This is an optimization exercise on Yosys and OpenROAD, whose aim is small area, not a production implementation.
At most, simulation tests tie the RTL to the original design; equivalence was not proved.
Not every run is shown, and edits may drop behaviour that the tests do not exercise.
For runs 2 and 7, only the layout was checked, not whether the RTL still works.
Power figures rest on the tool's default switching activity, not on a simulated workload.

<file path="flow/config.mk">
export PLATFORM = sky130hd
export DESIGN_NAME = RISCVunicycle
export DESIGN_NICKNAME = RISCVunicycle
export VERILOG_FILES = /design/flow/design.v
export SDC_FILE = /design/flow/constraint.sdc
export NUM_CORES = 4
export LEC_CHECK = 0
export CAP_MARGIN = 20
export CORE_MARGIN = 2
export CORE_UTILIZATION = 40
export SETUP_SLACK_MARGIN = 0.3
export SLEW_MARGIN = 20
</file>
<file path="flow/constraint.sdc">
create_clock -name core_clock -period 10.0 [get_ports {clk}]
set_input_delay 2.0000 -clock core_clock [delete_from_list [all_inputs] [get_ports {clk}]]
set_output_delay 2.0000 -clock core_clock [all_outputs]
set_load 0.01 [all_outputs]
</file>
<file path="flow/design.v">
module adder (
    input  wire signed [31:0] ina,
    input  wire signed [31:0] inb,
    output wire signed [31:0] out
);
    assign out = ina + inb;
endmodule
module mux21 (
    input  wire sel,
    input  wire [31:0] ina,
    input  wire [31:0] inb,
    output wire [31:0] out
);
    assign out = (sel) ? inb : ina;
endmodule
module mux4 (
    input  wire [31:0] d0,
    input  wire [31:0] d1,
    input  wire [31:0] d2,
    input  wire [31:0] d3,
    input  wire [1:0]  sel,
    output wire [31:0] out
);
    assign out = (sel[1]) ? ((sel[0]) ? d3 : d2) : ((sel[0]) ? d1 : d0);
endmodule
module pc_register (
    input  wire clk,
    input  wire rst,
    input  wire [31:0] pcnext,
    output reg  [31:0] pc
);
    always @(posedge clk, posedge rst) begin  
        if (rst) begin
            pc <= 32'b0;
        end 
        else begin
            pc <= pcnext;
        end
    end
endmodule
module register_file(
    input  wire        clk,
    input  wire        we3,
    input  wire [4:0]  a1,
    input  wire [4:0]  a2,
    input  wire [4:0]  a3,
    input  wire [31:0] wd3,
    output wire [31:0] rd1,
    output wire [31:0] rd2
    );
    reg [31:0] rf[31:0];
    always @(posedge clk) begin
        if (we3) rf[a3] <= wd3;
    end
    assign rd1 = (a1 != 0) ? rf[a1] : 0;
    assign rd2 = (a2 != 0) ? rf[a2] : 0;
endmodule
module imm_ext (
    input  wire [31:0] instr,
    input  wire [2:0]  ImmSrc,
    output reg  [31:0] ImmExt
);
    always @(*) begin
        case (ImmSrc)
            3'b000: ImmExt = {{20{instr[31]}}, instr[31:20]};  
            3'b001: ImmExt = {{20{instr[31]}}, instr[31:25], instr[11:7]};  
            3'b010: ImmExt = {{20{instr[31]}}, instr[7], instr[30:25], instr[11:8], 1'b0};  
            3'b011: ImmExt = {{12{instr[31]}}, instr[19:12], instr[20], instr[30:21], 1'b0};  
            3'b100: ImmExt = instr[31:12] << 12;  
            default: ImmExt = 32'bx;
        endcase
    end
endmodule
module alu (
    input  wire [3:0]  ALUControl,
    input  wire signed [31:0] SrcA,
    input  wire signed [31:0] SrcB,
    output reg  signed [31:0] ALUResult,
    output reg         zero,
    output reg         comparison
);
    always @(*) begin
        comparison = 0;  
        ALUResult = 32'bx;  
        case (ALUControl)
            4'b0000: ALUResult = SrcA + SrcB;  
            4'b0001: ALUResult = SrcA - SrcB;  
            4'b0010: ALUResult = SrcA & SrcB;  
            4'b0011: ALUResult = SrcA | SrcB;  
            4'b0100: ALUResult = SrcA ^ SrcB;  
            4'b0101: ALUResult = (SrcA) < (SrcB) ? 1 : 0;  
            4'b0110: ALUResult = ($unsigned(SrcA) < $unsigned(SrcB)) ? 1 : 0;  
            4'b0111: ALUResult = SrcA << SrcB[4:0];  
            4'b1000: ALUResult = SrcA >> SrcB[4:0];  
            4'b1001: ALUResult = SrcA >>> SrcB[4:0];  
            4'b1010: comparison = (SrcA) != (SrcB) ? 1 : 0;  
            4'b1011: comparison = (SrcA < SrcB) ? 1 : 0;  
            4'b1100: comparison = (SrcA >= SrcB) ? 1 : 0;  
            default: begin
                ALUResult = 32'bx;
                comparison = 0;
            end
        endcase
    end
    always @(*) begin
        case (ALUControl)
            4'b0001: zero = (SrcA == SrcB) ? 1 : 0;  
            default: zero = 0;  
        endcase
    end
endmodule
module aludeco (
    input  wire [6:0] opcode,
    input  wire [2:0] funct3,
    input  wire [6:0] funct7,
    input  wire [1:0] ALUOp,
    output reg  [3:0] ALUControl
);
    wire instr_sel;
    assign instr_sel = funct7[5] && opcode[5] ? 1'b1 : 1'b0;
    always @(*) begin
        case (ALUOp)
            2'b00: ALUControl = 4'b0000;  
            2'b01: case (funct3)
                3'b000:  ALUControl = 4'b0001;  
                3'b001:  ALUControl = 4'b1010;  
                3'b100:  ALUControl = 4'b1011;  
                3'b101:  ALUControl = 4'b1100;  
                default: ALUControl = 4'bx;
            endcase
            2'b10: case (funct3)
                3'b000: begin
                    if (instr_sel) ALUControl = 4'b0001;  
                    else ALUControl = 4'b0000;  
                end
                3'b001: ALUControl = 4'b0111;  
                3'b010: ALUControl = 4'b0101;  
                3'b011: ALUControl = 4'b0110;  
                3'b100: ALUControl = 4'b0100;  
                3'b101: begin
                    if (funct7[5]) ALUControl = 4'b1001;  
                    else ALUControl = 4'b1000;  
                end
                3'b110: ALUControl = 4'b0011;  
                3'b111: ALUControl = 4'b0010;  
                default: ALUControl = 4'bx;
            endcase
            2'b11: ALUControl = 4'b0000;   
            default: ALUControl = 4'bx;
        endcase
    end
endmodule
module maindeco (
    input  wire [6:0] opcode,
    output reg        Branch,
    output reg        Jump,
    output reg  [1:0] ResultSrc,
    output reg        MemWrite,
    output reg        MemRead,
    output reg        ALUSrc,
    output reg  [2:0] ImmSrc,
    output reg        RegWrite,
    output reg  [1:0] ALUOp,
    output reg        JumpSrc
);
    parameter R_type = 7'b0110011;
    parameter I_type = 7'b0010011;
    parameter B_type = 7'b1100011;
    parameter lw     = 7'b0000011;
    parameter sw     = 7'b0100011;
    parameter lui    = 7'b0110111;
    parameter jal    = 7'b1101111;
    parameter jalr   = 7'b1100111;
    always @(*) begin
        case (opcode)
            R_type: begin
                Branch    = 1'b0;
                Jump      = 1'b0;
                JumpSrc   = 1'bx;
                ResultSrc = 2'b00;
                MemWrite  = 1'b0;
                MemRead   = 1'b0;
                ALUSrc    = 1'b0;
                ImmSrc    = 3'bx;
                RegWrite  = 1'b1;
                ALUOp     = 2'b10;
            end 
            I_type: begin
                Branch    = 1'b0;
                Jump      = 1'b0;
                JumpSrc   = 1'bx;
                ResultSrc = 2'b00;
                MemWrite  = 1'b0;
                MemRead   = 1'b0;
                ALUSrc    = 1'b1;
                ImmSrc    = 3'b0;
                RegWrite  = 1'b1;
                ALUOp     = 2'b10;
            end
            B_type: begin
                Branch    = 1'b1;
                Jump      = 1'b0;
                JumpSrc   = 1'b0;
                ResultSrc = 2'bx;
                MemWrite  = 1'b0;
                MemRead   = 1'b0;
                ALUSrc    = 1'b0;
                ImmSrc    = 3'b010;
                RegWrite  = 1'b0;
                ALUOp     = 2'b01;
            end
            lw: begin
                Branch    = 1'b0;
                Jump      = 1'b0;
                JumpSrc   = 1'bx;
                ResultSrc = 2'b01;
                MemWrite  = 1'b0;
                MemRead   = 1'b1;
                ALUSrc    = 1'b1;
                ImmSrc    = 3'b000;
                RegWrite  = 1'b1;
                ALUOp     = 2'b00;
            end
            sw: begin
                Branch    = 1'b0;
                Jump      = 1'b0;
                JumpSrc   = 1'bx;
                ResultSrc = 2'bx;
                MemWrite  = 1'b1;
                MemRead   = 1'b0;
                ALUSrc    = 1'b1;
                ImmSrc    = 3'b001;
                RegWrite  = 1'b0;
                ALUOp     = 2'b00;
            end
            lui: begin
                Branch    = 1'b0;
                Jump      = 1'b0;
                JumpSrc   = 1'bx;
                ResultSrc = 2'b11;
                MemWrite  = 1'b0;
                MemRead   = 1'b0;
                ALUSrc    = 1'bx;
                ImmSrc    = 3'b100;
                RegWrite  = 1'b1;
                ALUOp     = 2'bx;
            end
            jal: begin
                Branch    = 1'b0;
                Jump      = 1'b1;
                JumpSrc   = 1'b0;
                ResultSrc = 2'b10;
                MemWrite  = 1'b0;
                MemRead   = 1'b0;
                ALUSrc    = 1'bx;
                ImmSrc    = 3'b011;
                RegWrite  = 1'b1;
                ALUOp     = 2'bx;
            end
            jalr: begin
                Branch    = 1'b0;
                Jump      = 1'b1;
                JumpSrc   = 1'b1;
                ResultSrc = 2'b10;
                MemWrite  = 1'b0;
                MemRead   = 1'b0;
                ALUSrc    = 1'b1;
                ImmSrc    = 3'b000;
                RegWrite  = 1'b1;
                ALUOp     = 2'b11;
            end
            default: begin
                Branch    = 1'bx;
                Jump      = 1'bx;
                JumpSrc   = 1'bx;
                ResultSrc = 2'bx;
                MemWrite  = 1'bx;
                MemRead   = 1'bx;
                ALUSrc    = 1'bx;
                ImmSrc    = 3'bx;
                RegWrite  = 1'bx;
                ALUOp     = 2'bx;
            end
        endcase
    end
endmodule
module control_unit (
    input wire [6:0] opcode,
    input wire [2:0] funct3,
    input wire [6:0] funct7,
    input wire       zero,
    input wire       comparison,
    output wire       PCSrc,
    output wire       Jump,
    output wire [1:0] ResultSrc,
    output wire       MemWrite,
    output wire       MemRead,
    output wire       ALUSrc,
    output wire [2:0] ImmSrc,
    output wire       RegWrite,
    output wire [3:0] ALUControl,
    output wire       JumpSrc
);
    wire [1:0] ALUOp;
    wire Branch;
    maindeco main_decoder(
        .opcode(opcode),
        .Branch(Branch),
        .Jump(Jump),
        .ResultSrc(ResultSrc),
        .MemWrite(MemWrite),
        .MemRead(MemRead),
        .ALUSrc(ALUSrc),
        .ImmSrc(ImmSrc),
        .RegWrite(RegWrite),
        .ALUOp(ALUOp),
        .JumpSrc(JumpSrc)
    );
    aludeco alu_decoder(
        .opcode(opcode),
        .funct3(funct3),
        .funct7(funct7),
        .ALUOp(ALUOp),
        .ALUControl(ALUControl)
        );
    assign PCSrc = (zero | comparison) & Branch | Jump;
endmodule
module datapath (
    input wire        clk,
    input wire        rst,
    input wire [31:0] instr,
    input wire        PCSrc,
    input wire [1:0]  ResultSrc,
    input wire        ALUSrc,
    input wire [2:0]  ImmSrc,
    input wire        RegWrite,
    input wire [3:0]  ALUControl,
    input wire [31:0] ReadData,
    input wire        JumpSrc,
    output wire [31:0] PC,
    output wire        zero,
    output wire        comparison,
    output wire signed [31:0] ALUResult,
    output wire [31:0] WriteData
);
    wire [31:0] PCNext;
    wire [31:0] PCPlus4;
    wire [31:0] PCTarget;
    wire [31:0] PCBranch;
    wire [31:0] PCJump;
    wire [31:0] SrcA;
    wire [31:0] SrcB;
    wire [31:0] ImmExt;
    wire [31:0] Result;
    wire [31:0] SrcAPlusImm;
    pc_register pc_reg(
        .clk(clk),
        .rst(rst),
        .pcnext(PCNext),
        .pc(PC)
    );
    adder pc_4(
        .ina(PC),
        .inb(32'd4),
        .out(PCPlus4)
    );
    adder pc_branch(
        .ina(PC),
        .inb(ImmExt),
        .out(PCBranch)
    );
    adder jalr_add(
        .ina(SrcA),
        .inb(ImmExt),
        .out(SrcAPlusImm)
    );
    mux21 target_mux(
        .sel(JumpSrc),
        .ina(PCBranch),      
        .inb(SrcAPlusImm),
        .out(PCTarget)
    );
    mux21 pc_mux(
        .sel(PCSrc),
        .ina(PCPlus4),
        .inb(PCTarget),
        .out(PCNext)
    );
    register_file regfile(
        .clk(clk),
        .we3(RegWrite),
        .a1(instr[19:15]),
        .a2(instr[24:20]),
        .a3(instr[11:7]),
        .wd3(Result),
        .rd1(SrcA),
        .rd2(WriteData)
    );
    imm_ext imm_extend(
        .instr(instr),
        .ImmSrc(ImmSrc),
        .ImmExt(ImmExt)
    );
    mux21 alu_mux(
        .sel(ALUSrc),
        .ina(WriteData),
        .inb(ImmExt),
        .out(SrcB)
    );
    alu alu(
        .ALUControl(ALUControl),
        .SrcA(SrcA),
        .SrcB(SrcB),
        .ALUResult(ALUResult),
        .zero(zero),
        .comparison(comparison)
    );
    mux4 result_mux(
        .d0(ALUResult),
        .d1(ReadData),
        .d2(PCPlus4),
        .d3(ImmExt),
        .sel(ResultSrc),
        .out(Result)
    );
endmodule
module RISCVunicycle (
    input  wire        clk,
    input  wire        rst,
    input  wire [31:0] instr,
    input  wire [31:0] ReadData,
    output wire [31:0] PC,
    output wire        MemWrite,
    output wire        MemRead,
    output wire signed [31:0] ALUResult,
    output wire [31:0] WriteData
);
    wire ALUSrc;
    wire RegWrite;
    wire Jump;
    wire PCSrc;
    wire zero;
    wire comparison;
    wire JumpSrc;
    wire [1:0] ResultSrc;
    wire [2:0] ImmSrc;
    wire [3:0] ALUControl;
    wire [6:0] opcode;
    wire [2:0] funct3;
    wire [6:0] funct7;
    assign opcode = instr[6:0];
    assign funct3 = instr[14:12];
    assign funct7 = instr[31:25];
    control_unit ctrl_unit(
        .opcode(opcode),
        .funct3(funct3),
        .funct7(funct7),
        .zero(zero),
        .comparison(comparison),
        .PCSrc(PCSrc),
        .Jump(Jump),
        .ResultSrc(ResultSrc),
        .MemWrite(MemWrite),
        .MemRead(MemRead),
        .ALUSrc(ALUSrc),
        .ImmSrc(ImmSrc),
        .RegWrite(RegWrite),
        .ALUControl(ALUControl),
        .JumpSrc(JumpSrc)
    );
    datapath datapath(
        .clk(clk),
        .rst(rst),
        .instr(instr),
        .PCSrc(PCSrc),
        .ResultSrc(ResultSrc),
        .ALUSrc(ALUSrc),
        .ImmSrc(ImmSrc),
        .RegWrite(RegWrite),
        .ALUControl(ALUControl),
        .ReadData(ReadData),
        .PC(PC),
        .zero(zero),
        .comparison(comparison),
        .ALUResult(ALUResult),
        .WriteData(WriteData),
        .JumpSrc(JumpSrc)
    );
endmodule
</file>
<file path="flow/run.sh">
#!/bin/bash
# synth_recipe.tcl (not shown) runs the flow's synth.tcl, then flattens the netlist and writes it again
# the make line also repeats each setting of config.mk as NAME=value (left out here)
make -C /OpenROAD-flow-scripts/flow DESIGN_CONFIG=/design/flow/config.mk WORK_HOME=/design/flow/orfs CLKGATE_MAP_FILE= SYNTH_SCRIPT=/design/flow/synth_recipe.tcl finish
</file>
**Run 1: the worst timing path**

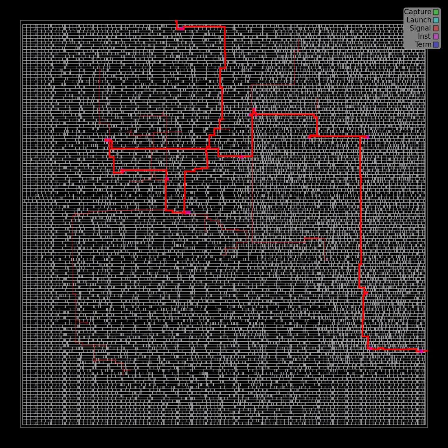
final worst slack: 0.383 ns
crit path time final: 9.62 ns
Final TNS setup: 0 ns

**Run 1: signal routing as the flow saved it**

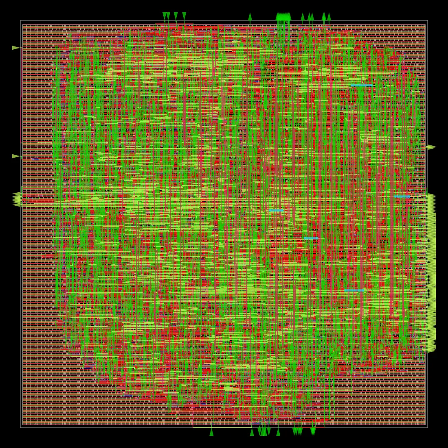
wl on met1: 102 mm
DR WL/cell: 37.1 microns
met2 wire len: 121 mm

**Run 1: register map, names as in the netlist**

(1.5 px per micron)
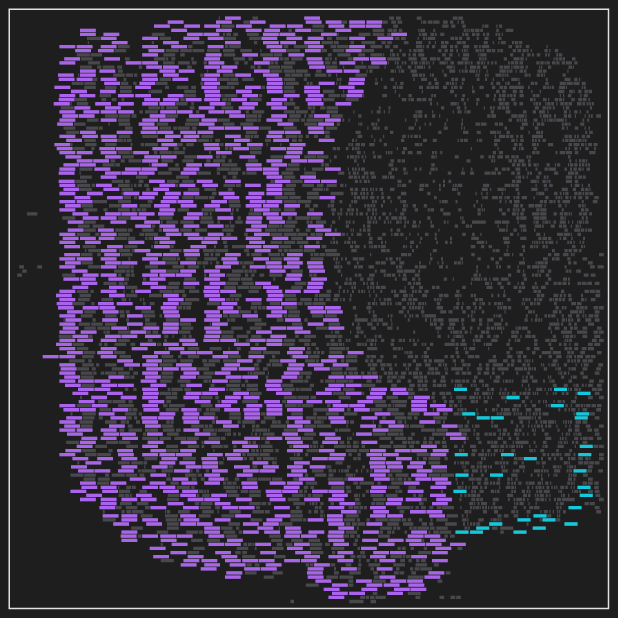
Cyan shows `datapath.pc_reg.pc`, flops 32, where lower right. Purple shows `datapath.regfile.rf`, flops 1024.
Core Util, Final: 48.1%
Seq. cell area: 31600 sq um
fraction of area in registers: 42.5%
total sequential power: 0.00545 W

==> reports/metrics.csv, run 1 <==
metric,value,unit
status,finished clean,
root buf cell,clkbuf_16,
Final setup viols,0,
dpl cells,6978,
slew margin rel.,12.5,%
area share of fa/ha/maj cells after synthesis,2.71,%
most frequent cell after synthesis,edfxtp_1,
R2R Path End,datapath.regfile.rf[10][28]$_DFFE_PP_,
1st-pass router iterations,6,
CTS buffer count,108,
GPL Wtd Cong,1.05,
RSZ-0062 raised after global routing,true,
Layout Nets,5255,
Largest register FFs,1024,
Reg2Reg Depth,23,
CTS Hold Bufs,0,
CP required,8.00,ns
crit end category,primary output,
# H-tree levels,3,
GRT overflow,0,
met3 WL post-DR,28.1,mm
Leakage Power,26.3,nW
post-synthesis sequential area ratio,50.7,%
worst hold path type,reg -> reg,
maxcap violations,0,
skew final,0.0647,ns
initial antenna violation count,8,
-- run 1: per-layer routing --
layer / vias to the layer above / GRT usage, %
met1: 24400 / 43.7
met5: - / 0
met2: 3074 / 51.5
met4: 10 / 16.9
met3: 554 / 6.40
li1: 19400 / -
-- run 1: power breakdown --
group	internal, W	switching [W]	total [W]
Combinational	0.00172	0.00283	0.00456
Sequential	0.00531	0.000136	0.00545
Clock	0.00231	0.00179	0.00410
-- run 1: what timing repair did --
| item | 4_1_cts | 5_1_grt |
|---|---|---|
| buffers inserted | 1 | 7 |
| cloned | 2 | 3 |
| resized for setup | 42 | 81 |
| endpoints found under the setup margin | 23 | 24 |
| pin swaps | 1 | 11 |
-- run 1: area by class of cell --
cell class                 count  area (sq um)
inverter                     139           522
tap                         2044          2560
timing repair buffer         775          7060
multi-input combinational   2977         29000
fill                       13400         80000
sequential                  1056         31600
clock buffer                 122          2820
antenna                        1          2.50
clock inverter                77           751
-- run 1: worst min-delay path by stage --
stage	slack (ns)	cells after the start	end
floorplan	0.59	1	datapath.pc_reg.pc[0]$_DFFE_PP0P_
global placement	0.67	1	datapath.pc_reg.pc[0]$_DFFE_PP0P_
detailed placement	0.68	1	datapath.pc_reg.pc[0]$_DFFE_PP0P_
CTS	0.70	1	datapath.pc_reg.pc[0]$_DFFE_PP0P_
global route	0.72	1	datapath.pc_reg.pc[0]$_DFFE_PP0P_
finish	0.71	2	datapath.pc_reg.pc[6]$_DFF_PP0_
-- run 1: worst max-delay path: stages --
cell and delay [ns]:
buf_6 0.23, buf_12 0.25, or3b_1 0.53, buf_4 0.24, o22a_1 0.21, nand4_1 0.30
nand3_2 0.44, or3_1 0.54, nand3_1 0.10, o21ai_1 0.07, o21ai_0 0.69, o21ai_0 0.40
a32o_1 0.48, a21oi_1 0.34, buf_4 0.19, clkdlybuf4s50_1 0.53
-- run 1: stage by stage --
| stage | setup TNS, ns | setup WS, ns | cell area (sq um) | power [W] | hold slack [ns] |
|---|---|---|---|---|---|
| after floorplan | 0 | 0.301 | 62200 | 0.00779 | 0.592 |
| after global placement | -1.56 | -0.415 | 69900 | 0.00988 | 0.672 |
| after detailed placement | -1.22 | -0.365 | 70000 | 0.00989 | 0.681 |
| after CTS | 0 | 0.274 | 73800 | 0.0140 | 0.697 |
| after global routing | 0 | 0.207 | 74300 | 0.0145 | 0.721 |
| final | 0 | 0.383 | 74300 | 0.0141 | 0.705 |
==> run 2: a larger rewrite; changed files in full <==
==> flow/design.v <==
module pc_register (
    input  wire        clk,
    input  wire        rst,
    input  wire [31:0] pcnext,
    output reg  [31:0] pc
);
    always @(posedge clk, posedge rst)
        if (rst) pc <= 32'b0;
        else     pc <= pcnext;
endmodule
module register_file (
    input  wire        clk,
    input  wire        we,
    input  wire [4:0]  a1,
    input  wire [4:0]  a2,
    input  wire [4:0]  a3,
    input  wire [31:0] wd,
    output wire [31:0] rd1,
    output wire [31:0] rd2
);
    reg  [31:0] r [1:31];
    wire [31:1] s1, s2;
    genvar i, b;
    generate for (i = 1; i < 32; i = i + 1) begin : regs
        always @(posedge clk)
            if (we && a3 == i) r[i] <= wd;
        assign s1[i] = a1 == i;
        assign s2[i] = a2 == i;
    end endgenerate
    generate for (b = 0; b < 32; b = b + 1) begin : bits
        wire [31:1] col;
        for (i = 1; i < 32; i = i + 1) begin : c
            assign col[i] = r[i][b];
        end
        rmux m1 (.s(s1), .d(col), .y(rd1[b]));
        rmux m2 (.s(s2), .d(col), .y(rd2[b]));
    end endgenerate
endmodule
module rmux (
    input  wire [31:1] s,
    input  wire [31:1] d,
    output wire y
);
    assign y = |(s & d);
endmodule
module imm_ext (
    input  wire [31:0] instr,
    output wire [31:0] imm,
    output wire [31:0] pcimm
);
    wire [4:0] op = instr[6:2];
    wire is_s = ~op[4] & op[3] & ~op[2];
    wire is_u = op[2] & op[0];
    wire s31 = instr[31];
    assign imm[0]     = is_u ? 1'b0 : (is_s ? instr[7] : instr[20]);
    assign imm[4:1]   = is_u ? 4'b0 : (is_s ? instr[11:8] : instr[24:21]);
    assign imm[10:5]  = is_u ? 6'b0 : instr[30:25];
    assign imm[11]    = is_u ? 1'b0 : s31;
    assign imm[31:12] = is_u ? instr[31:12] : {20{s31}};
    wire is_j = op[1];
    assign pcimm[0]     = 1'b0;
    assign pcimm[4:1]   = is_j ? instr[24:21] : instr[11:8];
    assign pcimm[10:5]  = instr[30:25];
    assign pcimm[11]    = is_j ? instr[20] : instr[7];
    assign pcimm[19:12] = is_j ? instr[19:12] : {8{s31}};
    assign pcimm[31:20] = {12{s31}};
endmodule
module alu (
    input  wire [2:0]  f3,
    input  wire        alt,
    input  wire        is_alu,
    input  wire        is_lui,
    input  wire        is_jmp,
    input  wire        sub,
    input  wire [31:0] a,
    input  wire [31:0] b,
    input  wire [31:0] uimm,
    input  wire [31:0] pc4,
    output wire [31:0] y,
    output wire        eq,
    output wire        lt,
    output wire [31:0] sum
);
    wire [31:0] bx = b ^ {32{sub}};
    wire [32:0] s = {1'b0, a} + {1'b0, bx} + {32'b0, sub};
    assign sum = s[31:0];
    wire ltu = ~s[32];
    assign lt = (a[31] ^ b[31]) ? a[31] : s[31];
    wire [31:0] x = a ^ b;
    assign eq = ~|x;
    wire left = ~f3[2];
    wire [31:0] ar;
    genvar i;
    generate for (i = 0; i < 32; i = i + 1) begin : rev
        assign ar[i] = left ? a[31 - i] : a[i];
    end endgenerate
    wire fill = alt & a[31] & ~left;
    wire [31:0] sr = $signed({fill, ar}) >>> b[4:0];
    wire [31:0] srr;
    generate for (i = 0; i < 32; i = i + 1) begin : rev2
        assign srr[i] = sr[31 - i];
    end endgenerate
    wire o_add = is_alu & (f3 == 3'b000);
    wire o_sll = is_alu & (f3 == 3'b001);
    wire o_slt = is_alu & (f3 == 3'b010);
    wire o_slu = is_alu & (f3 == 3'b011);
    wire o_xor = is_alu & (f3 == 3'b100);
    wire o_sr  = is_alu & (f3 == 3'b101);
    wire o_or  = is_alu & (f3 == 3'b110);
    wire o_and = is_alu & (f3 == 3'b111);
    wire o_sum = o_add | ~(is_alu | is_lui | is_jmp);
    assign y = ({32{o_sum}} & sum) | ({32{o_sll}} & srr) | ({32{o_sr}} & sr) |
               ({32{o_xor}} & x) | ({32{o_or}} & (a | b)) | ({32{o_and}} & (a & b)) |
               {31'b0, (o_slt & lt) | (o_slu & ltu)} |
               ({32{is_lui}} & uimm) | ({32{is_jmp}} & pc4);
endmodule
module maindeco (
    input  wire [31:0] instr,
    output wire is_jal, is_jalr, is_br, is_lui, is_lw, is_alu, use_imm, reg_write,
    output wire MemWrite, MemRead, sub
);
    wire [4:0] op = instr[6:2];
    assign is_jal    = op[1];
    assign is_jalr   = op[0] & ~op[2] & ~op[1];
    assign is_br     = op[4] & ~op[0];
    assign is_lui    = op[2] & op[0];
    assign is_lw     = ~op[3] & ~op[2];
    assign MemRead   = is_lw;
    assign MemWrite  = ~op[4] & op[3] & ~op[2];
    assign is_alu    = op[2] & ~op[0];                        
    wire   is_r      = op[3] & op[2] & ~op[0];
    assign use_imm   = ~(is_r | is_br);
    assign reg_write = ~(op[3] & ~op[2] & ~op[0]);            
    wire [2:0] f3 = instr[14:12];
    assign sub = is_br | (is_alu & ~f3[2] & f3[1]) | (is_r & instr[30] & (f3 == 3'b000));
endmodule
module RISCVunicycle (
    input  wire        clk,
    input  wire        rst,
    input  wire [31:0] instr,
    input  wire [31:0] ReadData,
    output wire [31:0] PC,
    output wire        MemWrite,
    output wire        MemRead,
    output wire [31:0] ALUResult,
    output wire [31:0] WriteData
);
    wire        is_jal, is_jalr, is_br, is_lui, is_lw, is_alu, use_imm, reg_write, sub;
    wire [31:0] imm, pcimm;
    wire [31:0] SrcA, rs2;
    wire [31:0] SrcB;
    wire [31:0] alu_y;
    wire        eq, lt;
    wire [31:0] PCPlus4;
    wire [31:0] Result;
    maindeco dec (
        .instr(instr), .is_jal(is_jal), .is_jalr(is_jalr), .is_br(is_br),
        .is_lui(is_lui), .is_lw(is_lw), .is_alu(is_alu), .use_imm(use_imm),
        .reg_write(reg_write), .MemWrite(MemWrite), .MemRead(MemRead), .sub(sub)
    );
    imm_ext immx (.instr(instr), .imm(imm), .pcimm(pcimm));
    register_file rf (
        .clk(clk), .we(reg_write), .a1(instr[19:15]), .a2(instr[24:20]),
        .a3(instr[11:7]), .wd(Result), .rd1(SrcA), .rd2(rs2)
    );
    assign WriteData = rs2;
    assign SrcB = use_imm ? imm : rs2;
    alu alu (
        .f3(instr[14:12]), .alt(instr[30]), .is_alu(is_alu), .is_lui(is_lui),
        .is_jmp(is_jal | is_jalr), .sub(sub), .a(SrcA), .b(SrcB), .uimm(imm),
        .pc4(PCPlus4), .y(alu_y), .eq(eq), .lt(lt), .sum(ALUResult)
    );
    assign Result = is_lw ? ReadData : alu_y;
    wire taken = is_br & (instr[14] ? (lt ^ instr[12]) : (eq ^ instr[12]));
    wire [31:0] PCTarget = PC + pcimm;
    assign PCPlus4 = PC + 32'd4;
    wire [31:0] PCNext = is_jalr ? ALUResult : ((taken | is_jal) ? PCTarget : PCPlus4);
    pc_register pcr (.clk(clk), .rst(rst), .pcnext(PCNext), .pc(PC));
endmodule
==> flow/config.mk <==
export PLATFORM = sky130hd
export DESIGN_NAME = RISCVunicycle
export DESIGN_NICKNAME = RISCVunicycle
export VERILOG_FILES = /design/flow/design.v
export SDC_FILE = /design/flow/constraint.sdc
export NUM_CORES = 4
export LEC_CHECK = 0
export CAP_MARGIN = 20
export CORE_MARGIN = 2
export CORE_UTILIZATION = 70
export SETUP_SLACK_MARGIN = 0
export SLEW_MARGIN = 20
export SYNTH_HIERARCHICAL = 1
export SYNTH_MINIMUM_KEEP_SIZE = 0
==> reports/metrics.csv, run 2 <==
metric,value,unit,change
status,aborted with a tool error,,was finished clean
Stop stage,5_1_grt,,
Run Error,[ERROR GRT-0232] Routing congestion too high. Check the congestion heatmap in the GUI.,,
met2 Use GR,92.2,%,
synth top area cells,"edfxtp_1 (57%), a22oi_1 (11%), ha_1 (3.0%), mux2_2 (2.1%), a221oi_2 (1.8%)",,"was edfxtp_1 (49%), mux4_2 (17%), mux2i_1 (3.9%), ha_1 (2.6%), a21oi_1 (2.0%)"
setup slack at placement,-0.0289,ns,was -0.365 ns
post-CTS setup buffer count,0,,was 1
global routing usage on met3,63.8,%,
ys async rst share,3.13,%,was 3.03%
root buf cell,clkbuf_16,,unchanged
clock sink total,1024,,was 1056
chip width,278,microns,was 398 microns
routing usage on met1,77.2,%,
most frequent cell after synthesis,edfxtp_1,,unchanged
Top Usage Layer GRT,met2,,
Gate Count Post-Synth,4026,,was 4520
# H-tree levels,3,,unchanged
Mapped Area,52700,sq um,was 62200 sq um
HPWL after detailed placement,159,mm,was 183 mm
GPL Wtd Cong,1.15,,was 1.05
largest net degree at the start of global routing,42,,
Synth Flop Type,edfxtp_1,,unchanged
GRT Total Usage,77.1,%,
initial core utilization,70.8,%,was 40.3%
"EDFF count, synth",992,,was 1024
Port-buffer cells,161,,was 163
post-synthesis sequential area ratio,58.0,%,was 50.7%
CTS Hold Bufs,0,,unchanged
Synth Warn #,9,,was 6
GRT overflow,46,,
CTS max path bufs,3,,unchanged
Yosys top cell area share,56.5,%,was 49.4%
CTS buffer count,95,,was 108
Synth area leader,edfxtp_1,,unchanged
row cnt,100,,was 144
==> run 2: cell count changes after synthesis, moves of 93 or more <==
cell and change:
mux2i_1 -183, o21ai_0 -120, mux4_2 -438, clkbuf_1 -104
a22oi_1 +732, a222oi_1 +93, a21oi_1 -147, nand4_1 +122
==> run 2: logic make-up after synthesis <==
| logic type | count (synthesis) | share of synthesized area (%) |
|---|---|---|
| mux | 192 | 4.56 |
| compound gates | 1463 | 21.7 |
| fa+ha+maj | 130 | 3.11 |
| flops | 1024 | 58.0 |
| buf+inv | 222 | 1.88 |
| other cells | 1 | 0.00712 |
| simple gates | 879 | 8.79 |
| xor+xnor | 115 | 1.94 |
==> run 2: per-module statistics from Yosys, one instance, submodules excluded <==
module | flip-flops and latches | cells | cell area, sq um | times used
RISCVunicycle | 0 | 506 | 3700 | 1
alu | 0 | 969 | 7160 | 1
imm_ext | 0 | 94 | 657 | 1
maindeco | 0 | 14 | 98.8 | 1
pc_register | 32 | 33 | 805 | 1
register_file | 992 | 1130 | 30400 | 1
rmux | 0 | 20 | 154 | 64
==> run 2: worst min-delay path by stage <==
| stage | from | end | slack (ns) | depth (start not counted) |
|---|---|---|---|---|
| 2_1_floorplan | pcr.pc[0]$_DFF_PP0_ | pcr.pc[0]$_DFF_PP0_ | 0.64 | 2 |
| 3_3_place_gp | pcr.pc[31]$_DFF_PP0_ | pcr.pc[31]$_DFF_PP0_ | 0.74 | 3 |
| 3_5_place_dp | pcr.pc[31]$_DFF_PP0_ | pcr.pc[31]$_DFF_PP0_ | 0.76 | 3 |
| 4_1_cts | pcr.pc[31]$_DFF_PP0_ | pcr.pc[31]$_DFF_PP0_ | 0.78 | 3 |
==> run 2: repair_timing <==
action	4_1_cts
endpoints found under the setup margin	5
resized for setup	11
endpoints found under the hold margin	0
==> run 2: stage by stage <==
step / setup TNS [ns] / cells / instance area (sq um)
4_1_cts: 0 / 5617 / 61900
3_3_place_gp: -0.00599 / 5442 / 58800
2_1_floorplan: 0 / 4026 / 52700
3_5_place_dp: -0.0289 / 5448 / 58900
==> run 2: power groups by stage <==
stage	Combinational, W	Sequential [W]	Clock, W
3_3_place_gp	0.00446	0.00560	0
2_1_floorplan	0.00223	0.00555	0
4_1_cts	0.00459	0.00553	0.00352
3_5_place_dp	0.00454	0.00561	0
## Run 3: files that changed since run 2, shown whole
==> flow/design.v <==
module pcadd (
    input  wire [31:0] pc,
    input  wire [31:1] pi,
    output wire [31:0] t
);
    wire [31:2] c;
    wire [31:2] p, g;
    assign t[0] = pc[0];
    c_ha h1 (.a(pc[1]), .b(pi[1]), .co(c[2]), .s(t[1]));
    genvar b;
    generate for (b = 2; b < 32; b = b + 1) begin : g_
        if (b % 2 == 0) begin : ev
            c_ha    u (.a(pc[b]), .b(pi[b]), .co(g[b]), .s(p[b]));
            c_a21oi cc (.a1(p[b]), .a2(c[b]), .b1(g[b]), .y(c[b+1]));
        end else begin : od
            c_xnor2 u (.a(pc[b]), .b(pi[b]), .y(p[b]));
            if (b < 31) begin : cy
                c_nand2 v (.a(pc[b]), .b(pi[b]), .y(g[b]));
                c_o21ai cc (.a1(p[b]), .a2(c[b]), .b1(g[b]), .y(c[b+1]));
            end
        end
        c_xor2 sm (.a(p[b]), .b(c[b]), .y(t[b]));
    end endgenerate
endmodule
module pcinc (
    input  wire [31:0] pc,
    output wire [31:0] pc4
);
    wire [31:3] c;
    assign pc4[1:0] = pc[1:0];
    c_inv i2 (.a(pc[2]), .y(pc4[2]));
    assign c[3] = pc[2];
    genvar b;
    generate for (b = 3; b < 31; b = b + 1) begin : g
        c_ha h (.a(pc[b]), .b(c[b]), .co(c[b+1]), .s(pc4[b]));
    end endgenerate
    c_xor2 x31 (.a(pc[31]), .b(c[31]), .y(pc4[31]));
endmodule
module c_inv    (input a, output y);                 assign y = ~a;                          endmodule
module c_nand2  (input a, b, output y);              assign y = ~(a & b);                    endmodule
module c_nand3  (input a, b, c, output y);           assign y = ~(a & b & c);                endmodule
module c_nand4  (input a, b, c, d, output y);        assign y = ~(a & b & c & d);            endmodule
module c_nor2   (input a, b, output y);              assign y = ~(a | b);                    endmodule
module c_nor4   (input a, b, c, d, output y);        assign y = ~(a | b | c | d);            endmodule
module c_xor2   (input a, b, output y);              assign y = a ^ b;                       endmodule
module c_xnor2  (input a, b, output y);              assign y = ~(a ^ b);                    endmodule
module c_a21oi  (input a1, a2, b1, output y);        assign y = ~((a1 & a2) | b1);           endmodule
module c_o21ai  (input a1, a2, b1, output y);        assign y = ~((a1 | a2) & b1);           endmodule
module c_a22oi  (input a1, a2, b1, b2, output y);    assign y = ~((a1 & a2) | (b1 & b2));    endmodule
module c_a22o   (input a1, a2, b1, b2, output y);    assign y = (a1 & a2) | (b1 & b2);       endmodule
module c_o22ai  (input a1, a2, b1, b2, output y);    assign y = ~((a1 | a2) & (b1 | b2));    endmodule
module c_a222oi (input a1, a2, b1, b2, c1, c2, output y);
    assign y = ~((a1 & a2) | (b1 & b2) | (c1 & c2));
endmodule
module c_a2111o (input a1, a2, b1, c1, d1, output y); assign y = (a1 & a2) | b1 | c1 | d1;   endmodule
module c_mux2i  (input a0, a1, s, output y);         assign y = ~(s ? a1 : a0);              endmodule
module c_ha     (input a, b, output co, s);          assign co = a & b; assign s = a ^ b;    endmodule
module c_fa     (input a, b, ci, output co, s);      assign {co, s} = a + b + ci;            endmodule
module c_and2   (input a, b, output y);              assign y = a & b;                       endmodule
module c_or3    (input a, b, c, output y);           assign y = a | b | c;                   endmodule
module c_o22a   (input a1, a2, b1, b2, output y);    assign y = (a1 | a2) & (b1 | b2);       endmodule
module c_and3   (input a, b, c, output y);           assign y = a & b & c;                   endmodule
module c_and4   (input a, b, c, d, output y);        assign y = a & b & c & d;               endmodule
module pc_register (
    input  wire        clk,
    input  wire        rst,
    input  wire        s_jalr, s_tk, s_nt,
    input  wire [31:0] jalr_t,    
    input  wire [31:0] pc_t,      
    input  wire [31:0] pc4,
    output reg  [31:0] pc
);
    wire [31:0] npc, pcnext;
    genvar b;
    generate for (b = 0; b < 32; b = b + 1) begin : g
        c_a222oi m (.a1(s_jalr), .a2(jalr_t[b]), .b1(s_tk), .b2(pc_t[b]), .c1(s_nt), .c2(pc4[b]), .y(npc[b]));
        c_inv    i (.a(npc[b]), .y(pcnext[b]));
    end endgenerate
    always @(posedge clk, posedge rst)
        if (rst) pc <= 32'b0;
        else     pc <= pcnext;
endmodule
module register_file (
    input  wire        clk,
    input  wire        we,
    input  wire        re1,       
    input  wire [4:0]  a1,
    input  wire [4:0]  a2,
    input  wire [4:0]  a3,
    input  wire [31:0] wd,
    output wire [31:0] rd1,
    output wire [31:0] rd2
);
    wire [31:1] wsel, s1, s2;
    decode5 dw (.en(we),   .a(a3), .sel(wsel));
    decode5 d1 (.en(re1),  .a(a1), .sel(s1));
    decode5 d2 (.en(1'b1), .a(a2), .sel(s2));
    reg  [31:0] r [1:31];
    genvar i, b;
    generate for (i = 1; i < 32; i = i + 1) begin : regs
        always @(posedge clk)
            if (wsel[i]) r[i] <= wd;
    end endgenerate
    generate for (b = 0; b < 32; b = b + 1) begin : bits
        wire [31:1] col;
        for (i = 1; i < 32; i = i + 1) begin : c
            assign col[i] = r[i][b];
        end
        rmux31 m1 (.s(s1), .d(col), .y(rd1[b]));
        rmux31 m2 (.s(s2), .d(col), .y(rd2[b]));
    end endgenerate
endmodule
module decode5 (
    input  wire        en,
    input  wire [4:0]  a,
    output wire [31:1] sel
);
    wire [4:0] na;
    wire [3:0] nlo;
    wire [7:0] nhi;
    genvar k;
    generate for (k = 0; k < 5; k = k + 1) begin : iv
        c_inv u (.a(a[k]), .y(na[k]));
    end
    for (k = 0; k < 4; k = k + 1) begin : lo
        c_nand2 u (.a(k[0] ? a[0] : na[0]), .b(k[1] ? a[1] : na[1]), .y(nlo[k]));
    end
    for (k = 0; k < 8; k = k + 1) begin : hi
        c_nand4 u (.a(en), .b(k[0] ? a[2] : na[2]), .c(k[1] ? a[3] : na[3]),
                   .d(k[2] ? a[4] : na[4]), .y(nhi[k]));
    end
    for (k = 1; k < 32; k = k + 1) begin : o
        c_nor2 u (.a(nlo[k % 4]), .b(nhi[k / 4]), .y(sel[k]));
    end endgenerate
endmodule
module rmux31 (
    input  wire [31:1] s,
    input  wire [31:1] d,
    output wire        y
);
    wire [10:0] t;
    wire p1, p2, p3;
    genvar k;
    generate for (k = 0; k < 10; k = k + 1) begin : g
        c_a222oi u (.a1(s[3*k+1]), .a2(d[3*k+1]), .b1(s[3*k+2]), .b2(d[3*k+2]),
                    .c1(s[3*k+3]), .c2(d[3*k+3]), .y(t[k]));
    end endgenerate
    c_nand2 u10 (.a(s[31]), .b(d[31]), .y(t[10]));
    c_and4  n1 (.a(t[0]), .b(t[1]), .c(t[2]), .d(t[3]), .y(p1));
    c_and4  n2 (.a(t[4]), .b(t[5]), .c(t[6]), .d(t[7]), .y(p2));
    c_and3  n3 (.a(t[8]), .b(t[9]), .c(t[10]), .y(p3));
    c_nand3 o  (.a(p1), .b(p2), .c(p3), .y(y));
endmodule
module opb (
    input  wire [31:0] instr,
    input  wire [31:0] rs2,
    input  wire        sR, sI, sS, sIS, sU, nsub,
    output wire [31:0] bp
);
    wire [31:0] imm, nb;
    genvar b;
    generate for (b = 0; b < 32; b = b + 1) begin : g
        if (b < 5) begin : lo
            c_a22o  u (.a1(sI), .a2(instr[20+b]), .b1(sS), .b2(instr[7+b]), .y(imm[b]));
        end else if (b < 11) begin : md
            c_and2  u (.a(sIS), .b(instr[20+b]), .y(imm[b]));
        end else if (b == 11) begin : b11
            c_and2  u (.a(sIS), .b(instr[31]), .y(imm[b]));
        end else if (b < 31) begin : hi
            c_a22o  u (.a1(sIS), .a2(instr[31]), .b1(sU), .b2(instr[b]), .y(imm[b]));
        end else begin : b31
            assign imm[b] = instr[31];
        end
        c_mux2i m (.a0(imm[b]), .a1(rs2[b]), .s(sR), .y(nb[b]));
        c_xor2  x (.a(nb[b]), .b(nsub), .y(bp[b]));
    end endgenerate
endmodule
module pcimm (
    input  wire [31:0] instr,
    input  wire        j, nj,
    output wire [31:1] pi
);
    genvar b;
    generate for (b = 1; b < 32; b = b + 1) begin : g
        if (b < 5) begin : lo
            c_a22o u (.a1(j), .a2(instr[20+b]), .b1(nj), .b2(instr[7+b]), .y(pi[b]));
        end else if (b < 11) begin : md
            assign pi[b] = instr[20+b];
        end else if (b == 11) begin : b11
            c_a22o u (.a1(j), .a2(instr[20]), .b1(nj), .b2(instr[7]), .y(pi[b]));
        end else if (b < 20) begin : hi
            c_a22o u (.a1(j), .a2(instr[b]), .b1(nj), .b2(instr[31]), .y(pi[b]));
        end else begin : sg
            assign pi[b] = instr[31];
        end
    end endgenerate
endmodule
module alu (
    input  wire [31:0] a,
    input  wire [31:0] bp,       
    input  wire        sub,      
    input  wire        left, fillen,
    input  wire        o_sum, o_x, o_g, no_x, no_g, o_sr, o_sl, o_pc4, o_slt, o_sltu,
    input  wire        lt, ltu,
    input  wire [31:0] pc4,
    output wire [31:0] y,
    output wire [31:0] sum,
    output wire        nc32,     
    output wire        np31,     
    output wire        eq_n,     
    output wire        eq_m
);
    wire [31:0] p, g;
    genvar i;
    generate for (i = 0; i < 32; i = i + 1) begin : pg
        if (i % 2 == 0) begin : ev
            c_ha    u (.a(a[i]), .b(bp[i]), .co(g[i]), .s(p[i]));
        end else begin : od
            c_xnor2 u (.a(a[i]), .b(bp[i]), .y(p[i]));
            c_nand2 v (.a(a[i]), .b(bp[i]), .y(g[i]));
        end
    end endgenerate
    wire [8:0] c;
    assign c[0] = sub;
    generate for (i = 0; i < 8; i = i + 1) begin : b0
        if (i % 2 == 0) begin : ev
            c_a21oi cc (.a1(p[i]), .a2(c[i]), .b1(g[i]), .y(c[i+1]));
        end else begin : od
            c_o21ai cc (.a1(p[i]), .a2(c[i]), .b1(g[i]), .y(c[i+1]));
        end
        c_xor2 sm (.a(p[i]), .b(c[i]), .y(sum[i]));
    end endgenerate
    wire ncin2, ncin3;
    csblock #(.S(8),  .E(15), .INV(0)) k1 (.a(a), .bp(bp), .p(p), .g(g), .cin(c[8]),  .sum(sum[15:8]),  .cout(ncin2));
    csblock #(.S(16), .E(23), .INV(1)) k2 (.a(a), .bp(bp), .p(p), .g(g), .cin(ncin2), .sum(sum[23:16]), .cout(ncin3));
    csblock #(.S(24), .E(31), .INV(1)) k3 (.a(a), .bp(bp), .p(p), .g(g), .cin(ncin3), .sum(sum[31:24]), .cout(nc32));
    assign np31 = p[31];
    wire [3:0] en, om;
    wire enor;
    generate for (i = 0; i < 4; i = i + 1) begin : eqg
        c_nand4 ne (.a(p[8*i]),   .b(p[8*i+2]), .c(p[8*i+4]), .d(p[8*i+6]), .y(en[i]));
        c_nor4  no (.a(p[8*i+1]), .b(p[8*i+3]), .c(p[8*i+5]), .d(p[8*i+7]), .y(om[i]));
    end endgenerate
    c_nor4  eqa (.a(en[0]), .b(en[1]), .c(en[2]), .d(en[3]), .y(eq_n));
    c_nand4 eqb (.a(om[0]), .b(om[1]), .c(om[2]), .d(om[3]), .y(eq_m));
    wire [31:0] sr;
    shifter sh (.a(a), .left(left), .fillen(fillen), .sh(bp[4:0]), .y(sr));
    generate for (i = 0; i < 32; i = i + 1) begin : res
        wire y1, y2, y3;
        c_nand2  m1 (.a(o_sum), .b(sum[i]), .y(y1));
        c_a222oi m2 (.a1(o_sr), .a2(sr[i]), .b1(o_sl), .b2(sr[31-i]), .c1(o_pc4), .c2(pc4[i]), .y(y2));
        if (i % 2 == 0) begin : ev
            c_a22oi m3 (.a1(o_x), .a2(p[i]), .b1(o_g), .b2(g[i]), .y(y3));
        end else begin : od
            c_o22a  m3 (.a1(no_x), .a2(p[i]), .b1(no_g), .b2(g[i]), .y(y3));
        end
        if (i == 0) begin : b0
            wire y4;
            c_a22oi m4 (.a1(o_slt), .a2(lt), .b1(o_sltu), .b2(ltu), .y(y4));
            c_nand4 o  (.a(y1), .b(y2), .c(y3), .d(y4), .y(y[i]));
        end else begin : bn
            c_nand3 o  (.a(y1), .b(y2), .c(y3), .y(y[i]));
        end
    end endgenerate
endmodule
module shifter (
    input  wire [31:0] a,
    input  wire        left, fillen,
    input  wire [4:0]  sh,
    output wire [31:0] y
);
    wire fill, nfill;
    c_and2  fa (.a(fillen), .b(a[31]), .y(fill));
    c_nand2 fb (.a(fillen), .b(a[31]), .y(nfill));
    wire [31:0] s [0:5];    
    genvar i, k;
    generate for (i = 0; i < 32; i = i + 1) begin : rv
        c_mux2i u (.a0(a[i]), .a1(a[31-i]), .s(left), .y(s[0][i]));
    end
    for (k = 0; k < 5; k = k + 1) begin : st
        for (i = 0; i < 32; i = i + 1) begin : b
            if (i + (1 << k) < 32) begin : m
                c_mux2i u (.a0(s[k][i]), .a1(s[k][i + (1 << k)]), .s(sh[k]), .y(s[k+1][i]));
            end else begin : f
                c_mux2i u (.a0(s[k][i]), .a1(k % 2 == 0 ? nfill : fill), .s(sh[k]), .y(s[k+1][i]));
            end
        end
    end endgenerate
    assign y = s[5];
endmodule
module csblock #(parameter S = 12, parameter E = 21, parameter INV = 0) (
    input  wire [31:0]  a, bp, p, g,
    input  wire         cin,
    output wire [E:S]   sum,
    output wire         cout
);
    wire [E+1:S+1] k0, k1;    
    wire [E+1:S+1] cs;        
    c_nand2 f0 (.a(a[S]), .b(bp[S]), .y(k0[S+1]));
    c_nor2  f1 (.a(a[S]), .b(bp[S]), .y(k1[S+1]));
    genvar i;
    generate for (i = S + 1; i <= E; i = i + 1) begin : ch
        if (i % 2 == 0) begin : ev
            c_a21oi z (.a1(p[i]), .a2(k0[i]), .b1(g[i]), .y(k0[i+1]));
            c_a21oi o (.a1(p[i]), .a2(k1[i]), .b1(g[i]), .y(k1[i+1]));
        end else begin : od
            c_o21ai z (.a1(p[i]), .a2(k0[i]), .b1(g[i]), .y(k0[i+1]));
            c_o21ai o (.a1(p[i]), .a2(k1[i]), .b1(g[i]), .y(k1[i+1]));
        end
    end
    for (i = S + 1; i <= E + 1; i = i + 1) begin : sl
        if (INV) begin : n
            c_mux2i m (.a0(k1[i]), .a1(k0[i]), .s(cin), .y(cs[i]));
        end else begin : t
            c_mux2i m (.a0(k0[i]), .a1(k1[i]), .s(cin), .y(cs[i]));
        end
    end
    for (i = S + 1; i <= E; i = i + 1) begin : sm
        c_xnor2 x (.a(p[i]), .b(cs[i]), .y(sum[i]));
    end endgenerate
    generate if (INV) begin : s0n
        c_xnor2 x (.a(p[S]), .b(cin), .y(sum[S]));
    end else begin : s0t
        c_xor2  x (.a(p[S]), .b(cin), .y(sum[S]));
    end endgenerate
    assign cout = cs[E+1];
endmodule
module maindeco (
    input  wire [31:0] instr,
    output wire MemWrite, MemRead, nlw, reg_write, re1,
    output wire is_br, is_jal, is_jalr,
    output wire sR, sI, sS, sIS, sU, sub, nsub,
    output wire left, fillen,
    output wire o_sum, o_x, o_g, no_x, no_g, o_sr, o_sl, o_pc4, o_slt, o_sltu,
    output wire j, nj
);
    wire [4:0] op = instr[6:2];
    wire [2:0] f3 = instr[14:12];
    wire lw   = ~op[3] & ~op[2];
    wire sw   = ~op[4] & op[3] & ~op[2];
    wire jal  = op[1];
    wire jalr = op[0] & ~op[2] & ~op[1];
    wire br   = op[4] & ~op[0];
    wire lui  = op[2] & op[0];
    wire alu  = op[2] & ~op[0];
    wire r    = op[3] & op[2] & ~op[0];
    wire use_imm = ~(r | br);
    assign MemRead   = lw;
    assign nlw       = ~lw;
    assign MemWrite  = sw;
    assign reg_write = ~(op[3] & ~op[2] & ~op[0]);
    assign re1       = ~lui;
    assign is_br     = br;
    assign is_jal    = jal;
    assign is_jalr   = jalr;
    assign sR  = ~use_imm;
    assign sU  = lui;
    assign sS  = sw;
    assign sIS = use_imm & ~lui;
    assign sI  = use_imm & ~lui & ~sw;
    assign sub = br | (alu & ~f3[2] & f3[1]) | (r & instr[30] & (f3 == 3'b000));
    assign nsub = ~sub;
    assign left   = ~f3[2];
    assign fillen = instr[30] & f3[2];
    assign o_sum  = alu ? (f3 == 3'b000) : (lw | sw | lui);
    assign o_x    = alu & f3[2] & ~f3[0];
    assign o_g    = alu & f3[2] & f3[1];
    assign no_x   = ~o_x;
    assign no_g   = ~o_g;
    assign o_sr   = alu & (f3 == 3'b101);
    assign o_sl   = alu & (f3 == 3'b001);
    assign o_pc4  = jal | jalr;
    assign o_slt  = alu & (f3 == 3'b010);
    assign o_sltu = alu & (f3 == 3'b011);
    assign j  = jal;
    assign nj = ~jal;
endmodule
module control_unit (
    input  wire [2:0] f3,
    input  wire       is_br, is_jal, is_jalr,
    input  wire       nc32, np31, eq_n, eq_m,
    output wire       lt, ltu,
    output wire       s_jalr, s_tk, s_nt
);
    assign lt  = np31 ^ nc32;
    assign ltu = nc32;
    wire eq = eq_n & ~eq_m;
    wire taken = is_br & (f3[2] ? (lt ^ f3[0]) : (eq ^ f3[0]));
    assign s_jalr = is_jalr;
    assign s_tk   = is_jal | taken;
    assign s_nt   = ~(is_jalr | is_jal | taken);
endmodule
module RISCVunicycle (
    input  wire        clk,
    input  wire        rst,
    input  wire [31:0] instr,
    input  wire [31:0] ReadData,
    output wire [31:0] PC,
    output wire        MemWrite,
    output wire        MemRead,
    output wire [31:0] ALUResult,
    output wire [31:0] WriteData
);
    wire nlw, reg_write, re1, is_br, is_jal, is_jalr;
    wire sR, sI, sS, sIS, sU, sub, nsub, left, fillen;
    wire o_sum, o_x, o_g, no_x, no_g, o_sr, o_sl, o_pc4, o_slt, o_sltu, j, nj;
    wire lt, ltu, s_jalr, s_tk, s_nt, nc32, np31, eq_n, eq_m;
    wire [31:0] rs1, rs2, bp, sum, pc4, pc_t, Result;
    wire [31:1] pi;
    maindeco dec (
        .instr(instr), .MemWrite(MemWrite), .MemRead(MemRead), .nlw(nlw),
        .reg_write(reg_write), .re1(re1), .is_br(is_br), .is_jal(is_jal), .is_jalr(is_jalr),
        .sR(sR), .sI(sI), .sS(sS), .sIS(sIS), .sU(sU), .sub(sub), .nsub(nsub),
        .left(left), .fillen(fillen),
        .o_sum(o_sum), .o_x(o_x), .o_g(o_g), .no_x(no_x), .no_g(no_g), .o_sr(o_sr), .o_sl(o_sl),
        .o_pc4(o_pc4), .o_slt(o_slt), .o_sltu(o_sltu), .j(j), .nj(nj)
    );
    register_file rf (
        .clk(clk), .we(reg_write), .re1(re1), .a1(instr[19:15]), .a2(instr[24:20]),
        .a3(instr[11:7]), .wd(Result), .rd1(rs1), .rd2(rs2)
    );
    assign WriteData = rs2;
    opb ob (
        .instr(instr), .rs2(rs2), .sR(sR), .sI(sI), .sS(sS), .sIS(sIS), .sU(sU),
        .nsub(nsub), .bp(bp)
    );
    alu alu (
        .a(rs1), .bp(bp), .sub(sub), .left(left), .fillen(fillen),
        .o_sum(o_sum), .o_x(o_x), .o_g(o_g), .no_x(no_x), .no_g(no_g), .o_sr(o_sr), .o_sl(o_sl),
        .o_pc4(o_pc4), .o_slt(o_slt), .o_sltu(o_sltu), .lt(lt), .ltu(ltu), .pc4(pc4),
        .y(ALUResult), .sum(sum), .nc32(nc32), .np31(np31), .eq_n(eq_n), .eq_m(eq_m)
    );
    genvar b;
    generate for (b = 0; b < 32; b = b + 1) begin : wb
        c_a22o m (.a1(MemRead), .a2(ReadData[b]), .b1(nlw), .b2(ALUResult[b]), .y(Result[b]));
    end endgenerate
    control_unit cu (
        .f3(instr[14:12]), .is_br(is_br), .is_jal(is_jal), .is_jalr(is_jalr),
        .nc32(nc32), .np31(np31), .eq_n(eq_n), .eq_m(eq_m), .lt(lt), .ltu(ltu),
        .s_jalr(s_jalr), .s_tk(s_tk), .s_nt(s_nt)
    );
    pcimm pm (.instr(instr), .j(j), .nj(nj), .pi(pi));
    pcadd pa (.pc(PC), .pi(pi), .t(pc_t));
    pcinc pn (.pc(PC), .pc4(pc4));
    pc_register pcr (
        .clk(clk), .rst(rst), .s_jalr(s_jalr), .s_tk(s_tk), .s_nt(s_nt),
        .jalr_t(sum), .pc_t(pc_t), .pc4(pc4), .pc(PC)
    );
endmodule
==> flow/config.mk <==
export PLATFORM = sky130hd
export DESIGN_NAME = RISCVunicycle
export DESIGN_NICKNAME = RISCVunicycle
export VERILOG_FILES = /design/flow/design.v
export SDC_FILE = /design/flow/constraint.sdc
export NUM_CORES = 4
export LEC_CHECK = 0
export CAP_MARGIN = 0
export CORE_MARGIN = 2
export CORE_UTILIZATION = 55
export SETUP_SLACK_MARGIN = 0
export SLEW_MARGIN = 0
export SYNTH_HIERARCHICAL = 1
export SYNTH_MINIMUM_KEEP_SIZE = 0
**Run 3: signal routing as the flow saved it**

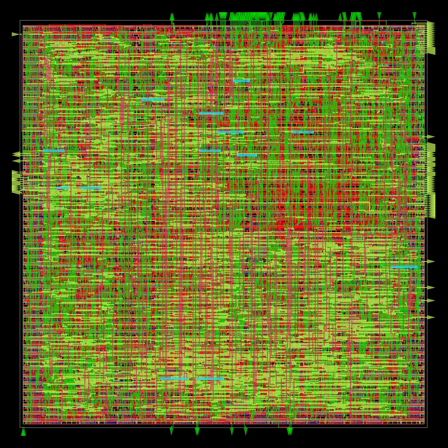
routed wire length: 199 mm
DR WL/cell: 39.7 microns

**Run 3: register map, names as in the netlist**

(2 px per micron)
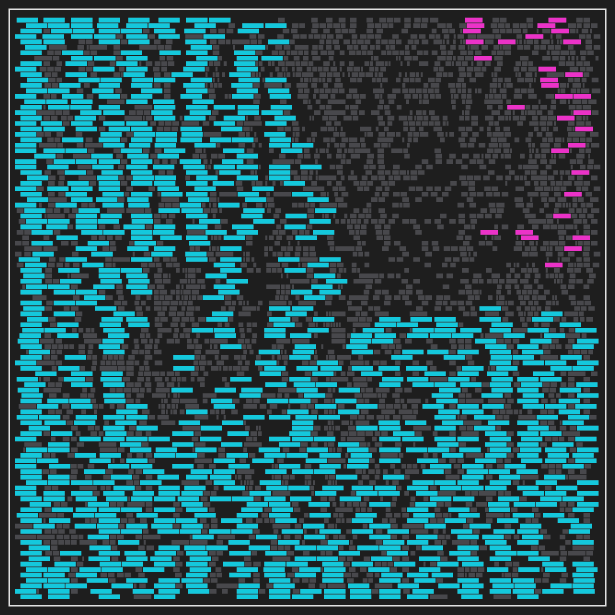
Magenta shows `pcr.pc`, flops 32, where upper right. Cyan shows `rf.r`, flops 992, where spread over the die.

==> reports/metrics.csv, run 3 <==
metric,value,unit,change
Port-buffer cells,161,,unchanged
met2 wire len,87.0,mm,
skew final,0.0412,ns,
Pwr top,registers,,
largest net degree at the start of global routing,34,,
total sequential power,0.00556,W,
Cell Int Power,0.00888,W,
Synth Flop Type,edfxtp_1,,unchanged
WHS,0.634,ns,
slew margin rel.,10.2,%,
crit end category,primary output,,
share of power burned in registers,42.3,%,
"most used cell, CP",buf_4,,
post-route cell area,58900,sq um,
row cnt,107,,was 100
"EDFF count, synth",992,,unchanged
dpl cells,4814,,was 5448
Post-Synth XOR/XNOR Area,2.38,%,was 1.94%
final worst slack,-0.0378,ns,
top flop regs,"rf.r (992), pcr.pc (32)",,
maxcap violations,0,,
initial antenna violation count,25,,
CTS max path bufs,3,,unchanged
Synth Warn #,10,,was 9
CTS buffer count,102,,was 95
Leakage Power,19.6,nW,
met3 WL post-DR,31.9,mm,
"Core Util, Final",69.1,%,
clk pwr,0.00370,W,
filler instances,5799,,
Final setup viols,1,,
clock sink total,1024,,unchanged
switching portion of total power,32.4,%,
CTS Hold Bufs,0,,unchanged
Critical Path Max Stage Delay,0.63,ns,
Failed Checks,setup timing,,
area share of fa/ha/maj cells after synthesis,1.58,%,was 3.11%
CP required,8.00,ns,
root buf cell,clkbuf_16,,unchanged
combinational share of power,29.5,%,
area share of and/or/nand/nor cells after synthesis,7.16,%,was 8.79%
Comb. pwr,0.00387,W,
multiplexer share of the synthesized area,5.26,%,was 4.56%
crit path time final,10.04,ns,
GRT overflow,0,,
Pwr per Cell Area,223,nW/um^2,
worst hold path type,reg -> reg,,
Mapped Area,47400,sq um,was 52700 sq um
post-synthesis sequential area ratio,64.6,%,was 58.0%
overall power,0.0131,W,
placed cell areas,55400,sq um,was 58900 sq um
area of the multi-input gates,17500,sq um,
Compound-Gate Fraction of Synth Area,18.1,%,was 21.7%
Yosys top cell area share,62.9,%,was 56.5%
Seq. cell area,30600,sq um,
CP max-delay cell,clkdlybuf4s50_1,,
most frequent cell after synthesis,edfxtp_1,,unchanged
status,failed layout checks,,was aborted with a tool error
**Run 3: the worst timing path**

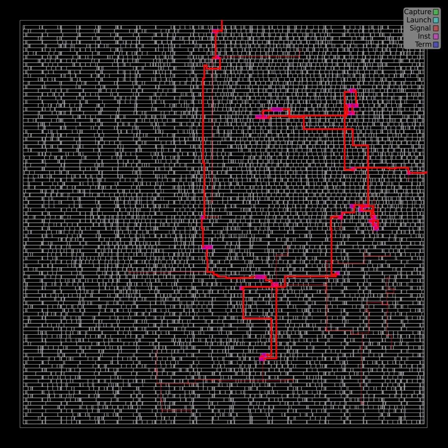
final worst slack: -0.0378 ns
Final TNS setup: -0.0378 ns
post-route insts no fill: 5018

run 3: cell count changes after synthesis, moves of 65 or more:
cell	delta
a222oi_1	+609
and4_1	+124
nor2_1	-84
mux2_2	-100
nand3_1	-67
mux2i_1	+188
o21ai_0	-85
ha_1	-68
clkbuf_1	-71
nand4_1	-118
a22oi_1	-778
a21oi_1	-105
or4_1	-65
run 3: area by class of cell:
cell class	count	area share [%]
multi-input cells	1938	29.7
clock buffers	124	4.51
clock inverters	64	0.903
well taps	1144	2.43
diodes	8	0.0340
inverters	55	0.389
repair buffers	661	10.1
flip-flops and latches	1024	51.9
run 3: path summary, 6_finish.rpt:
check,from,endpoint,slack (ns),depth (start not counted)
worst min-delay path,pcr.pc[1]$_DFF_PP0_,pcr.pc[1]$_DFF_PP0_,0.63,2
min in group asynchronous,rst,pcr.pc[23]$_DFF_PP0_,1.71,3
worst max-delay path,instr[17],ALUResult[0],-0.04,28
worst max register to register,pcr.pc[3]$_DFF_PP0_,rf.r[9][31]$_DFFE_PP_,2.37,34
max in group asynchronous,rst,pcr.pc[7]$_DFF_PP0_,7.96,3
worst min register to register,pcr.pc[1]$_DFF_PP0_,pcr.pc[1]$_DFF_PP0_,0.63,2
run 3: cell families (layout without fill, tap and decap cells):
logic type | after synthesis | in the layout
flip-flops | 1024 | 1024
other | 1 | 16
AO/OA/AOI/OAI | 892 | 892
XOR/XNOR | 128 | 128
adder cells (fa/ha/maj) | 60 | 60
buffers and inverters | 83 | 904
multiplexers | 249 | 249
AND/OR/NAND/NOR | 601 | 601
run 3: timing repair:
| item | in CTS | in global routing |
|---|---|---|
| setup buffers | 3 | 5 |
| setup endpoints to repair | 13 | 17 |
| pin swaps | 10 | 15 |
| gates resized for setup | 33 | 46 |
run 3: critical path, delay by kind of cell:
family	cells	cell delay (ns)
xor+xnor	1	0.13
mux	3	0.96
buf+inv	9	2.34
simple gates	6	1.09
compound gates	9	1.50
run 3: Yosys stat by module, one instance, submodules excluded, a selection:
module         cells  copies in the design
c_o21ai            1                    42
c_a21oi            1                    37
c_xnor2            1                    54
c_a22o             1                    69
register_file    993                     1
c_a222oi           1                   704
run 3: routing by layer:
metal,vias to the layer above,global-route usage (%)
li1,15600,-
met1,19400,56.5
met2,3790,65.3
met3,693,15.3
met4,26,22.4
met5,-,0
==> inputs of run 4 (changes only) <==
==> flow/flow/run.sh (new file) <==
#!/bin/bash
# Own layout flow: the standard ORFS flow (standard.sh, unchanged synthesis)
# with two changes:
#  - plain buffers (buf_2) on the ports instead of the default port buffer,
#  - clock tree built from clkbuf_8 (clusters of up to 16 sinks, 80 um) without
#    dummy loads.
# The full make output goes to flow_make.log in the work folder; ORFS keeps its
# per-step logs under orfs/logs/.
set -euo pipefail
export BUFFER_PORTS_ARGS="-buffer_cell sky130_fd_sc_hd__buf_2"
export CTS_ARGS="-sink_clustering_enable -repair_clock_nets -dont_use_dummy_load -buf_list sky130_fd_sc_hd__clkbuf_8 -sink_clustering_size 16 -sink_clustering_max_diameter 80"
bash standard.sh > flow_make.log 2>&1
==> flow/standard.sh (new file) <==
#!/bin/bash
# synth_recipe.tcl (not shown) runs the flow's synth.tcl, then flattens the netlist and writes it again
# the make line also repeats each setting of config.mk as NAME=value (left out here)
make -C /OpenROAD-flow-scripts/flow DESIGN_CONFIG=/design/flow/config.mk WORK_HOME=/design/flow/orfs CLKGATE_MAP_FILE= SYNTH_SCRIPT=/design/flow/synth_recipe.tcl "${@:-finish}"
--- a/flow/config.mk
+++ b/flow/config.mk
@@ -9,5 +9,5 @@
 export CORE_MARGIN = 2
 export CORE_UTILIZATION = 55
-export SETUP_SLACK_MARGIN = 0
+export SETUP_SLACK_MARGIN = 0.1
 export SLEW_MARGIN = 0
 export SYNTH_HIERARCHICAL = 1
removed: flow/run.sh
**Run 4: the worst timing path**

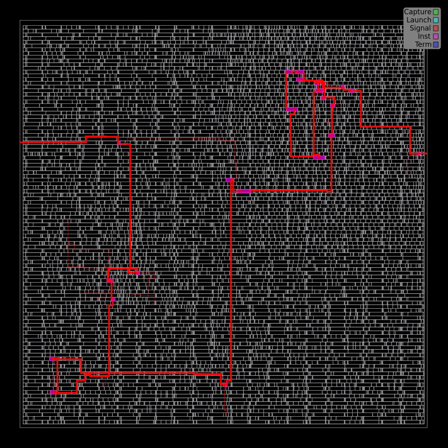
Core Util, Final: 63.4%
final worst slack: 0.174 ns
post-route insts no fill: 4721

**Run 4: register map, names as in the netlist**

(2 px per micron)
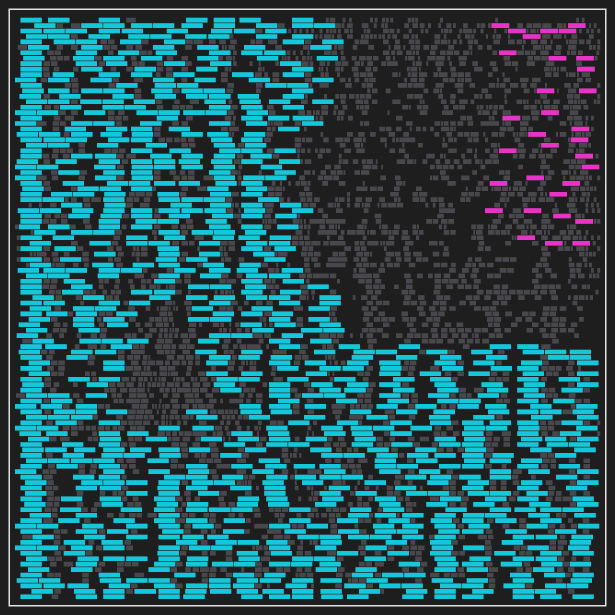
total sequential power: 0.00555 W
fraction of area in registers: 56.6%
Seq. cell area: 30600 sq um

==> reports/metrics.csv, run 4 <==
metric,value,unit,change
maxcap violations,0,,unchanged
initial antenna violation count,29,,was 25
dpl cells,4605,,was 4814
Largest register FFs,992,,unchanged
CP Launch Point,instr[20],,was instr[17]
GRT Total Usage,43.7,%,about the same
chip width,297,microns,unchanged
Pwr per Cell Area,205,nW/um^2,was 223 nW/um^2
Compound-Gate Fraction of Synth Area,18.1,%,unchanged
Port-buffer cells,161,,unchanged
skew final,0.146,ns,was 0.0412 ns
post-route cell area,54100,sq um,was 58900 sq um
main combinational cell family by area after synthesis,compound AO/OA/AOI/OAI gates,,unchanged
CTS max path bufs,3,,unchanged
Reg2Reg Depth,32,,was 34
hold path start,pcr.pc[0]$_DFF_PP0_,,was pcr.pc[1]$_DFF_PP0_
Leakage Power,17.4,nW,was 19.6 nW
Gate Count Post-Synth,3038,,unchanged
status,finished clean,,was failed layout checks
root buf cell,clkbuf_8,,was clkbuf_16
worst hold path type,reg -> reg,,unchanged
ys async rst share,3.13,%,unchanged
CTS Hold Bufs,0,,unchanged
filler instances,6371,,was 5799
row cnt,107,,unchanged
top flop regs,"rf.r (992), pcr.pc (32)",,unchanged
RSZ-0062 raised after global routing,false,,was true
Min-Delay Endpoint,pcr.pc[0]$_DFF_PP0_,,was pcr.pc[1]$_DFF_PP0_
WHS,0.591,ns,was 0.634 ns
largest net degree at the start of global routing,33,,was 34
Synth area leader,edfxtp_1,,unchanged
flop-to-flop setup slack,2.59,ns,was 2.37 ns
crit path time final,9.83,ns,was 10.04 ns
DR WL/cell,42.4,microns,was 39.7 microns
CP required,8.00,ns,about the same
**Run 4: met1 routing**

(1.5 px per micron) Supply wires on this layer in grey.
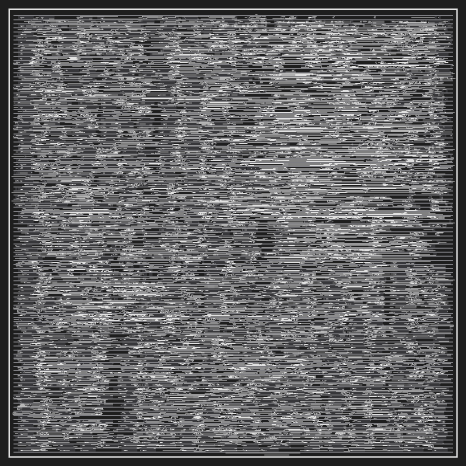
The longest straight run is 122 microns. 3548 nets have wire on it.

run 4: cell counts after synthesis:
No cell type changed its count.
run 4: metal layers:
| layer | global-route usage, % | routed length [microns] | vias to the layer above | part of all wire, % |
|---|---|---|---|---|
| li1 | - | - | 15100 | - |
| met1 | 55.6 | 67000 | 18900 | 34 |
| met2 | 66.4 | 88200 | 3561 | 44 |
| met3 | 14.4 | 31400 | 640 | 16 |
| met4 | 23.9 | 13100 | 36 | 6.6 |
| met5 | 0 | 290 | - | 0.15 |
run 4: critical path, stage by stage:
cell,delay (ns)
buf_2,0.20
nand2_2,0.45
nor2_4,0.12
buf_4,0.21
a222oi_1,0.44
and4_1,0.45
nand3_1,0.41
mux2i_2,0.43
xor2_4,0.15
ha_1,0.44
a21oi_2,0.11
o21ai_2,0.20
a21oi_2,0.12
o21ai_4,0.22
mux2i_4,0.36
mux2i_4,0.32
mux2i_2,0.34
xor2_2,0.13
a22oi_2,0.27
nand4_1,0.12
buf_4,0.19
buf_2,0.14
run 4: modules after synthesis (local to each module, per instance), excerpt:
module         copies in the design  cells inside
register_file                     1           993
maindeco                          1            44
c_a22oi                          17             1
c_a222oi                        704             1
c_mux2i                         248             1
c_and4                          128             1
c_o22a                           16             1
pcadd                             1             1
c_and2                            8             1
c_and3                           64             1
c_nand4                          30             1
c_o21ai                          42             1
c_nand2                         142             1
run 4: final cells by class:
cell class / instances / share of cell area (%)
diodes: 13 / 0.0602
flip-flops and latches: 1024 / 56.6
well taps: 1144 / 2.65
repair buffers: 467 / 6.04
clock buffers: 76 / 1.93
inverters: 55 / 0.423
multi-input cells: 1942 / 32.3
run 4: metrics by stage:
step                      util, %  power, W  worst slack (ns)
after detailed placement     61.8   0.00903            -0.216
after CTS                    63.1    0.0109             0.103
after global routing         63.4    0.0113             0.105
after floorplan                 -   0.00742             -1.14
after global placement       61.8   0.00895            -0.104
final                        63.4    0.0111             0.174
run 4: repair_timing:
action | CTS | global route
buffers inserted | 11 | 12
setup endpoints to repair | 13 | 12
gates resized for setup | 1 | 17
cloned | 4 | 0
pin swaps | 8 | 5
run 4: report_power, final:
part | switching [W] | total (W) | internal (W)
combinational | 0.00245 | 0.00354 | 0.00109
sequential | 0.000132 | 0.00555 | 0.00542
clock | 0.00129 | 0.00197 | 0.000682
==> inputs of run 5 (changes only) <==
--- a/flow/design.v
+++ b/flow/design.v
@@ -84,5 +84,4 @@
     input  wire        clk,
     input  wire        we,
-    input  wire        re1,       
     input  wire [4:0]  a1,
     input  wire [4:0]  a2,
@@ -92,32 +91,38 @@
     output wire [31:0] rd2
 );
-    wire [31:1] wsel, s1, s2;
-    decode5 dw (.en(we),   .a(a3), .sel(wsel));
-    decode5 d1 (.en(re1),  .a(a1), .sel(s1));
-    decode5 d2 (.en(1'b1), .a(a2), .sel(s2));
-    reg  [31:0] r [1:31];
-    genvar i, b;
+    localparam NC = 4;
+    localparam GW = 32 / NC;
+    wire [NC*32-1:0] wsel, s1, s2;
+    decode5 #(.NC(NC)) dw (.en(we),   .a(a3), .sel(wsel));
+    decode5 #(.NC(NC)) d1 (.en(1'b1), .a(a1), .sel(s1));
+    decode5 #(.NC(NC)) d2 (.en(1'b1), .a(a2), .sel(s2));
+    wire [31:0] rq [1:31];
+    genvar i, b, c;
     generate for (i = 1; i < 32; i = i + 1) begin : regs
+        reg [31:0] q;
+        integer g;
         always @(posedge clk)
-            if (wsel[i]) r[i] <= wd;
+            for (g = 0; g < NC; g = g + 1)
+                if (wsel[g*32+i]) q[g*GW +: GW] <= wd[g*GW +: GW];
+        assign rq[i] = q;
     end endgenerate
     generate for (b = 0; b < 32; b = b + 1) begin : bits
         wire [31:1] col;
         for (i = 1; i < 32; i = i + 1) begin : c
-            assign col[i] = r[i][b];
+            assign col[i] = rq[i][b];
         end
-        rmux31 m1 (.s(s1), .d(col), .y(rd1[b]));
-        rmux31 m2 (.s(s2), .d(col), .y(rd2[b]));
+        rmux31 m1 (.s(s1[(b/GW)*32+1 +: 31]), .d(col), .y(rd1[b]));
+        rmux31 m2 (.s(s2[(b/GW)*32+1 +: 31]), .d(col), .y(rd2[b]));
     end endgenerate
 endmodule
-module decode5 (
-    input  wire        en,
-    input  wire [4:0]  a,
-    output wire [31:1] sel
+module decode5 #(parameter NC = 1) (
+    input  wire           en,
+    input  wire [4:0]     a,
+    output wire [NC*32-1:0] sel
 );
     wire [4:0] na;
     wire [3:0] nlo;
     wire [7:0] nhi;
-    genvar k;
+    genvar k, c;
     generate for (k = 0; k < 5; k = k + 1) begin : iv
         c_inv u (.a(a[k]), .y(na[k]));
@@ -130,6 +135,9 @@
                    .d(k[2] ? a[4] : na[4]), .y(nhi[k]));
     end
-    for (k = 1; k < 32; k = k + 1) begin : o
-        c_nor2 u (.a(nlo[k % 4]), .b(nhi[k / 4]), .y(sel[k]));
+    for (c = 0; c < NC; c = c + 1) begin : cp
+        assign sel[c*32] = 1'b0;
+        for (k = 1; k < 32; k = k + 1) begin : o
+            c_nor2 u (.a(nlo[k % 4]), .b(nhi[k / 4]), .y(sel[c*32+k]));
+        end
     end endgenerate
 endmodule
@@ -155,5 +163,5 @@
     input  wire [31:0] instr,
     input  wire [31:0] rs2,
-    input  wire        sR, sI, sS, sIS, sU, nsub,
+    input  wire        sR, sI, sS, nsub,
     output wire [31:0] bp
 );
@@ -164,10 +172,6 @@
             c_a22o  u (.a1(sI), .a2(instr[20+b]), .b1(sS), .b2(instr[7+b]), .y(imm[b]));
         end else if (b < 11) begin : md
-            c_and2  u (.a(sIS), .b(instr[20+b]), .y(imm[b]));
-        end else if (b == 11) begin : b11
-            c_and2  u (.a(sIS), .b(instr[31]), .y(imm[b]));
-        end else if (b < 31) begin : hi
-            c_a22o  u (.a1(sIS), .a2(instr[31]), .b1(sU), .b2(instr[b]), .y(imm[b]));
-        end else begin : b31
+            assign imm[b] = instr[20+b];
+        end else begin : hi
             assign imm[b] = instr[31];
         end
@@ -201,5 +205,6 @@
     input  wire        sub,      
     input  wire        left, fillen,
-    input  wire        o_sum, o_x, o_g, no_x, no_g, o_sr, o_sl, o_pc4, o_slt, o_sltu,
+    input  wire        o_sum, o_x, o_g, no_x, no_g, o_sr, o_sl, o_pc4, o_slt, o_sltu, o_lui,
+    input  wire [31:12] uimm,     
     input  wire        lt, ltu,
     input  wire [31:0] pc4,
@@ -247,18 +252,16 @@
     shifter sh (.a(a), .left(left), .fillen(fillen), .sh(bp[4:0]), .y(sr));
     generate for (i = 0; i < 32; i = i + 1) begin : res
-        wire y1, y2, y3;
-        c_nand2  m1 (.a(o_sum), .b(sum[i]), .y(y1));
-        c_a222oi m2 (.a1(o_sr), .a2(sr[i]), .b1(o_sl), .b2(sr[31-i]), .c1(o_pc4), .c2(pc4[i]), .y(y2));
-        if (i % 2 == 0) begin : ev
-            c_a22oi m3 (.a1(o_x), .a2(p[i]), .b1(o_g), .b2(g[i]), .y(y3));
-        end else begin : od
-            c_o22a  m3 (.a1(no_x), .a2(p[i]), .b1(no_g), .b2(g[i]), .y(y3));
-        end
         if (i == 0) begin : b0
-            wire y4;
-            c_a22oi m4 (.a1(o_slt), .a2(lt), .b1(o_sltu), .b2(ltu), .y(y4));
-            c_nand4 o  (.a(y1), .b(y2), .c(y3), .d(y4), .y(y[i]));
-        end else begin : bn
-            c_nand3 o  (.a(y1), .b(y2), .c(y3), .y(y[i]));
+            resbit0 m (.o_sum(o_sum), .sum(sum[i]), .o_sr(o_sr), .sr(sr[i]), .o_sl(o_sl), .sl(sr[31-i]),
+                       .o_pc4(o_pc4), .pc4(pc4[i]), .o_x(o_x), .o_g(o_g), .p(p[i]), .g(g[i]),
+                       .o_slt(o_slt), .lt(lt), .o_sltu(o_sltu), .ltu(ltu), .y(y[i]));
+        end else if (i % 2 == 0) begin : ev
+            resbit #(.INV(0), .LUI(i >= 12)) m (.o_sum(o_sum), .sum(sum[i]), .o_lui(o_lui), .u(i >= 12 ? uimm[i] : 1'b0),
+                       .o_sr(o_sr), .sr(sr[i]), .o_sl(o_sl), .sl(sr[31-i]), .o_pc4(o_pc4), .pc4(pc4[i]),
+                       .o_x(o_x), .o_g(o_g), .no_x(no_x), .no_g(no_g), .p(p[i]), .g(g[i]), .y(y[i]));
+        end else begin : od
+            resbit #(.INV(1), .LUI(i >= 12)) m (.o_sum(o_sum), .sum(sum[i]), .o_lui(o_lui), .u(i >= 12 ? uimm[i] : 1'b0),
+                       .o_sr(o_sr), .sr(sr[i]), .o_sl(o_sl), .sl(sr[31-i]), .o_pc4(o_pc4), .pc4(pc4[i]),
+                       .o_x(o_x), .o_g(o_g), .no_x(no_x), .no_g(no_g), .p(p[i]), .g(g[i]), .y(y[i]));
         end
     end endgenerate
@@ -326,9 +329,26 @@
     assign cout = cs[E+1];
 endmodule
+module resbit #(parameter INV = 0, parameter LUI = 0) (
+    input  wire o_sum, sum, o_lui, u, o_sr, sr, o_sl, sl, o_pc4, pc4,
+    input  wire o_x, o_g, no_x, no_g, p, g,
+    output wire y
+);
+    wire lg = INV ? ~((no_x | p) & (no_g | g)) : ((o_x & p) | (o_g & g));
+    wire lu = LUI ? (o_lui & u) : 1'b0;
+    assign y = (o_sum & sum) | lu | (o_sr & sr) | (o_sl & sl) | (o_pc4 & pc4) | lg;
+endmodule
+module resbit0 (
+    input  wire o_sum, sum, o_sr, sr, o_sl, sl, o_pc4, pc4,
+    input  wire o_x, o_g, p, g, o_slt, lt, o_sltu, ltu,
+    output wire y
+);
+    assign y = (o_sum & sum) | (o_sr & sr) | (o_sl & sl) | (o_pc4 & pc4) |
+               (o_x & p) | (o_g & g) | (o_slt & lt) | (o_sltu & ltu);
+endmodule
 module maindeco (
     input  wire [31:0] instr,
-    output wire MemWrite, MemRead, nlw, reg_write, re1,
+    output wire MemWrite, MemRead, nlw, reg_write,
     output wire is_br, is_jal, is_jalr,
-    output wire sR, sI, sS, sIS, sU, sub, nsub,
+    output wire sR, sI, sS, o_lui, sub, nsub,
     output wire left, fillen,
     output wire o_sum, o_x, o_g, no_x, no_g, o_sr, o_sl, o_pc4, o_slt, o_sltu,
@@ -350,18 +370,16 @@
     assign MemWrite  = sw;
     assign reg_write = ~(op[3] & ~op[2] & ~op[0]);
-    assign re1       = ~lui;
     assign is_br     = br;
     assign is_jal    = jal;
     assign is_jalr   = jalr;
     assign sR  = ~use_imm;
-    assign sU  = lui;
+    assign o_lui = lui;
     assign sS  = sw;
-    assign sIS = use_imm & ~lui;
-    assign sI  = use_imm & ~lui & ~sw;
+    assign sI  = use_imm & ~sw;
     assign sub = br | (alu & ~f3[2] & f3[1]) | (r & instr[30] & (f3 == 3'b000));
     assign nsub = ~sub;
     assign left   = ~f3[2];
     assign fillen = instr[30] & f3[2];
-    assign o_sum  = alu ? (f3 == 3'b000) : (lw | sw | lui);
+    assign o_sum  = alu ? (f3 == 3'b000) : (lw | sw);
     assign o_x    = alu & f3[2] & ~f3[0];
     assign o_g    = alu & f3[2] & f3[1];
@@ -402,6 +420,6 @@
     output wire [31:0] WriteData
 );
-    wire nlw, reg_write, re1, is_br, is_jal, is_jalr;
-    wire sR, sI, sS, sIS, sU, sub, nsub, left, fillen;
+    wire nlw, reg_write, is_br, is_jal, is_jalr;
+    wire sR, sI, sS, o_lui, sub, nsub, left, fillen;
     wire o_sum, o_x, o_g, no_x, no_g, o_sr, o_sl, o_pc4, o_slt, o_sltu, j, nj;
     wire lt, ltu, s_jalr, s_tk, s_nt, nc32, np31, eq_n, eq_m;
@@ -410,6 +428,6 @@
     maindeco dec (
         .instr(instr), .MemWrite(MemWrite), .MemRead(MemRead), .nlw(nlw),
-        .reg_write(reg_write), .re1(re1), .is_br(is_br), .is_jal(is_jal), .is_jalr(is_jalr),
-        .sR(sR), .sI(sI), .sS(sS), .sIS(sIS), .sU(sU), .sub(sub), .nsub(nsub),
+        .reg_write(reg_write), .is_br(is_br), .is_jal(is_jal), .is_jalr(is_jalr),
+        .sR(sR), .sI(sI), .sS(sS), .o_lui(o_lui), .sub(sub), .nsub(nsub),
         .left(left), .fillen(fillen),
         .o_sum(o_sum), .o_x(o_x), .o_g(o_g), .no_x(no_x), .no_g(no_g), .o_sr(o_sr), .o_sl(o_sl),
@@ -417,10 +435,10 @@
     );
     register_file rf (
-        .clk(clk), .we(reg_write), .re1(re1), .a1(instr[19:15]), .a2(instr[24:20]),
+        .clk(clk), .we(reg_write), .a1(instr[19:15]), .a2(instr[24:20]),
         .a3(instr[11:7]), .wd(Result), .rd1(rs1), .rd2(rs2)
     );
     assign WriteData = rs2;
     opb ob (
-        .instr(instr), .rs2(rs2), .sR(sR), .sI(sI), .sS(sS), .sIS(sIS), .sU(sU),
+        .instr(instr), .rs2(rs2), .sR(sR), .sI(sI), .sS(sS),
         .nsub(nsub), .bp(bp)
     );
@@ -428,5 +446,5 @@
         .a(rs1), .bp(bp), .sub(sub), .left(left), .fillen(fillen),
         .o_sum(o_sum), .o_x(o_x), .o_g(o_g), .no_x(no_x), .no_g(no_g), .o_sr(o_sr), .o_sl(o_sl),
-        .o_pc4(o_pc4), .o_slt(o_slt), .o_sltu(o_sltu), .lt(lt), .ltu(ltu), .pc4(pc4),
+        .o_pc4(o_pc4), .o_slt(o_slt), .o_sltu(o_sltu), .o_lui(o_lui), .uimm(instr[31:12]), .lt(lt), .ltu(ltu), .pc4(pc4),
         .y(ALUResult), .sum(sum), .nc32(nc32), .np31(np31), .eq_n(eq_n), .eq_m(eq_m)
     );
==> flow/flow/run.sh (replaced) <==
#!/bin/bash
# Own layout flow: the standard ORFS flow (standard.sh, unchanged synthesis)
# with two changes:
#  - plain buffers (buf_1) on the ports instead of the default port buffer,
#  - clock tree built from clkbuf_8 (clusters of up to 16 sinks, 80 um) without
#    dummy loads.
# The full make output goes to flow_make.log in the work folder; ORFS keeps its
# per-step logs under orfs/logs/.
set -euo pipefail
export BUFFER_PORTS_ARGS="-buffer_cell sky130_fd_sc_hd__buf_1"
export CTS_ARGS="-sink_clustering_enable -repair_clock_nets -dont_use_dummy_load -buf_list sky130_fd_sc_hd__clkbuf_8 -sink_clustering_size 16 -sink_clustering_max_diameter 80"
bash standard.sh > flow_make.log 2>&1
--- a/flow/config.mk
+++ b/flow/config.mk
@@ -8,5 +8,5 @@
 export CAP_MARGIN = 0
 export CORE_MARGIN = 2
-export CORE_UTILIZATION = 55
+export CORE_UTILIZATION = 50
 export SETUP_SLACK_MARGIN = 0.1
 export SLEW_MARGIN = 0
**Run 5: the worst timing path**

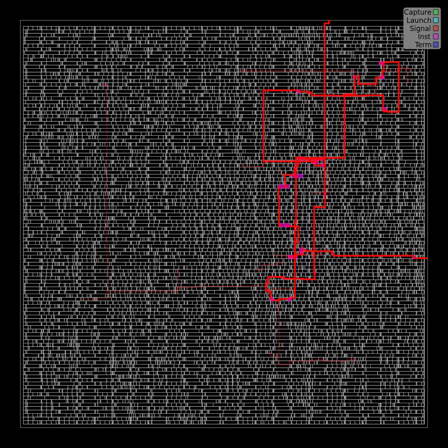
final worst slack: 0.169 ns
Final TNS setup: 0 ns
Core Util, Final: 56.5%
crit path time final: 9.83 ns
post-route insts no fill: 5029

**Run 5: pin placement**

(1.5 px per micron) Pins as bars across the die edge, other pins in grey.
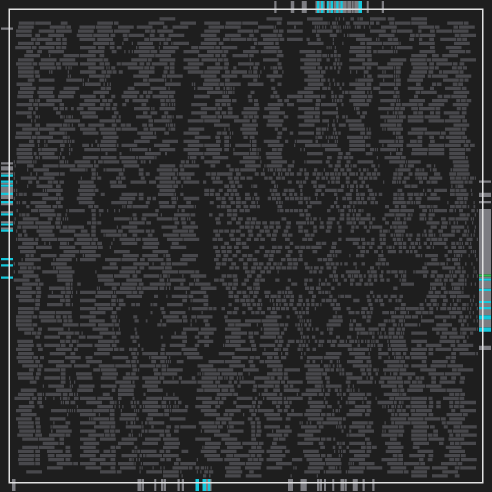
Cyan shows `ReadData`, pins 32, direction input, edge 11 left, 8 right, 8 top, 5 bottom. Green shows `MemWrite`, pins 1, direction output, edge right.

==> reports/metrics.csv, run 5 <==
metric,value,unit,change
status,finished clean,,unchanged
overall power,0.0106,W,was 0.0111 W
Buf/Inv on CP,6,,was 4
Synth Warn #,9,,was 10
"most common cell after layout, fill and taps aside",edfxtp_1,,unchanged
CTS Hold Bufs,0,,unchanged
RSZ-0062 raised after global routing,false,,unchanged
GRT Total Usage,37.9,%,was 43.7%
Mapped Area,48300,sq um,was 47400 sq um
met3 WL post-DR,24.4,mm,was 31.4 mm
CTS max path bufs,3,,unchanged
Worst setup endpoint,ALUResult[29],,was ALUResult[0]
dpl cells,4928,,was 4605
CP Launch Point,instr[19],,was instr[20]
worst r2r src,pcr.pc[2]$_DFF_PP0_,,was pcr.pc[3]$_DFF_PP0_
wl on met1,73.1,mm,was 67.0 mm
Pwr per Cell Area,196,nW/um^2,was 205 nW/um^2
initial DRC count,9863,,was 10000
top flop regs,"rf.regs.q (992), pcr.pc (32)",,"was rf.r (992), pcr.pc (32)"
"CP delay by family, top",simple AND/OR/NAND/NOR gates,,unchanged
crit end category,primary output,,unchanged
1st-pass router iterations,12,,was 14
Layout Nets,3888,,was 3692
CP cell instances,buf_1 -> inv_1 -> nand4_1 -> buf_4 -> nor2_1 -> buf_4 -> a222oi_1 -> and4_1 -> nand3_1 -> ha_1 -> a21oi_2 -> o21ai_1 -> a21oi_2 -> o21ai_1 -> mux2i_4 -> mux2i_4 -> buf_12 -> mux2i_1 -> xnor2_1 -> a22oi_1 -> nand4b_1 -> buf_1,,was buf_2 -> nand2_2 -> nor2_4 -> buf_4 -> a222oi_1 -> and4_1 -> nand3_1 -> mux2i_2 -> xor2_4 -> ha_1 -> a21oi_2 -> o21ai_2 -> a21oi_2 -> o21ai_4 -> mux2i_4 -> mux2i_4 -> mux2i_2 -> xor2_2 -> a22oi_2 -> nand4_1 -> buf_4 -> buf_2
root buf cell,clkbuf_8,,unchanged
largest net degree at the start of global routing,35,,was 33
worst hold path type,reg -> reg,,unchanged
setup slack at placement,0.00275,ns,was -0.216 ns
chip width,315,microns,was 297 microns
clock sink total,1024,,unchanged
maxcap violations,0,,unchanged
GRT overflow,0,,unchanged
# H-tree levels,3,,unchanged
Critical Path Max Stage Delay,0.53,ns,was 0.45 ns
flop-to-flop setup slack,2.51,ns,was 2.59 ns
Leakage Power,16.8,nW,was 17.4 nW
first-pass GRT wire length,267,mm,was 273 mm
skew final,0.124,ns,was 0.146 ns
Largest register FFs,992,,unchanged
slew margin rel.,11.3,%,was 10.6%
Final setup viols,0,,unchanged
CP max-delay cell,a222oi_1,,was nand2_2
CTS buffer count,76,,unchanged
initial core utilization,50.7,%,was 55.5%
GPL Wtd Cong,1.02,,was 1.00
DR WL/cell,38.3,microns,was 42.4 microns
Top Metal Used,met5,,unchanged
HPWL after detailed placement,137,mm,was 135 mm
**Run 5: met1 routing**

(1.5 px per micron) Supply wires on this layer in grey.
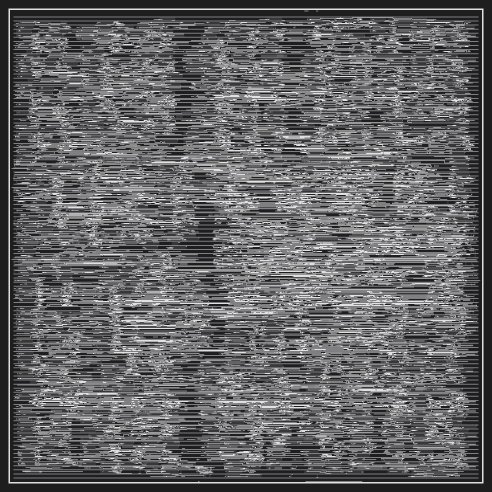
routing usage on met1: 52.0%
routed wire length: 193 mm
via count: 39100

run 5: report_power, final:
| group | total (W) | leakage [nW] | switching (W) | internal [W] |
|---|---|---|---|---|
| combinational | 0.00317 | 6.85 | 0.00219 | 0.000981 |
| sequential | 0.00542 | 9.37 | 0.000127 | 0.00529 |
| clock | 0.00199 | 0.546 | 0.00131 | 0.000682 |
run 5: how the worst min path moves through the flow:
stage / cells past startpoint / startpoint / slack [ns] / to
global route: 2 / pcr.pc[0]$_DFF_PP0_ / 0.65 / pcr.pc[0]$_DFF_PP0_
CTS: 2 / pcr.pc[0]$_DFF_PP0_ / 0.60 / pcr.pc[0]$_DFF_PP0_
global placement: 2 / pcr.pc[0]$_DFF_PP0_ / 0.57 / pcr.pc[0]$_DFF_PP0_
detailed placement: 2 / pcr.pc[0]$_DFF_PP0_ / 0.57 / pcr.pc[0]$_DFF_PP0_
finish: 2 / pcr.pc[0]$_DFF_PP0_ / 0.60 / pcr.pc[0]$_DFF_PP0_
floorplan: 3 / pcr.pc[0]$_DFF_PP0_ / 0.63 / pcr.pc[0]$_DFF_PP0_
run 5: layer usage:
metal	track usage, %	up-vias
li1	-	15700
met1	52.0	19500
met2	57.6	3386
met3	8.87	538
met4	16.8	2
met5	0	-
run 5: final cells by class:
| cell class | count | area (sq um) |
|---|---|---|
| inverters | 55 | 225 |
| multi-input cells | 2206 | 17800 |
| clock buffers | 76 | 1050 |
| repair buffers | 399 | 2590 |
| diodes | 4 | 10.0 |
| fillers | 7794 | 41500 |
| well taps | 1265 | 1580 |
| flip-flops and latches | 1024 | 30600 |
run 5: timing repair:
action                     in CTS  in global routing
setup endpoints to repair      11                 17
resized for setup               8                 61
pin swaps                       1                 16
buffers inserted                3                 18
run 5: worst min-delay path, cell delays in order (launching register included):
cell and delay [ns]:
dfrtp_1 0.43, a222oi_1 0.09, inv_1 0.06
run 5: through the flow:
stage          util [%]  TNS (ns)  cell area, sq um  hold WS (ns)
2_1_floorplan         -    -15.64             48500         0.632
3_3_place_gp       54.9         0             52300         0.570
3_5_place_dp       54.9         0             52300         0.571
4_1_cts            56.0         0             53400         0.596
5_1_grt            56.5         0             53800         0.655
6_report           56.5         0             53800         0.601
==> inputs of run 6 (changes only) <==
--- a/flow/design.v
+++ b/flow/design.v
@@ -94,7 +94,7 @@
     localparam GW = 32 / NC;
     wire [NC*32-1:0] wsel, s1, s2;
-    decode5 #(.NC(NC)) dw (.en(we),   .a(a3), .sel(wsel));
-    decode5 #(.NC(NC)) d1 (.en(1'b1), .a(a1), .sel(s1));
-    decode5 #(.NC(NC)) d2 (.en(1'b1), .a(a2), .sel(s2));
+    decode5 #(.NC(NC), .EN(1)) dw (.en(we),   .a(a3), .sel(wsel));
+    decode5 #(.NC(NC), .EN(0)) d1 (.en(1'b1), .a(a1), .sel(s1));
+    decode5 #(.NC(NC), .EN(0)) d2 (.en(1'b1), .a(a2), .sel(s2));
     wire [31:0] rq [1:31];
     genvar i, b, c;
@@ -116,5 +116,5 @@
     end endgenerate
 endmodule
-module decode5 #(parameter NC = 1) (
+module decode5 #(parameter NC = 1, parameter EN = 1) (
     input  wire           en,
     input  wire [4:0]     a,
@@ -132,6 +132,11 @@
     end
     for (k = 0; k < 8; k = k + 1) begin : hi
-        c_nand4 u (.a(en), .b(k[0] ? a[2] : na[2]), .c(k[1] ? a[3] : na[3]),
-                   .d(k[2] ? a[4] : na[4]), .y(nhi[k]));
+        if (EN) begin : e
+            c_nand4 u (.a(en), .b(k[0] ? a[2] : na[2]), .c(k[1] ? a[3] : na[3]),
+                       .d(k[2] ? a[4] : na[4]), .y(nhi[k]));
+        end else begin : n
+            c_nand3 u (.a(k[0] ? a[2] : na[2]), .b(k[1] ? a[3] : na[3]),
+                       .c(k[2] ? a[4] : na[4]), .y(nhi[k]));
+        end
     end
     for (c = 0; c < NC; c = c + 1) begin : cp
--- a/flow/config.mk
+++ b/flow/config.mk
@@ -9,5 +9,5 @@
 export CORE_MARGIN = 2
 export CORE_UTILIZATION = 50
-export SETUP_SLACK_MARGIN = 0.1
+export SETUP_SLACK_MARGIN = 0.2
 export SLEW_MARGIN = 0
 export SYNTH_HIERARCHICAL = 1
**Run 6: met1 routing**

(1.5 px per micron) Supply wires on this layer in grey.
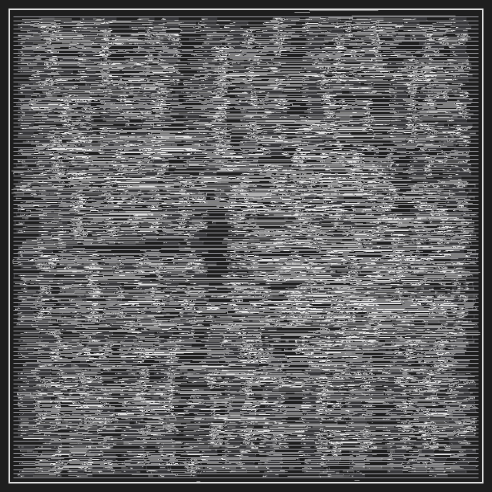
The layer holds 37% of the routed length. The layer carries 71.4 mm of wire. 3675 nets have wire on it. The wires run mostly horizontal.

**Run 6: gate families picked out**

(1.5 px per micron)
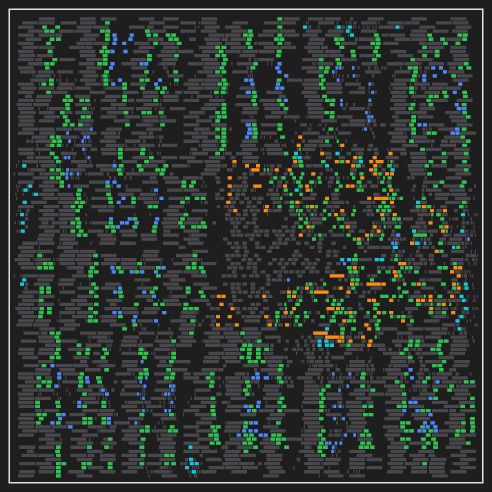
Blue shows and/or cells, cells 199, where spread over the die. Cyan shows non-inverting ao/oa cells, cells 54, where spread over the die. Orange shows xor and xnor cells, cells 128. Green shows aoi and oai cells, cells 852, where spread over the die.

==> reports/metrics.csv, run 6 <==
metric,value,unit,change
maxcap violations,0,,unchanged
"most common cell after layout, fill and taps aside",edfxtp_1,,unchanged
slew margin rel.,13.3,%,was 11.3%
Port-buffer cells,161,,unchanged
routed wire length,192,mm,was 193 mm
Final setup viols,0,,unchanged
area of the multi-input gates,18000,sq um,was 17800 sq um
Pwr per Cell Area,207,nW/um^2,was 196 nW/um^2
Synth Warn #,9,,unchanged
DR WL/cell,38.5,microns,was 38.3 microns
via count,38700,,was 39100
initial DRC count,10400,,was 9863
Buf/Inv on CP,7,,was 6
Min-Delay Endpoint,pcr.pc[0]$_DFF_PP0_,,unchanged
Layout Nets,3831,,was 3888
DRC,0,,unchanged
clock sink total,1024,,unchanged
crit path time final,9.69,ns,was 9.83 ns
1st-pass router iterations,14,,was 12
"Core Util, Final",56.4,%,was 56.5%
Std-Cell Core Area,95300,sq um,unchanged
CTS buffer count,76,,unchanged
CP max-delay cell,a222oi_1,,unchanged
GPL Wtd Cong,1.03,,was 1.02
GRT Total Usage,37.4,%,was 37.9%
Reg2Reg Depth,33,,was 34
Gate Count Post-Synth,3297,,was 3298
Seq. cell area,30600,sq um,about the same
Leakage Power,16.7,nW,was 16.8 nW
skew final,0.106,ns,was 0.124 ns
chip width,315,microns,about the same
CP required,8.00,ns,about the same
GRT overflow,0,,unchanged
Critical Path Max Stage Delay,0.44,ns,was 0.53 ns
top flop regs,"rf.regs.q (992), pcr.pc (32)",,unchanged
flop-to-flop setup slack,2.49,ns,was 2.51 ns
RSZ-0062 raised after global routing,false,,unchanged
R2R Path End,rf.regs[7].q[30]$_DFFE_PP_,,was rf.regs[27].q[31]$_DFFE_PP_
worst r2r src,pcr.pc[2]$_DFF_PP0_,,unchanged
crit end category,primary output,,unchanged
row cnt,113,,unchanged
root buf cell,clkbuf_8,,unchanged
Mapped Area,48200,sq um,was 48300 sq um
status,finished clean,,unchanged
initial antenna violation count,5,,was 7
largest net degree at the start of global routing,33,,was 35
initial core utilization,50.6,%,was 50.7%
CTS Hold Bufs,0,,unchanged
CTS max path bufs,3,,unchanged
"CP delay by family, top",compound AO/OA/AOI/OAI gates,,was simple AND/OR/NAND/NOR gates
# H-tree levels,3,,unchanged
Hold Path Depth,2,,unchanged
Largest register FFs,992,,unchanged
filler instances,7725,,was 7794
**Run 6: pin placement**

(1.5 px per micron) Pins as bars across the die edge, other pins in grey.
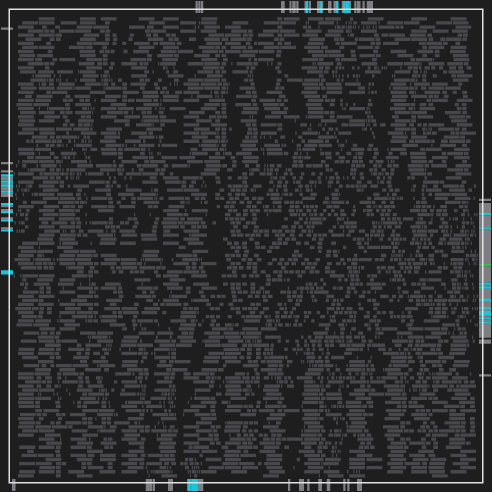
Cyan shows `ReadData`, pins 32, direction input, edge 10 right, 10 left, 6 top, 6 bottom. Green shows `MemWrite`, pins 1, direction output, edge right.
All pins by edge: 70 right, 35 top, 35 bottom, 24 left.

## run 6: per-layer routing
layer	GRT usage, %	up-vias	wire [microns]
met5	0	-	0
met4	15.6	0	9490
met3	10.1	494	27500
met2	55.4	3367	83100
met1	52.3	19200	71400
li1	-	15600	-
## run 6: cell type report
cell class | instances | area share [%]
flip-flops and latches | 1024 | 56.9
multi-input cells | 2190 | 33.5
repair buffers | 358 | 4.25
well taps | 1265 | 2.94
clock buffers | 76 | 1.95
inverters | 55 | 0.384
diodes | 3 | 0.0140
## run 6: worst max-delay path by stage
stage,startpoint,endpoint,slack [ns],depth (start not counted)
final,instr[20],ALUResult[29],0.31,28
after detailed placement,instr[20],ALUResult[29],-0.07,27
after floorplan,instr[20],ALUResult[0],0.21,23
after global placement,instr[21],ALUResult[29],-0.03,27
after CTS,instr[22],ALUResult[29],0.20,28
after global routing,instr[19],ALUResult[29],0.17,26
## run 6: repair_timing
action | CTS | global route
buffers inserted | 3 | 15
pin swaps | 14 | 28
resized for setup | 54 | 86
endpoints found under the setup margin | 8 | 15
## run 6: tightest hold or removal path, delay by kind of cell (launching register included)
kind | cells | cell delay (ns)
flip-flops | 1 | 0.43
AO/OA/AOI/OAI | 1 | 0.09
buffers and inverters | 1 | 0.06
## run 6: through the flow
step           instance area (sq um)  hold WS (ns)  setup slack [ns]  std cells  TNS [ns]
3_5_place_dp                   52000         0.581           -0.0712       4874   -0.0712
6_report                       53700         0.613             0.315       4971         0
5_1_grt                        53700         0.646             0.167       4971         0
2_1_floorplan                  48500         0.632             0.212       3297         0
3_3_place_gp                   52000         0.585           -0.0311       4874   -0.0311
4_1_cts                        53300         0.600             0.200       4953         0
## run 6: power breakdown
part           internal, W  total, W  switching, W
logic              0.00111   0.00364       0.00252
registers          0.00537   0.00551      0.000143
clock network     0.000682   0.00199       0.00131
==> inputs of run 7 (changes only) <==
--- a/flow/design.v
+++ b/flow/design.v
@@ -91,5 +91,5 @@
     output wire [31:0] rd2
 );
-    localparam NC = 4;
+    localparam NC = 2;
     localparam GW = 32 / NC;
     wire [NC*32-1:0] wsel, s1, s2;
**Run 7: met1 routing**

(1.5 px per micron) Supply wires on this layer in grey.
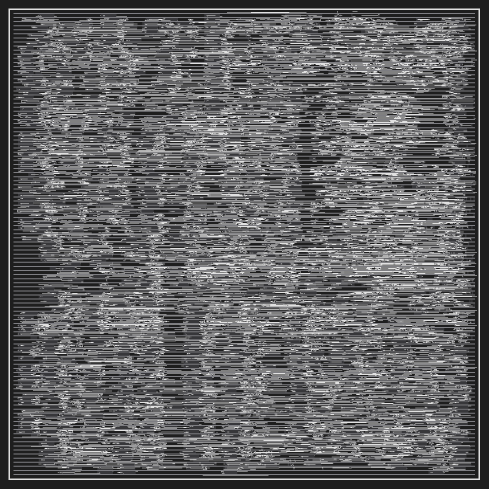
The layer carries 70.0 mm of wire. The longest straight run is 119 microns. The layer holds 38% of the routed length.

**Run 7: gate families picked out**

(1.5 px per micron)
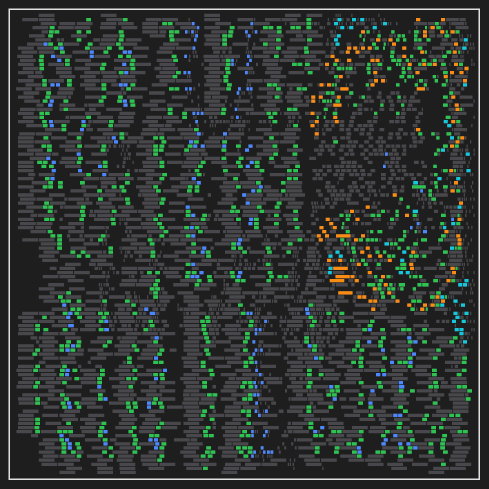
post-route insts no fill: 4939
fraction of area in multi-input gates: 32.0%
most common cell after layout, fill and taps aside: edfxtp_1

==> reports/metrics.csv, run 7 <==
metric,value,unit,change
status,finished clean,,unchanged
slew margin rel.,14.2,%,was 13.3%
HPWL after detailed placement,131,mm,was 134 mm
root buf cell,clkbuf_8,,unchanged
CP required,8.00,ns,about the same
Final TNS setup,0,ns,unchanged
CTS Hold Bufs,0,,unchanged
Hold Path Depth,2,,unchanged
1st-pass router iterations,13,,was 14
CTS buffer count,75,,was 76
worst r2r src,pcr.pc[3]$_DFF_PP0_,,was pcr.pc[2]$_DFF_PP0_
Gate Count Post-Synth,3111,,was 3297
crit end category,primary output,,unchanged
Min-Delay Endpoint,pcr.pc[0]$_DFF_PP0_,,unchanged
top flop regs,"rf.regs.q (992), pcr.pc (32)",,unchanged
RSZ-0062 raised after global routing,false,,unchanged
Final setup viols,0,,unchanged
clock sink total,1024,,unchanged
met3 WL post-DR,25.9,mm,was 27.5 mm
Buf/Inv on CP,5,,was 7
area of the multi-input gates,17300,sq um,was 18000 sq um
initial antenna violation count,6,,was 5
worst hold path type,reg -> reg,,unchanged
Std-Cell Core Area,94600,sq um,was 95300 sq um
first-pass GRT wire length,255,mm,was 263 mm
Synth Warn #,9,,unchanged
maxcap violations,0,,unchanged
filler instances,7587,,was 7725
placed cell areas,52400,sq um,was 52000 sq um
Port-buffer cells,161,,unchanged
post-route cell area,54000,sq um,was 53700 sq um
largest net degree at the start of global routing,34,,was 33
overall power,0.0110,W,was 0.0111 W
Leakage Power,17.2,nW,was 16.7 nW
initial DRC count,9123,,was 10400
Reg2Reg Depth,33,,unchanged
Critical Path Max Stage Delay,0.53,ns,was 0.44 ns
# H-tree levels,3,,unchanged
CP cell instances,buf_1 -> inv_1 -> nand3_1 -> nor2_1 -> buf_4 -> a222oi_1 -> and4_1 -> nand3_1 -> ha_1 -> a21oi_2 -> o21ai_1 -> a21oi_2 -> o21ai_1 -> a21oi_2 -> o21ai_1 -> mux2i_4 -> mux2i_4 -> buf_12 -> mux2i_4 -> xor2_2 -> a22oi_1 -> nand4_1 -> buf_1,,
row cnt,113,,unchanged
CP max-delay cell,ha_1,,was a222oi_1
hold path start,pcr.pc[0]$_DFF_PP0_,,unchanged
Pwr per Cell Area,204,nW/um^2,was 207 nW/um^2
routed wire length,185,mm,was 192 mm
Layout Nets,3799,,was 3831
Top Metal Used,met5,,was met4
**Run 7: the worst timing path**

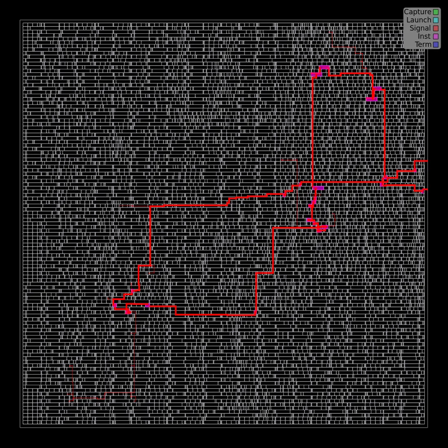
Core Util, Final: 57.1%
final worst slack: 0.371 ns
crit path time final: 9.63 ns

## run 7: per-stage QoR
stage | worst slack (ns) | util, % | std cells | hold slack, ns
floorplan | 0.216 | - | 3111 | 0.632
global placement | 0.0698 | 55.4 | 4817 | 0.558
detailed placement | 0.00928 | 55.4 | 4817 | 0.564
CTS | 0.208 | 56.7 | 4914 | 0.578
global route | 0.208 | 57.1 | 4937 | 0.639
finish | 0.371 | 57.1 | 4939 | 0.597
## run 7: what timing repair did
item	4_1_cts	5_1_grt
pin swaps	10	20
gates resized for setup	5	48
setup endpoints to repair	13	16
setup buffers	22	22
hold endpoints to repair	0	0
## run 7: cell type report
| cell class | instances | area share, % |
|---|---|---|
| Antenna cell | 3 | 0.0139 |
| Tap cell | 1265 | 2.93 |
| Timing Repair Buffer | 513 | 6.14 |
| Sequential cell | 1024 | 56.7 |
| Clock buffer | 75 | 1.91 |
| Inverter | 55 | 0.389 |
| Multi-Input combinational cell | 2004 | 32.0 |
## run 7: power by group
part / leakage [nW] / switching [W] / total [W] / internal (W)
sequential: 9.36 / 0.000126 / 0.00549 / 0.00537
clock: 0.539 / 0.00129 / 0.00197 / 0.000674
combinational: 7.35 / 0.00243 / 0.00354 / 0.00111
total: 17.2 / 0.00385 / 0.0110 / 0.00715
## run 7: worst max path at each step
stage	startpoint	to	slack, ns	cells after the start
5_1_grt	instr[23]	ALUResult[31]	0.21	25
4_1_cts	instr[22]	ALUResult[0]	0.21	27
3_5_place_dp	instr[24]	ALUResult[0]	0.009	26
6_report	instr[17]	ALUResult[0]	0.37	23
2_1_floorplan	instr[20]	ALUResult[0]	0.22	23
3_3_place_gp	instr[24]	ALUResult[0]	0.07	26
## run 7: worst register-to-register path, delay by kind of cell, from the launching register on
| kind | cells | cell delay (ns) |
|---|---|---|
| xor gates and xnor gates | 1 | 0.30 |
| buffers and inverters | 1 | 0.39 |
| AOI/OAI and AO/OA | 2 | 0.28 |
| adders and majority gates | 28 | 5.34 |
| DFF | 1 | 0.45 |
| and+or+nand+nor | 1 | 0.19 |
## run 7: per-layer routing
layer	GRT usage (%)	vias to the layer above
li1	-	15300
met1	51.3	18800
met2	53.9	3076
met3	8.97	375
met4	16.3	2
met5	0	-
==> inputs of run 8 (changes only) <==
--- a/flow/design.v
+++ b/flow/design.v
@@ -91,5 +91,5 @@
     output wire [31:0] rd2
 );
-    localparam NC = 2;
+    localparam NC = 4;
     localparam GW = 32 / NC;
     wire [NC*32-1:0] wsel, s1, s2;
--- a/flow/config.mk
+++ b/flow/config.mk
@@ -8,5 +8,5 @@
 export CAP_MARGIN = 0
 export CORE_MARGIN = 2
-export CORE_UTILIZATION = 50
+export CORE_UTILIZATION = 40
 export SETUP_SLACK_MARGIN = 0.2
 export SLEW_MARGIN = 0
**Run 8: the worst timing path**

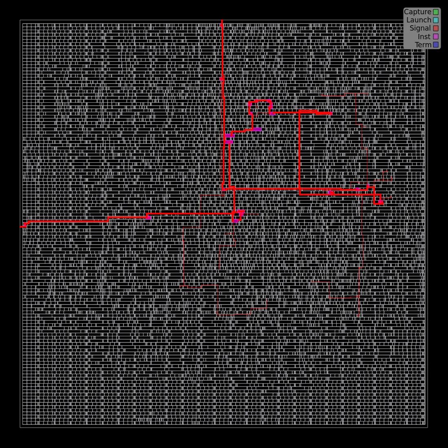
post-route insts no fill: 5379
final worst slack: 0.192 ns

**Run 8: register map, names as in the netlist**

(1.5 px per micron)
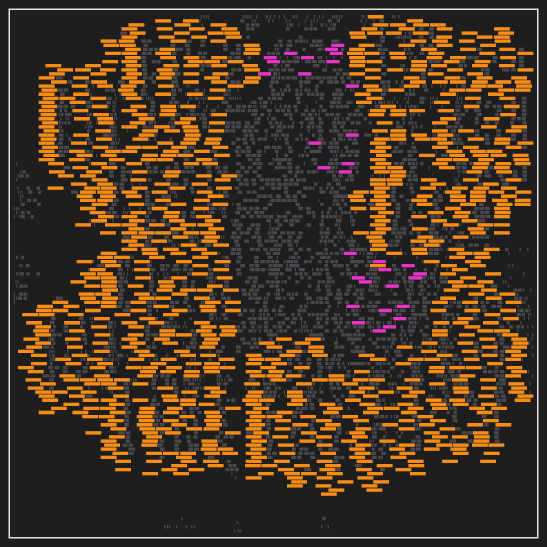
Orange shows `rf.regs.q`, flops 992, where spread over the die. Magenta shows `pcr.pc`, flops 32.
total sequential power: 0.00553 W
Seq. cell area: 30600 sq um
Core Util, Final: 45.2%

==> reports/metrics.csv, run 8 <==
metric,value,unit,change
status,finished clean,,unchanged
setup slack at placement,0.00217,ns,was 0.00928 ns
crit end category,primary output,,unchanged
clock sink total,1024,,unchanged
Synth Warn #,9,,unchanged
GPL Wtd Cong,0.988,,was 1.01
maxcap violations,0,,unchanged
top flop regs,"rf.regs.q (992), pcr.pc (32)",,unchanged
Critical Path Max Stage Delay,0.57,ns,was 0.53 ns
crit path time final,9.81,ns,was 9.63 ns
initial antenna violation count,14,,was 6
Gate Count Post-Synth,3297,,was 3111
Largest register FFs,992,,unchanged
HPWL after detailed placement,135,mm,was 131 mm
Mapped Area,48200,sq um,was 47500 sq um
DRC,0,,unchanged
first-pass GRT wire length,260,mm,was 255 mm
largest net degree at the start of global routing,34,,unchanged
worst hold path type,reg -> reg,,unchanged
CTS buffer count,76,,was 75
row cnt,127,,was 113
GRT Total Usage,29.5,%,was 36.5%
Std-Cell Core Area,120000,sq um,was 94600 sq um
chip width,351,microns,was 312 microns
Layout Nets,3887,,was 3799
"most common cell after layout, fill and taps aside",edfxtp_1,,unchanged
initial core utilization,40.3,%,was 50.3%
post-route cell area,54200,sq um,was 54000 sq um
CTS Hold Bufs,0,,unchanged
Port-buffer cells,161,,unchanged
CP max-delay cell,a222oi_1,,was ha_1
slew margin rel.,16.3,%,was 14.2%
placed cell areas,52900,sq um,was 52400 sq um
via count,38300,,was 37600
CTS max path bufs,3,,unchanged
root buf cell,clkbuf_8,,unchanged
routed wire length,188,mm,was 185 mm
GRT overflow,0,,unchanged
# H-tree levels,3,,unchanged
**Run 8: signal routing as the flow saved it**

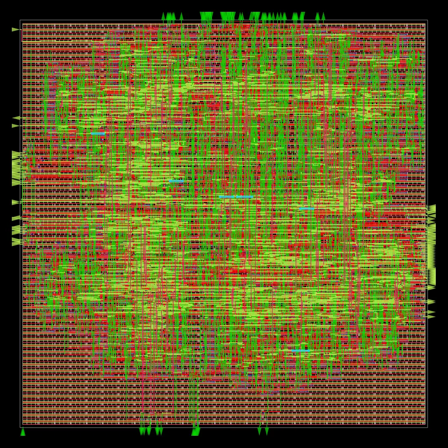
wl on met1: 71.3 mm
met3 WL post-DR: 25.4 mm
DR WL/cell: 35.0 microns

## run 8: layer usage
| metal | routed length (microns) | up-vias | GRT usage [%] | part of all wire [%] |
|---|---|---|---|---|
| li1 | - | 15700 | - | - |
| met1 | 71300 | 19200 | 39.6 | 38 |
| met2 | 83700 | 2907 | 45.7 | 44 |
| met3 | 25400 | 403 | 8.53 | 13 |
| met4 | 7770 | 12 | 9.90 | 4.1 |
| met5 | 69 | - | 0 | 0.037 |
## run 8: power breakdown
group	internal, W	leakage (nW)	switching (W)
clock	0.000684	0.546	0.00131
combinational	0.00112	6.95	0.00250
sequential	0.00537	9.36	0.000158
total	0.00717	16.9	0.00397
## run 8: critical path: cells and delay by family
family                     cells  cell delay (ns)
muxes                          3             0.75
AOI/OAI and AO/OA              8             1.64
adders and majority gates      1             0.41
buffers and inverters          6             1.24
and+or+nand+nor                5             1.60
xor gates and xnor gates       1             0.13
## run 8: path summary, 6_finish.rpt
path | start | endpoint | slack [ns] | cells after the start
max in group asynchronous | rst | pcr.pc[11]$_DFF_PP0_ | 8.21 | 3
worst max register to register | pcr.pc[3]$_DFF_PP0_ | rf.regs[15].q[31]$_DFFE_PP_ | 2.50 | 34
worst min-delay path | pcr.pc[1]$_DFF_PP0_ | pcr.pc[1]$_DFF_PP0_ | 0.71 | 2
worst min register to register | pcr.pc[1]$_DFF_PP0_ | pcr.pc[1]$_DFF_PP0_ | 0.71 | 2
min in group asynchronous | rst | pcr.pc[3]$_DFF_PP0_ | 1.33 | 3
worst max-delay path | instr[16] | ALUResult[31] | 0.19 | 24
## run 8: area by class of cell
type / count / area, sq um
fillers: 10800 / 65600
flip-flops and latches: 1024 / 30600
multi-input cells: 2191 / 17700
repair buffers: 413 / 2550
well taps: 1612 / 2020
clock buffers: 76 / 1050
inverters: 55 / 210
diodes: 8 / 20.0
## run 8: metrics by stage
step | cells | total power, W
floorplan | 3297 | 0.00748
global placement | 5287 | 0.00909
detailed placement | 5287 | 0.00911
CTS | 5365 | 0.0111
global route | 5373 | 0.0115
finish | 5379 | 0.0111
## run 8: what timing repair did
item | CTS | global route
setup endpoints to repair | 8 | 12
pin swaps | 2 | 12
gates cloned | 0 | 1
buffers inserted | 2 | 5
gates resized for setup | 18 | 31
==> inputs of run 9 (changes only) <==
--- a/flow/config.mk
+++ b/flow/config.mk
@@ -8,5 +8,5 @@
 export CAP_MARGIN = 0
 export CORE_MARGIN = 2
-export CORE_UTILIZATION = 40
+export CORE_UTILIZATION = 35
 export SETUP_SLACK_MARGIN = 0.2
 export SLEW_MARGIN = 0
**Run 9: met1 routing**

(1 px per micron) Supply wires on this layer in grey.
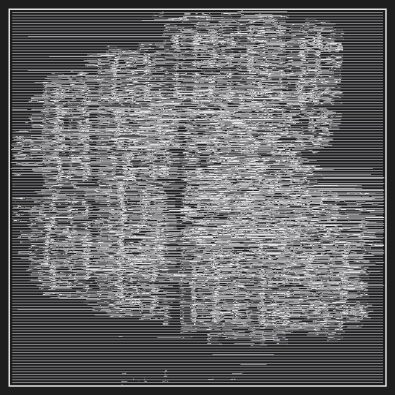
routing usage on met1: 34.0%
routed wire length: 186 mm
via count: 37900

**Run 9: pin placement**

(1 px per micron) Pins as bars across the die edge, other pins in grey.
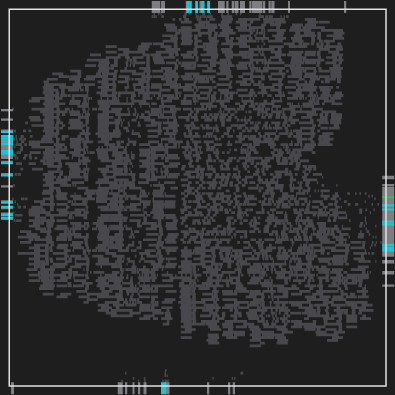
Green shows `MemWrite`, pins 1, direction output, edge right. Cyan shows `ReadData`, pins 32, direction input, edge 14 left, 8 right, 6 top, 4 bottom.
chip width: 375 microns
Port-buffer cells: 161
die height: 375 microns

==> reports/metrics.csv, run 9 <==
metric,value,unit,change
# H-tree levels,3,,unchanged
GRT overflow,0,,unchanged
"CP delay by family, top",compound AO/OA/AOI/OAI gates,,unchanged
switching portion of total power,35.6,%,about the same
vias per cell,6.78,,was 7.12
CP required,8.00,ns,about the same
Largest register FFs,992,,unchanged
WHS,0.704,ns,was 0.711 ns
Leakage Power,17.1,nW,was 16.9 nW
sw power,0.00402,W,was 0.00397 W
maxcap violations,0,,unchanged
"most common cell after layout, fill and taps aside",edfxtp_1,,unchanged
DR WL/cell,33.3,microns,was 35.0 microns
combinational share of power,33.5,%,was 32.5%
Critical Path Max Stage Delay,0.66,ns,was 0.57 ns
crit path time final,9.78,ns,was 9.81 ns
Pwr per Cell Area,206,nW/um^2,about the same
filler instances,12800,,was 10800
GRT Total Usage,25.2,%,was 29.5%
first-pass GRT wire length,256,mm,was 260 mm
CTS buffer count,78,,was 76
row cnt,136,,was 127
initial core utilization,35.2,%,was 40.3%
Top Usage Layer GRT,met2,,unchanged
Buf/Inv on CP,6,,unchanged
Mapped Area,48200,sq um,unchanged
top flop regs,"rf.regs.q (992), pcr.pc (32)",,unchanged
Layout Nets,3922,,was 3887
RSZ-0062 raised after global routing,false,,was true
crit end category,primary output,,unchanged
Final setup viols,0,,unchanged
post-route insts no fill,5593,,was 5379
Max Fclk,102,MHz,about the same
GPL Wtd Cong,0.981,,was 0.988
CTS Hold Bufs,0,,unchanged
"most used cell, CP",o21ai_1,,
Final TNS setup,0,ns,unchanged
CP max-delay cell,a222oi_1,,unchanged
global routing usage on met3,6.10,%,was 8.53%
worst hold path type,reg -> reg,,unchanged
Cell Int Power,0.00728,W,was 0.00717 W
largest net degree at the start of global routing,33,,was 34
Gate Count Post-Synth,3297,,unchanged
root buf cell,clkbuf_8,,unchanged
initial antenna violation count,9,,was 14
1st-pass router iterations,14,,unchanged
dpl cells,5508,,was 5287
status,finished clean,,unchanged
CTS max path bufs,3,,unchanged
slew margin rel.,20.2,%,was 16.3%
initial DRC count,8993,,was 9372
HPWL after detailed placement,137,mm,was 135 mm
**Run 9: register map, names as in the netlist**

(1.5 px per micron)
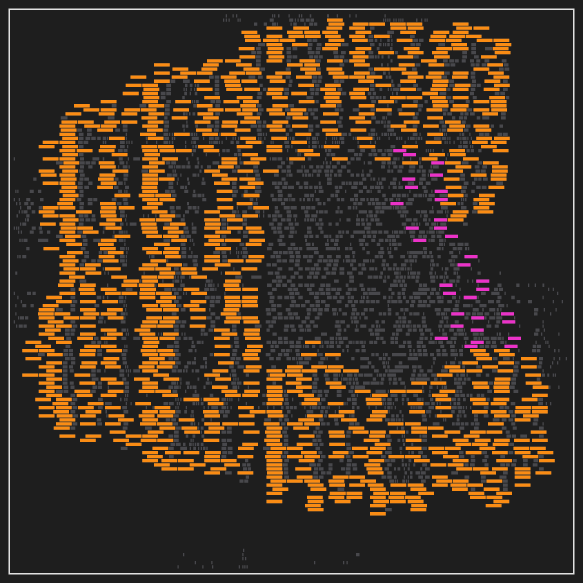
Core Util, Final: 40.0%
fraction of area in registers: 55.8%

==> run 9: per-layer routing <==
layer | vias to the layer above | routed length, microns
met1 | 18900 | 72300
met4 | 6 | 9640
met2 | 2774 | 81400
met5 | - | 34
met3 | 411 | 22700
li1 | 15800 | -
==> run 9: metrics by stage <==
step	cell area (sq um)	setup slack, ns	total power, W	util [%]
2_1_floorplan	48500	0.212	0.00748	-
3_3_place_gp	53500	-0.0524	0.00924	39.0
3_5_place_dp	53500	-0.172	0.00928	39.0
4_1_cts	54600	0.213	0.0112	39.8
5_1_grt	54800	0.0874	0.0117	40.0
6_report	54900	0.218	0.0113	40.0
==> run 9: layout make-up <==
type	count	area, sq um	share of cell area (%)
Antenna cell	5	12.5	0.0228
Timing Repair Buffer	447	2910	5.31
Multi-Input combinational cell	2190	17800	32.5
Inverter	55	206	0.376
Sequential cell	1024	30600	55.8
Tap cell	1794	2240	4.09
Clock buffer	78	1070	1.96
==> run 9: path summary, 6_finish.rpt <==
check,start,end,depth (start not counted)
worst max-delay path,instr[15],ALUResult[0],25
worst min-delay path,pcr.pc[0]$_DFF_PP0_,pcr.pc[0]$_DFF_PP0_,2
worst max register to register,pcr.pc[3]$_DFF_PP0_,rf.regs[28].q[31]$_DFFE_PP_,34
worst min register to register,pcr.pc[0]$_DFF_PP0_,pcr.pc[0]$_DFF_PP0_,2
max in group asynchronous,rst,pcr.pc[20]$_DFF_PP0_,3
min in group asynchronous,rst,pcr.pc[5]$_DFF_PP0_,3
==> run 9: worst min-delay path, stage by stage (launching register included) <==
cell,delay (ns)
dfrtp_1,0.50
a222oi_1,0.11
inv_1,0.06
==> run 9: power groups by stage <==
stage	combinational (W)	clock, W	sequential (W)
final	0.00379	0.00199	0.00552
after global routing	0.00399	0.00217	0.00553
after CTS	0.00369	0.00203	0.00551
after detailed placement	0.00367	0	0.00561
after global placement	0.00364	0	0.00560
after floorplan	0.00189	0	0.00559
==> run 9: timing repair <==
| action | CTS | global route |
|---|---|---|
| hold endpoints to repair | 0 | 0 |
| setup endpoints to repair | 15 | 17 |
| buffers inserted | 0 | 2 |
| pin swaps | 1 | 12 |
| gates resized for setup | 21 | 55 |

==> notes/layouts.md <==
Pictures saved along the way, in no particular order.

Pin placement.
shot_01.png
(1.5 px per micron) Pins as bars across the die edge, other pins in grey.
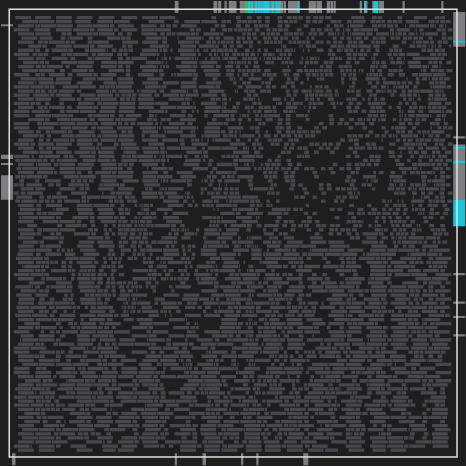
shot_02.png
(1 px per micron) Pins as bars across the die edge, other pins in grey.
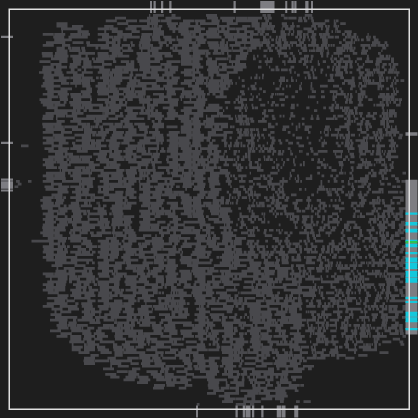
shot_03.png
(1.5 px per micron) Pins as bars across the die edge, other pins in grey.
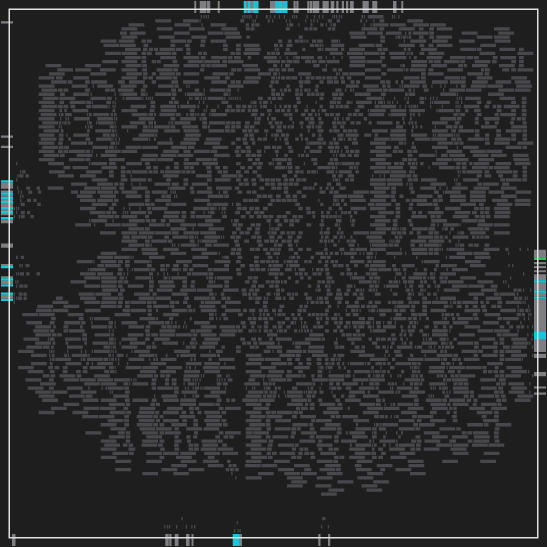
shot_04.png
(1.5 px per micron) Pins as bars across the die edge, other pins in grey.
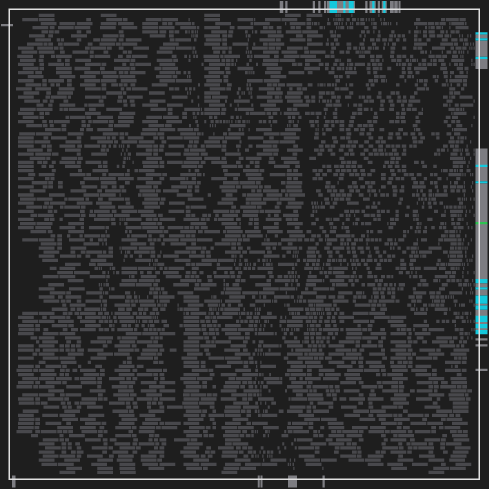
- largest die: shot_02.png
| from | picture |
|---|---|
| run 3 | shot_01.png |
| run 8 | shot_03.png |
| run 7 | shot_04.png |
| run 1 | shot_02.png |

Key to shot_01.png:
Green shows `MemWrite`, pins 1, direction output, edge top. Cyan shows `ReadData`, pins 32, direction input, edge 16 right, 16 top.

## static timing again, ports no longer ideal
The flow's constraints put no driver on any port. The routed layouts listed below were extracted and timed again, unchanged, in two steps.
Step 1 (the two cells are an assumption about what drives the block):
set clk [get_ports {clk}]
set_driving_cell -lib_cell sky130_fd_sc_hd__clkbuf_16 $clk
set_driving_cell -lib_cell sky130_fd_sc_hd__buf_2 [delete_from_list [all_inputs] $clk]
Step 2, shift: input delay + t, output delay - t, t = (earliest + latest rising clock arrival at the registers) / 2. This alone moves slack from input paths to output paths.
Slacks: ideal / step 1 / step 2; pairs: ideal / step 1.
run	t (ns)	setup slack, ns	worst setup path after step 2
run 1	0.807	0.383 / 0.167 / 0.167	input to output
run 3	0.774	-0.038 / -0.067 / -0.067	input to output
run 4	0.752	0.174 / 0.090 / 0.090	input to output
run 5	0.826	0.169 / 0.030 / 0.030	input to output
run 6	0.801	0.315 / 0.227 / 0.227	input to output
run 7	0.807	0.371 / 0.336 / 0.336	input to output
run 8	0.819	0.192 / 0.172 / 0.172	input to output
run 9	0.836	0.218 / 0.183 / 0.183	input to output
For run 1, which loses most, drivers alone change the setup slack by -0.216 ns; drivers and shift together by -0.216 ns.
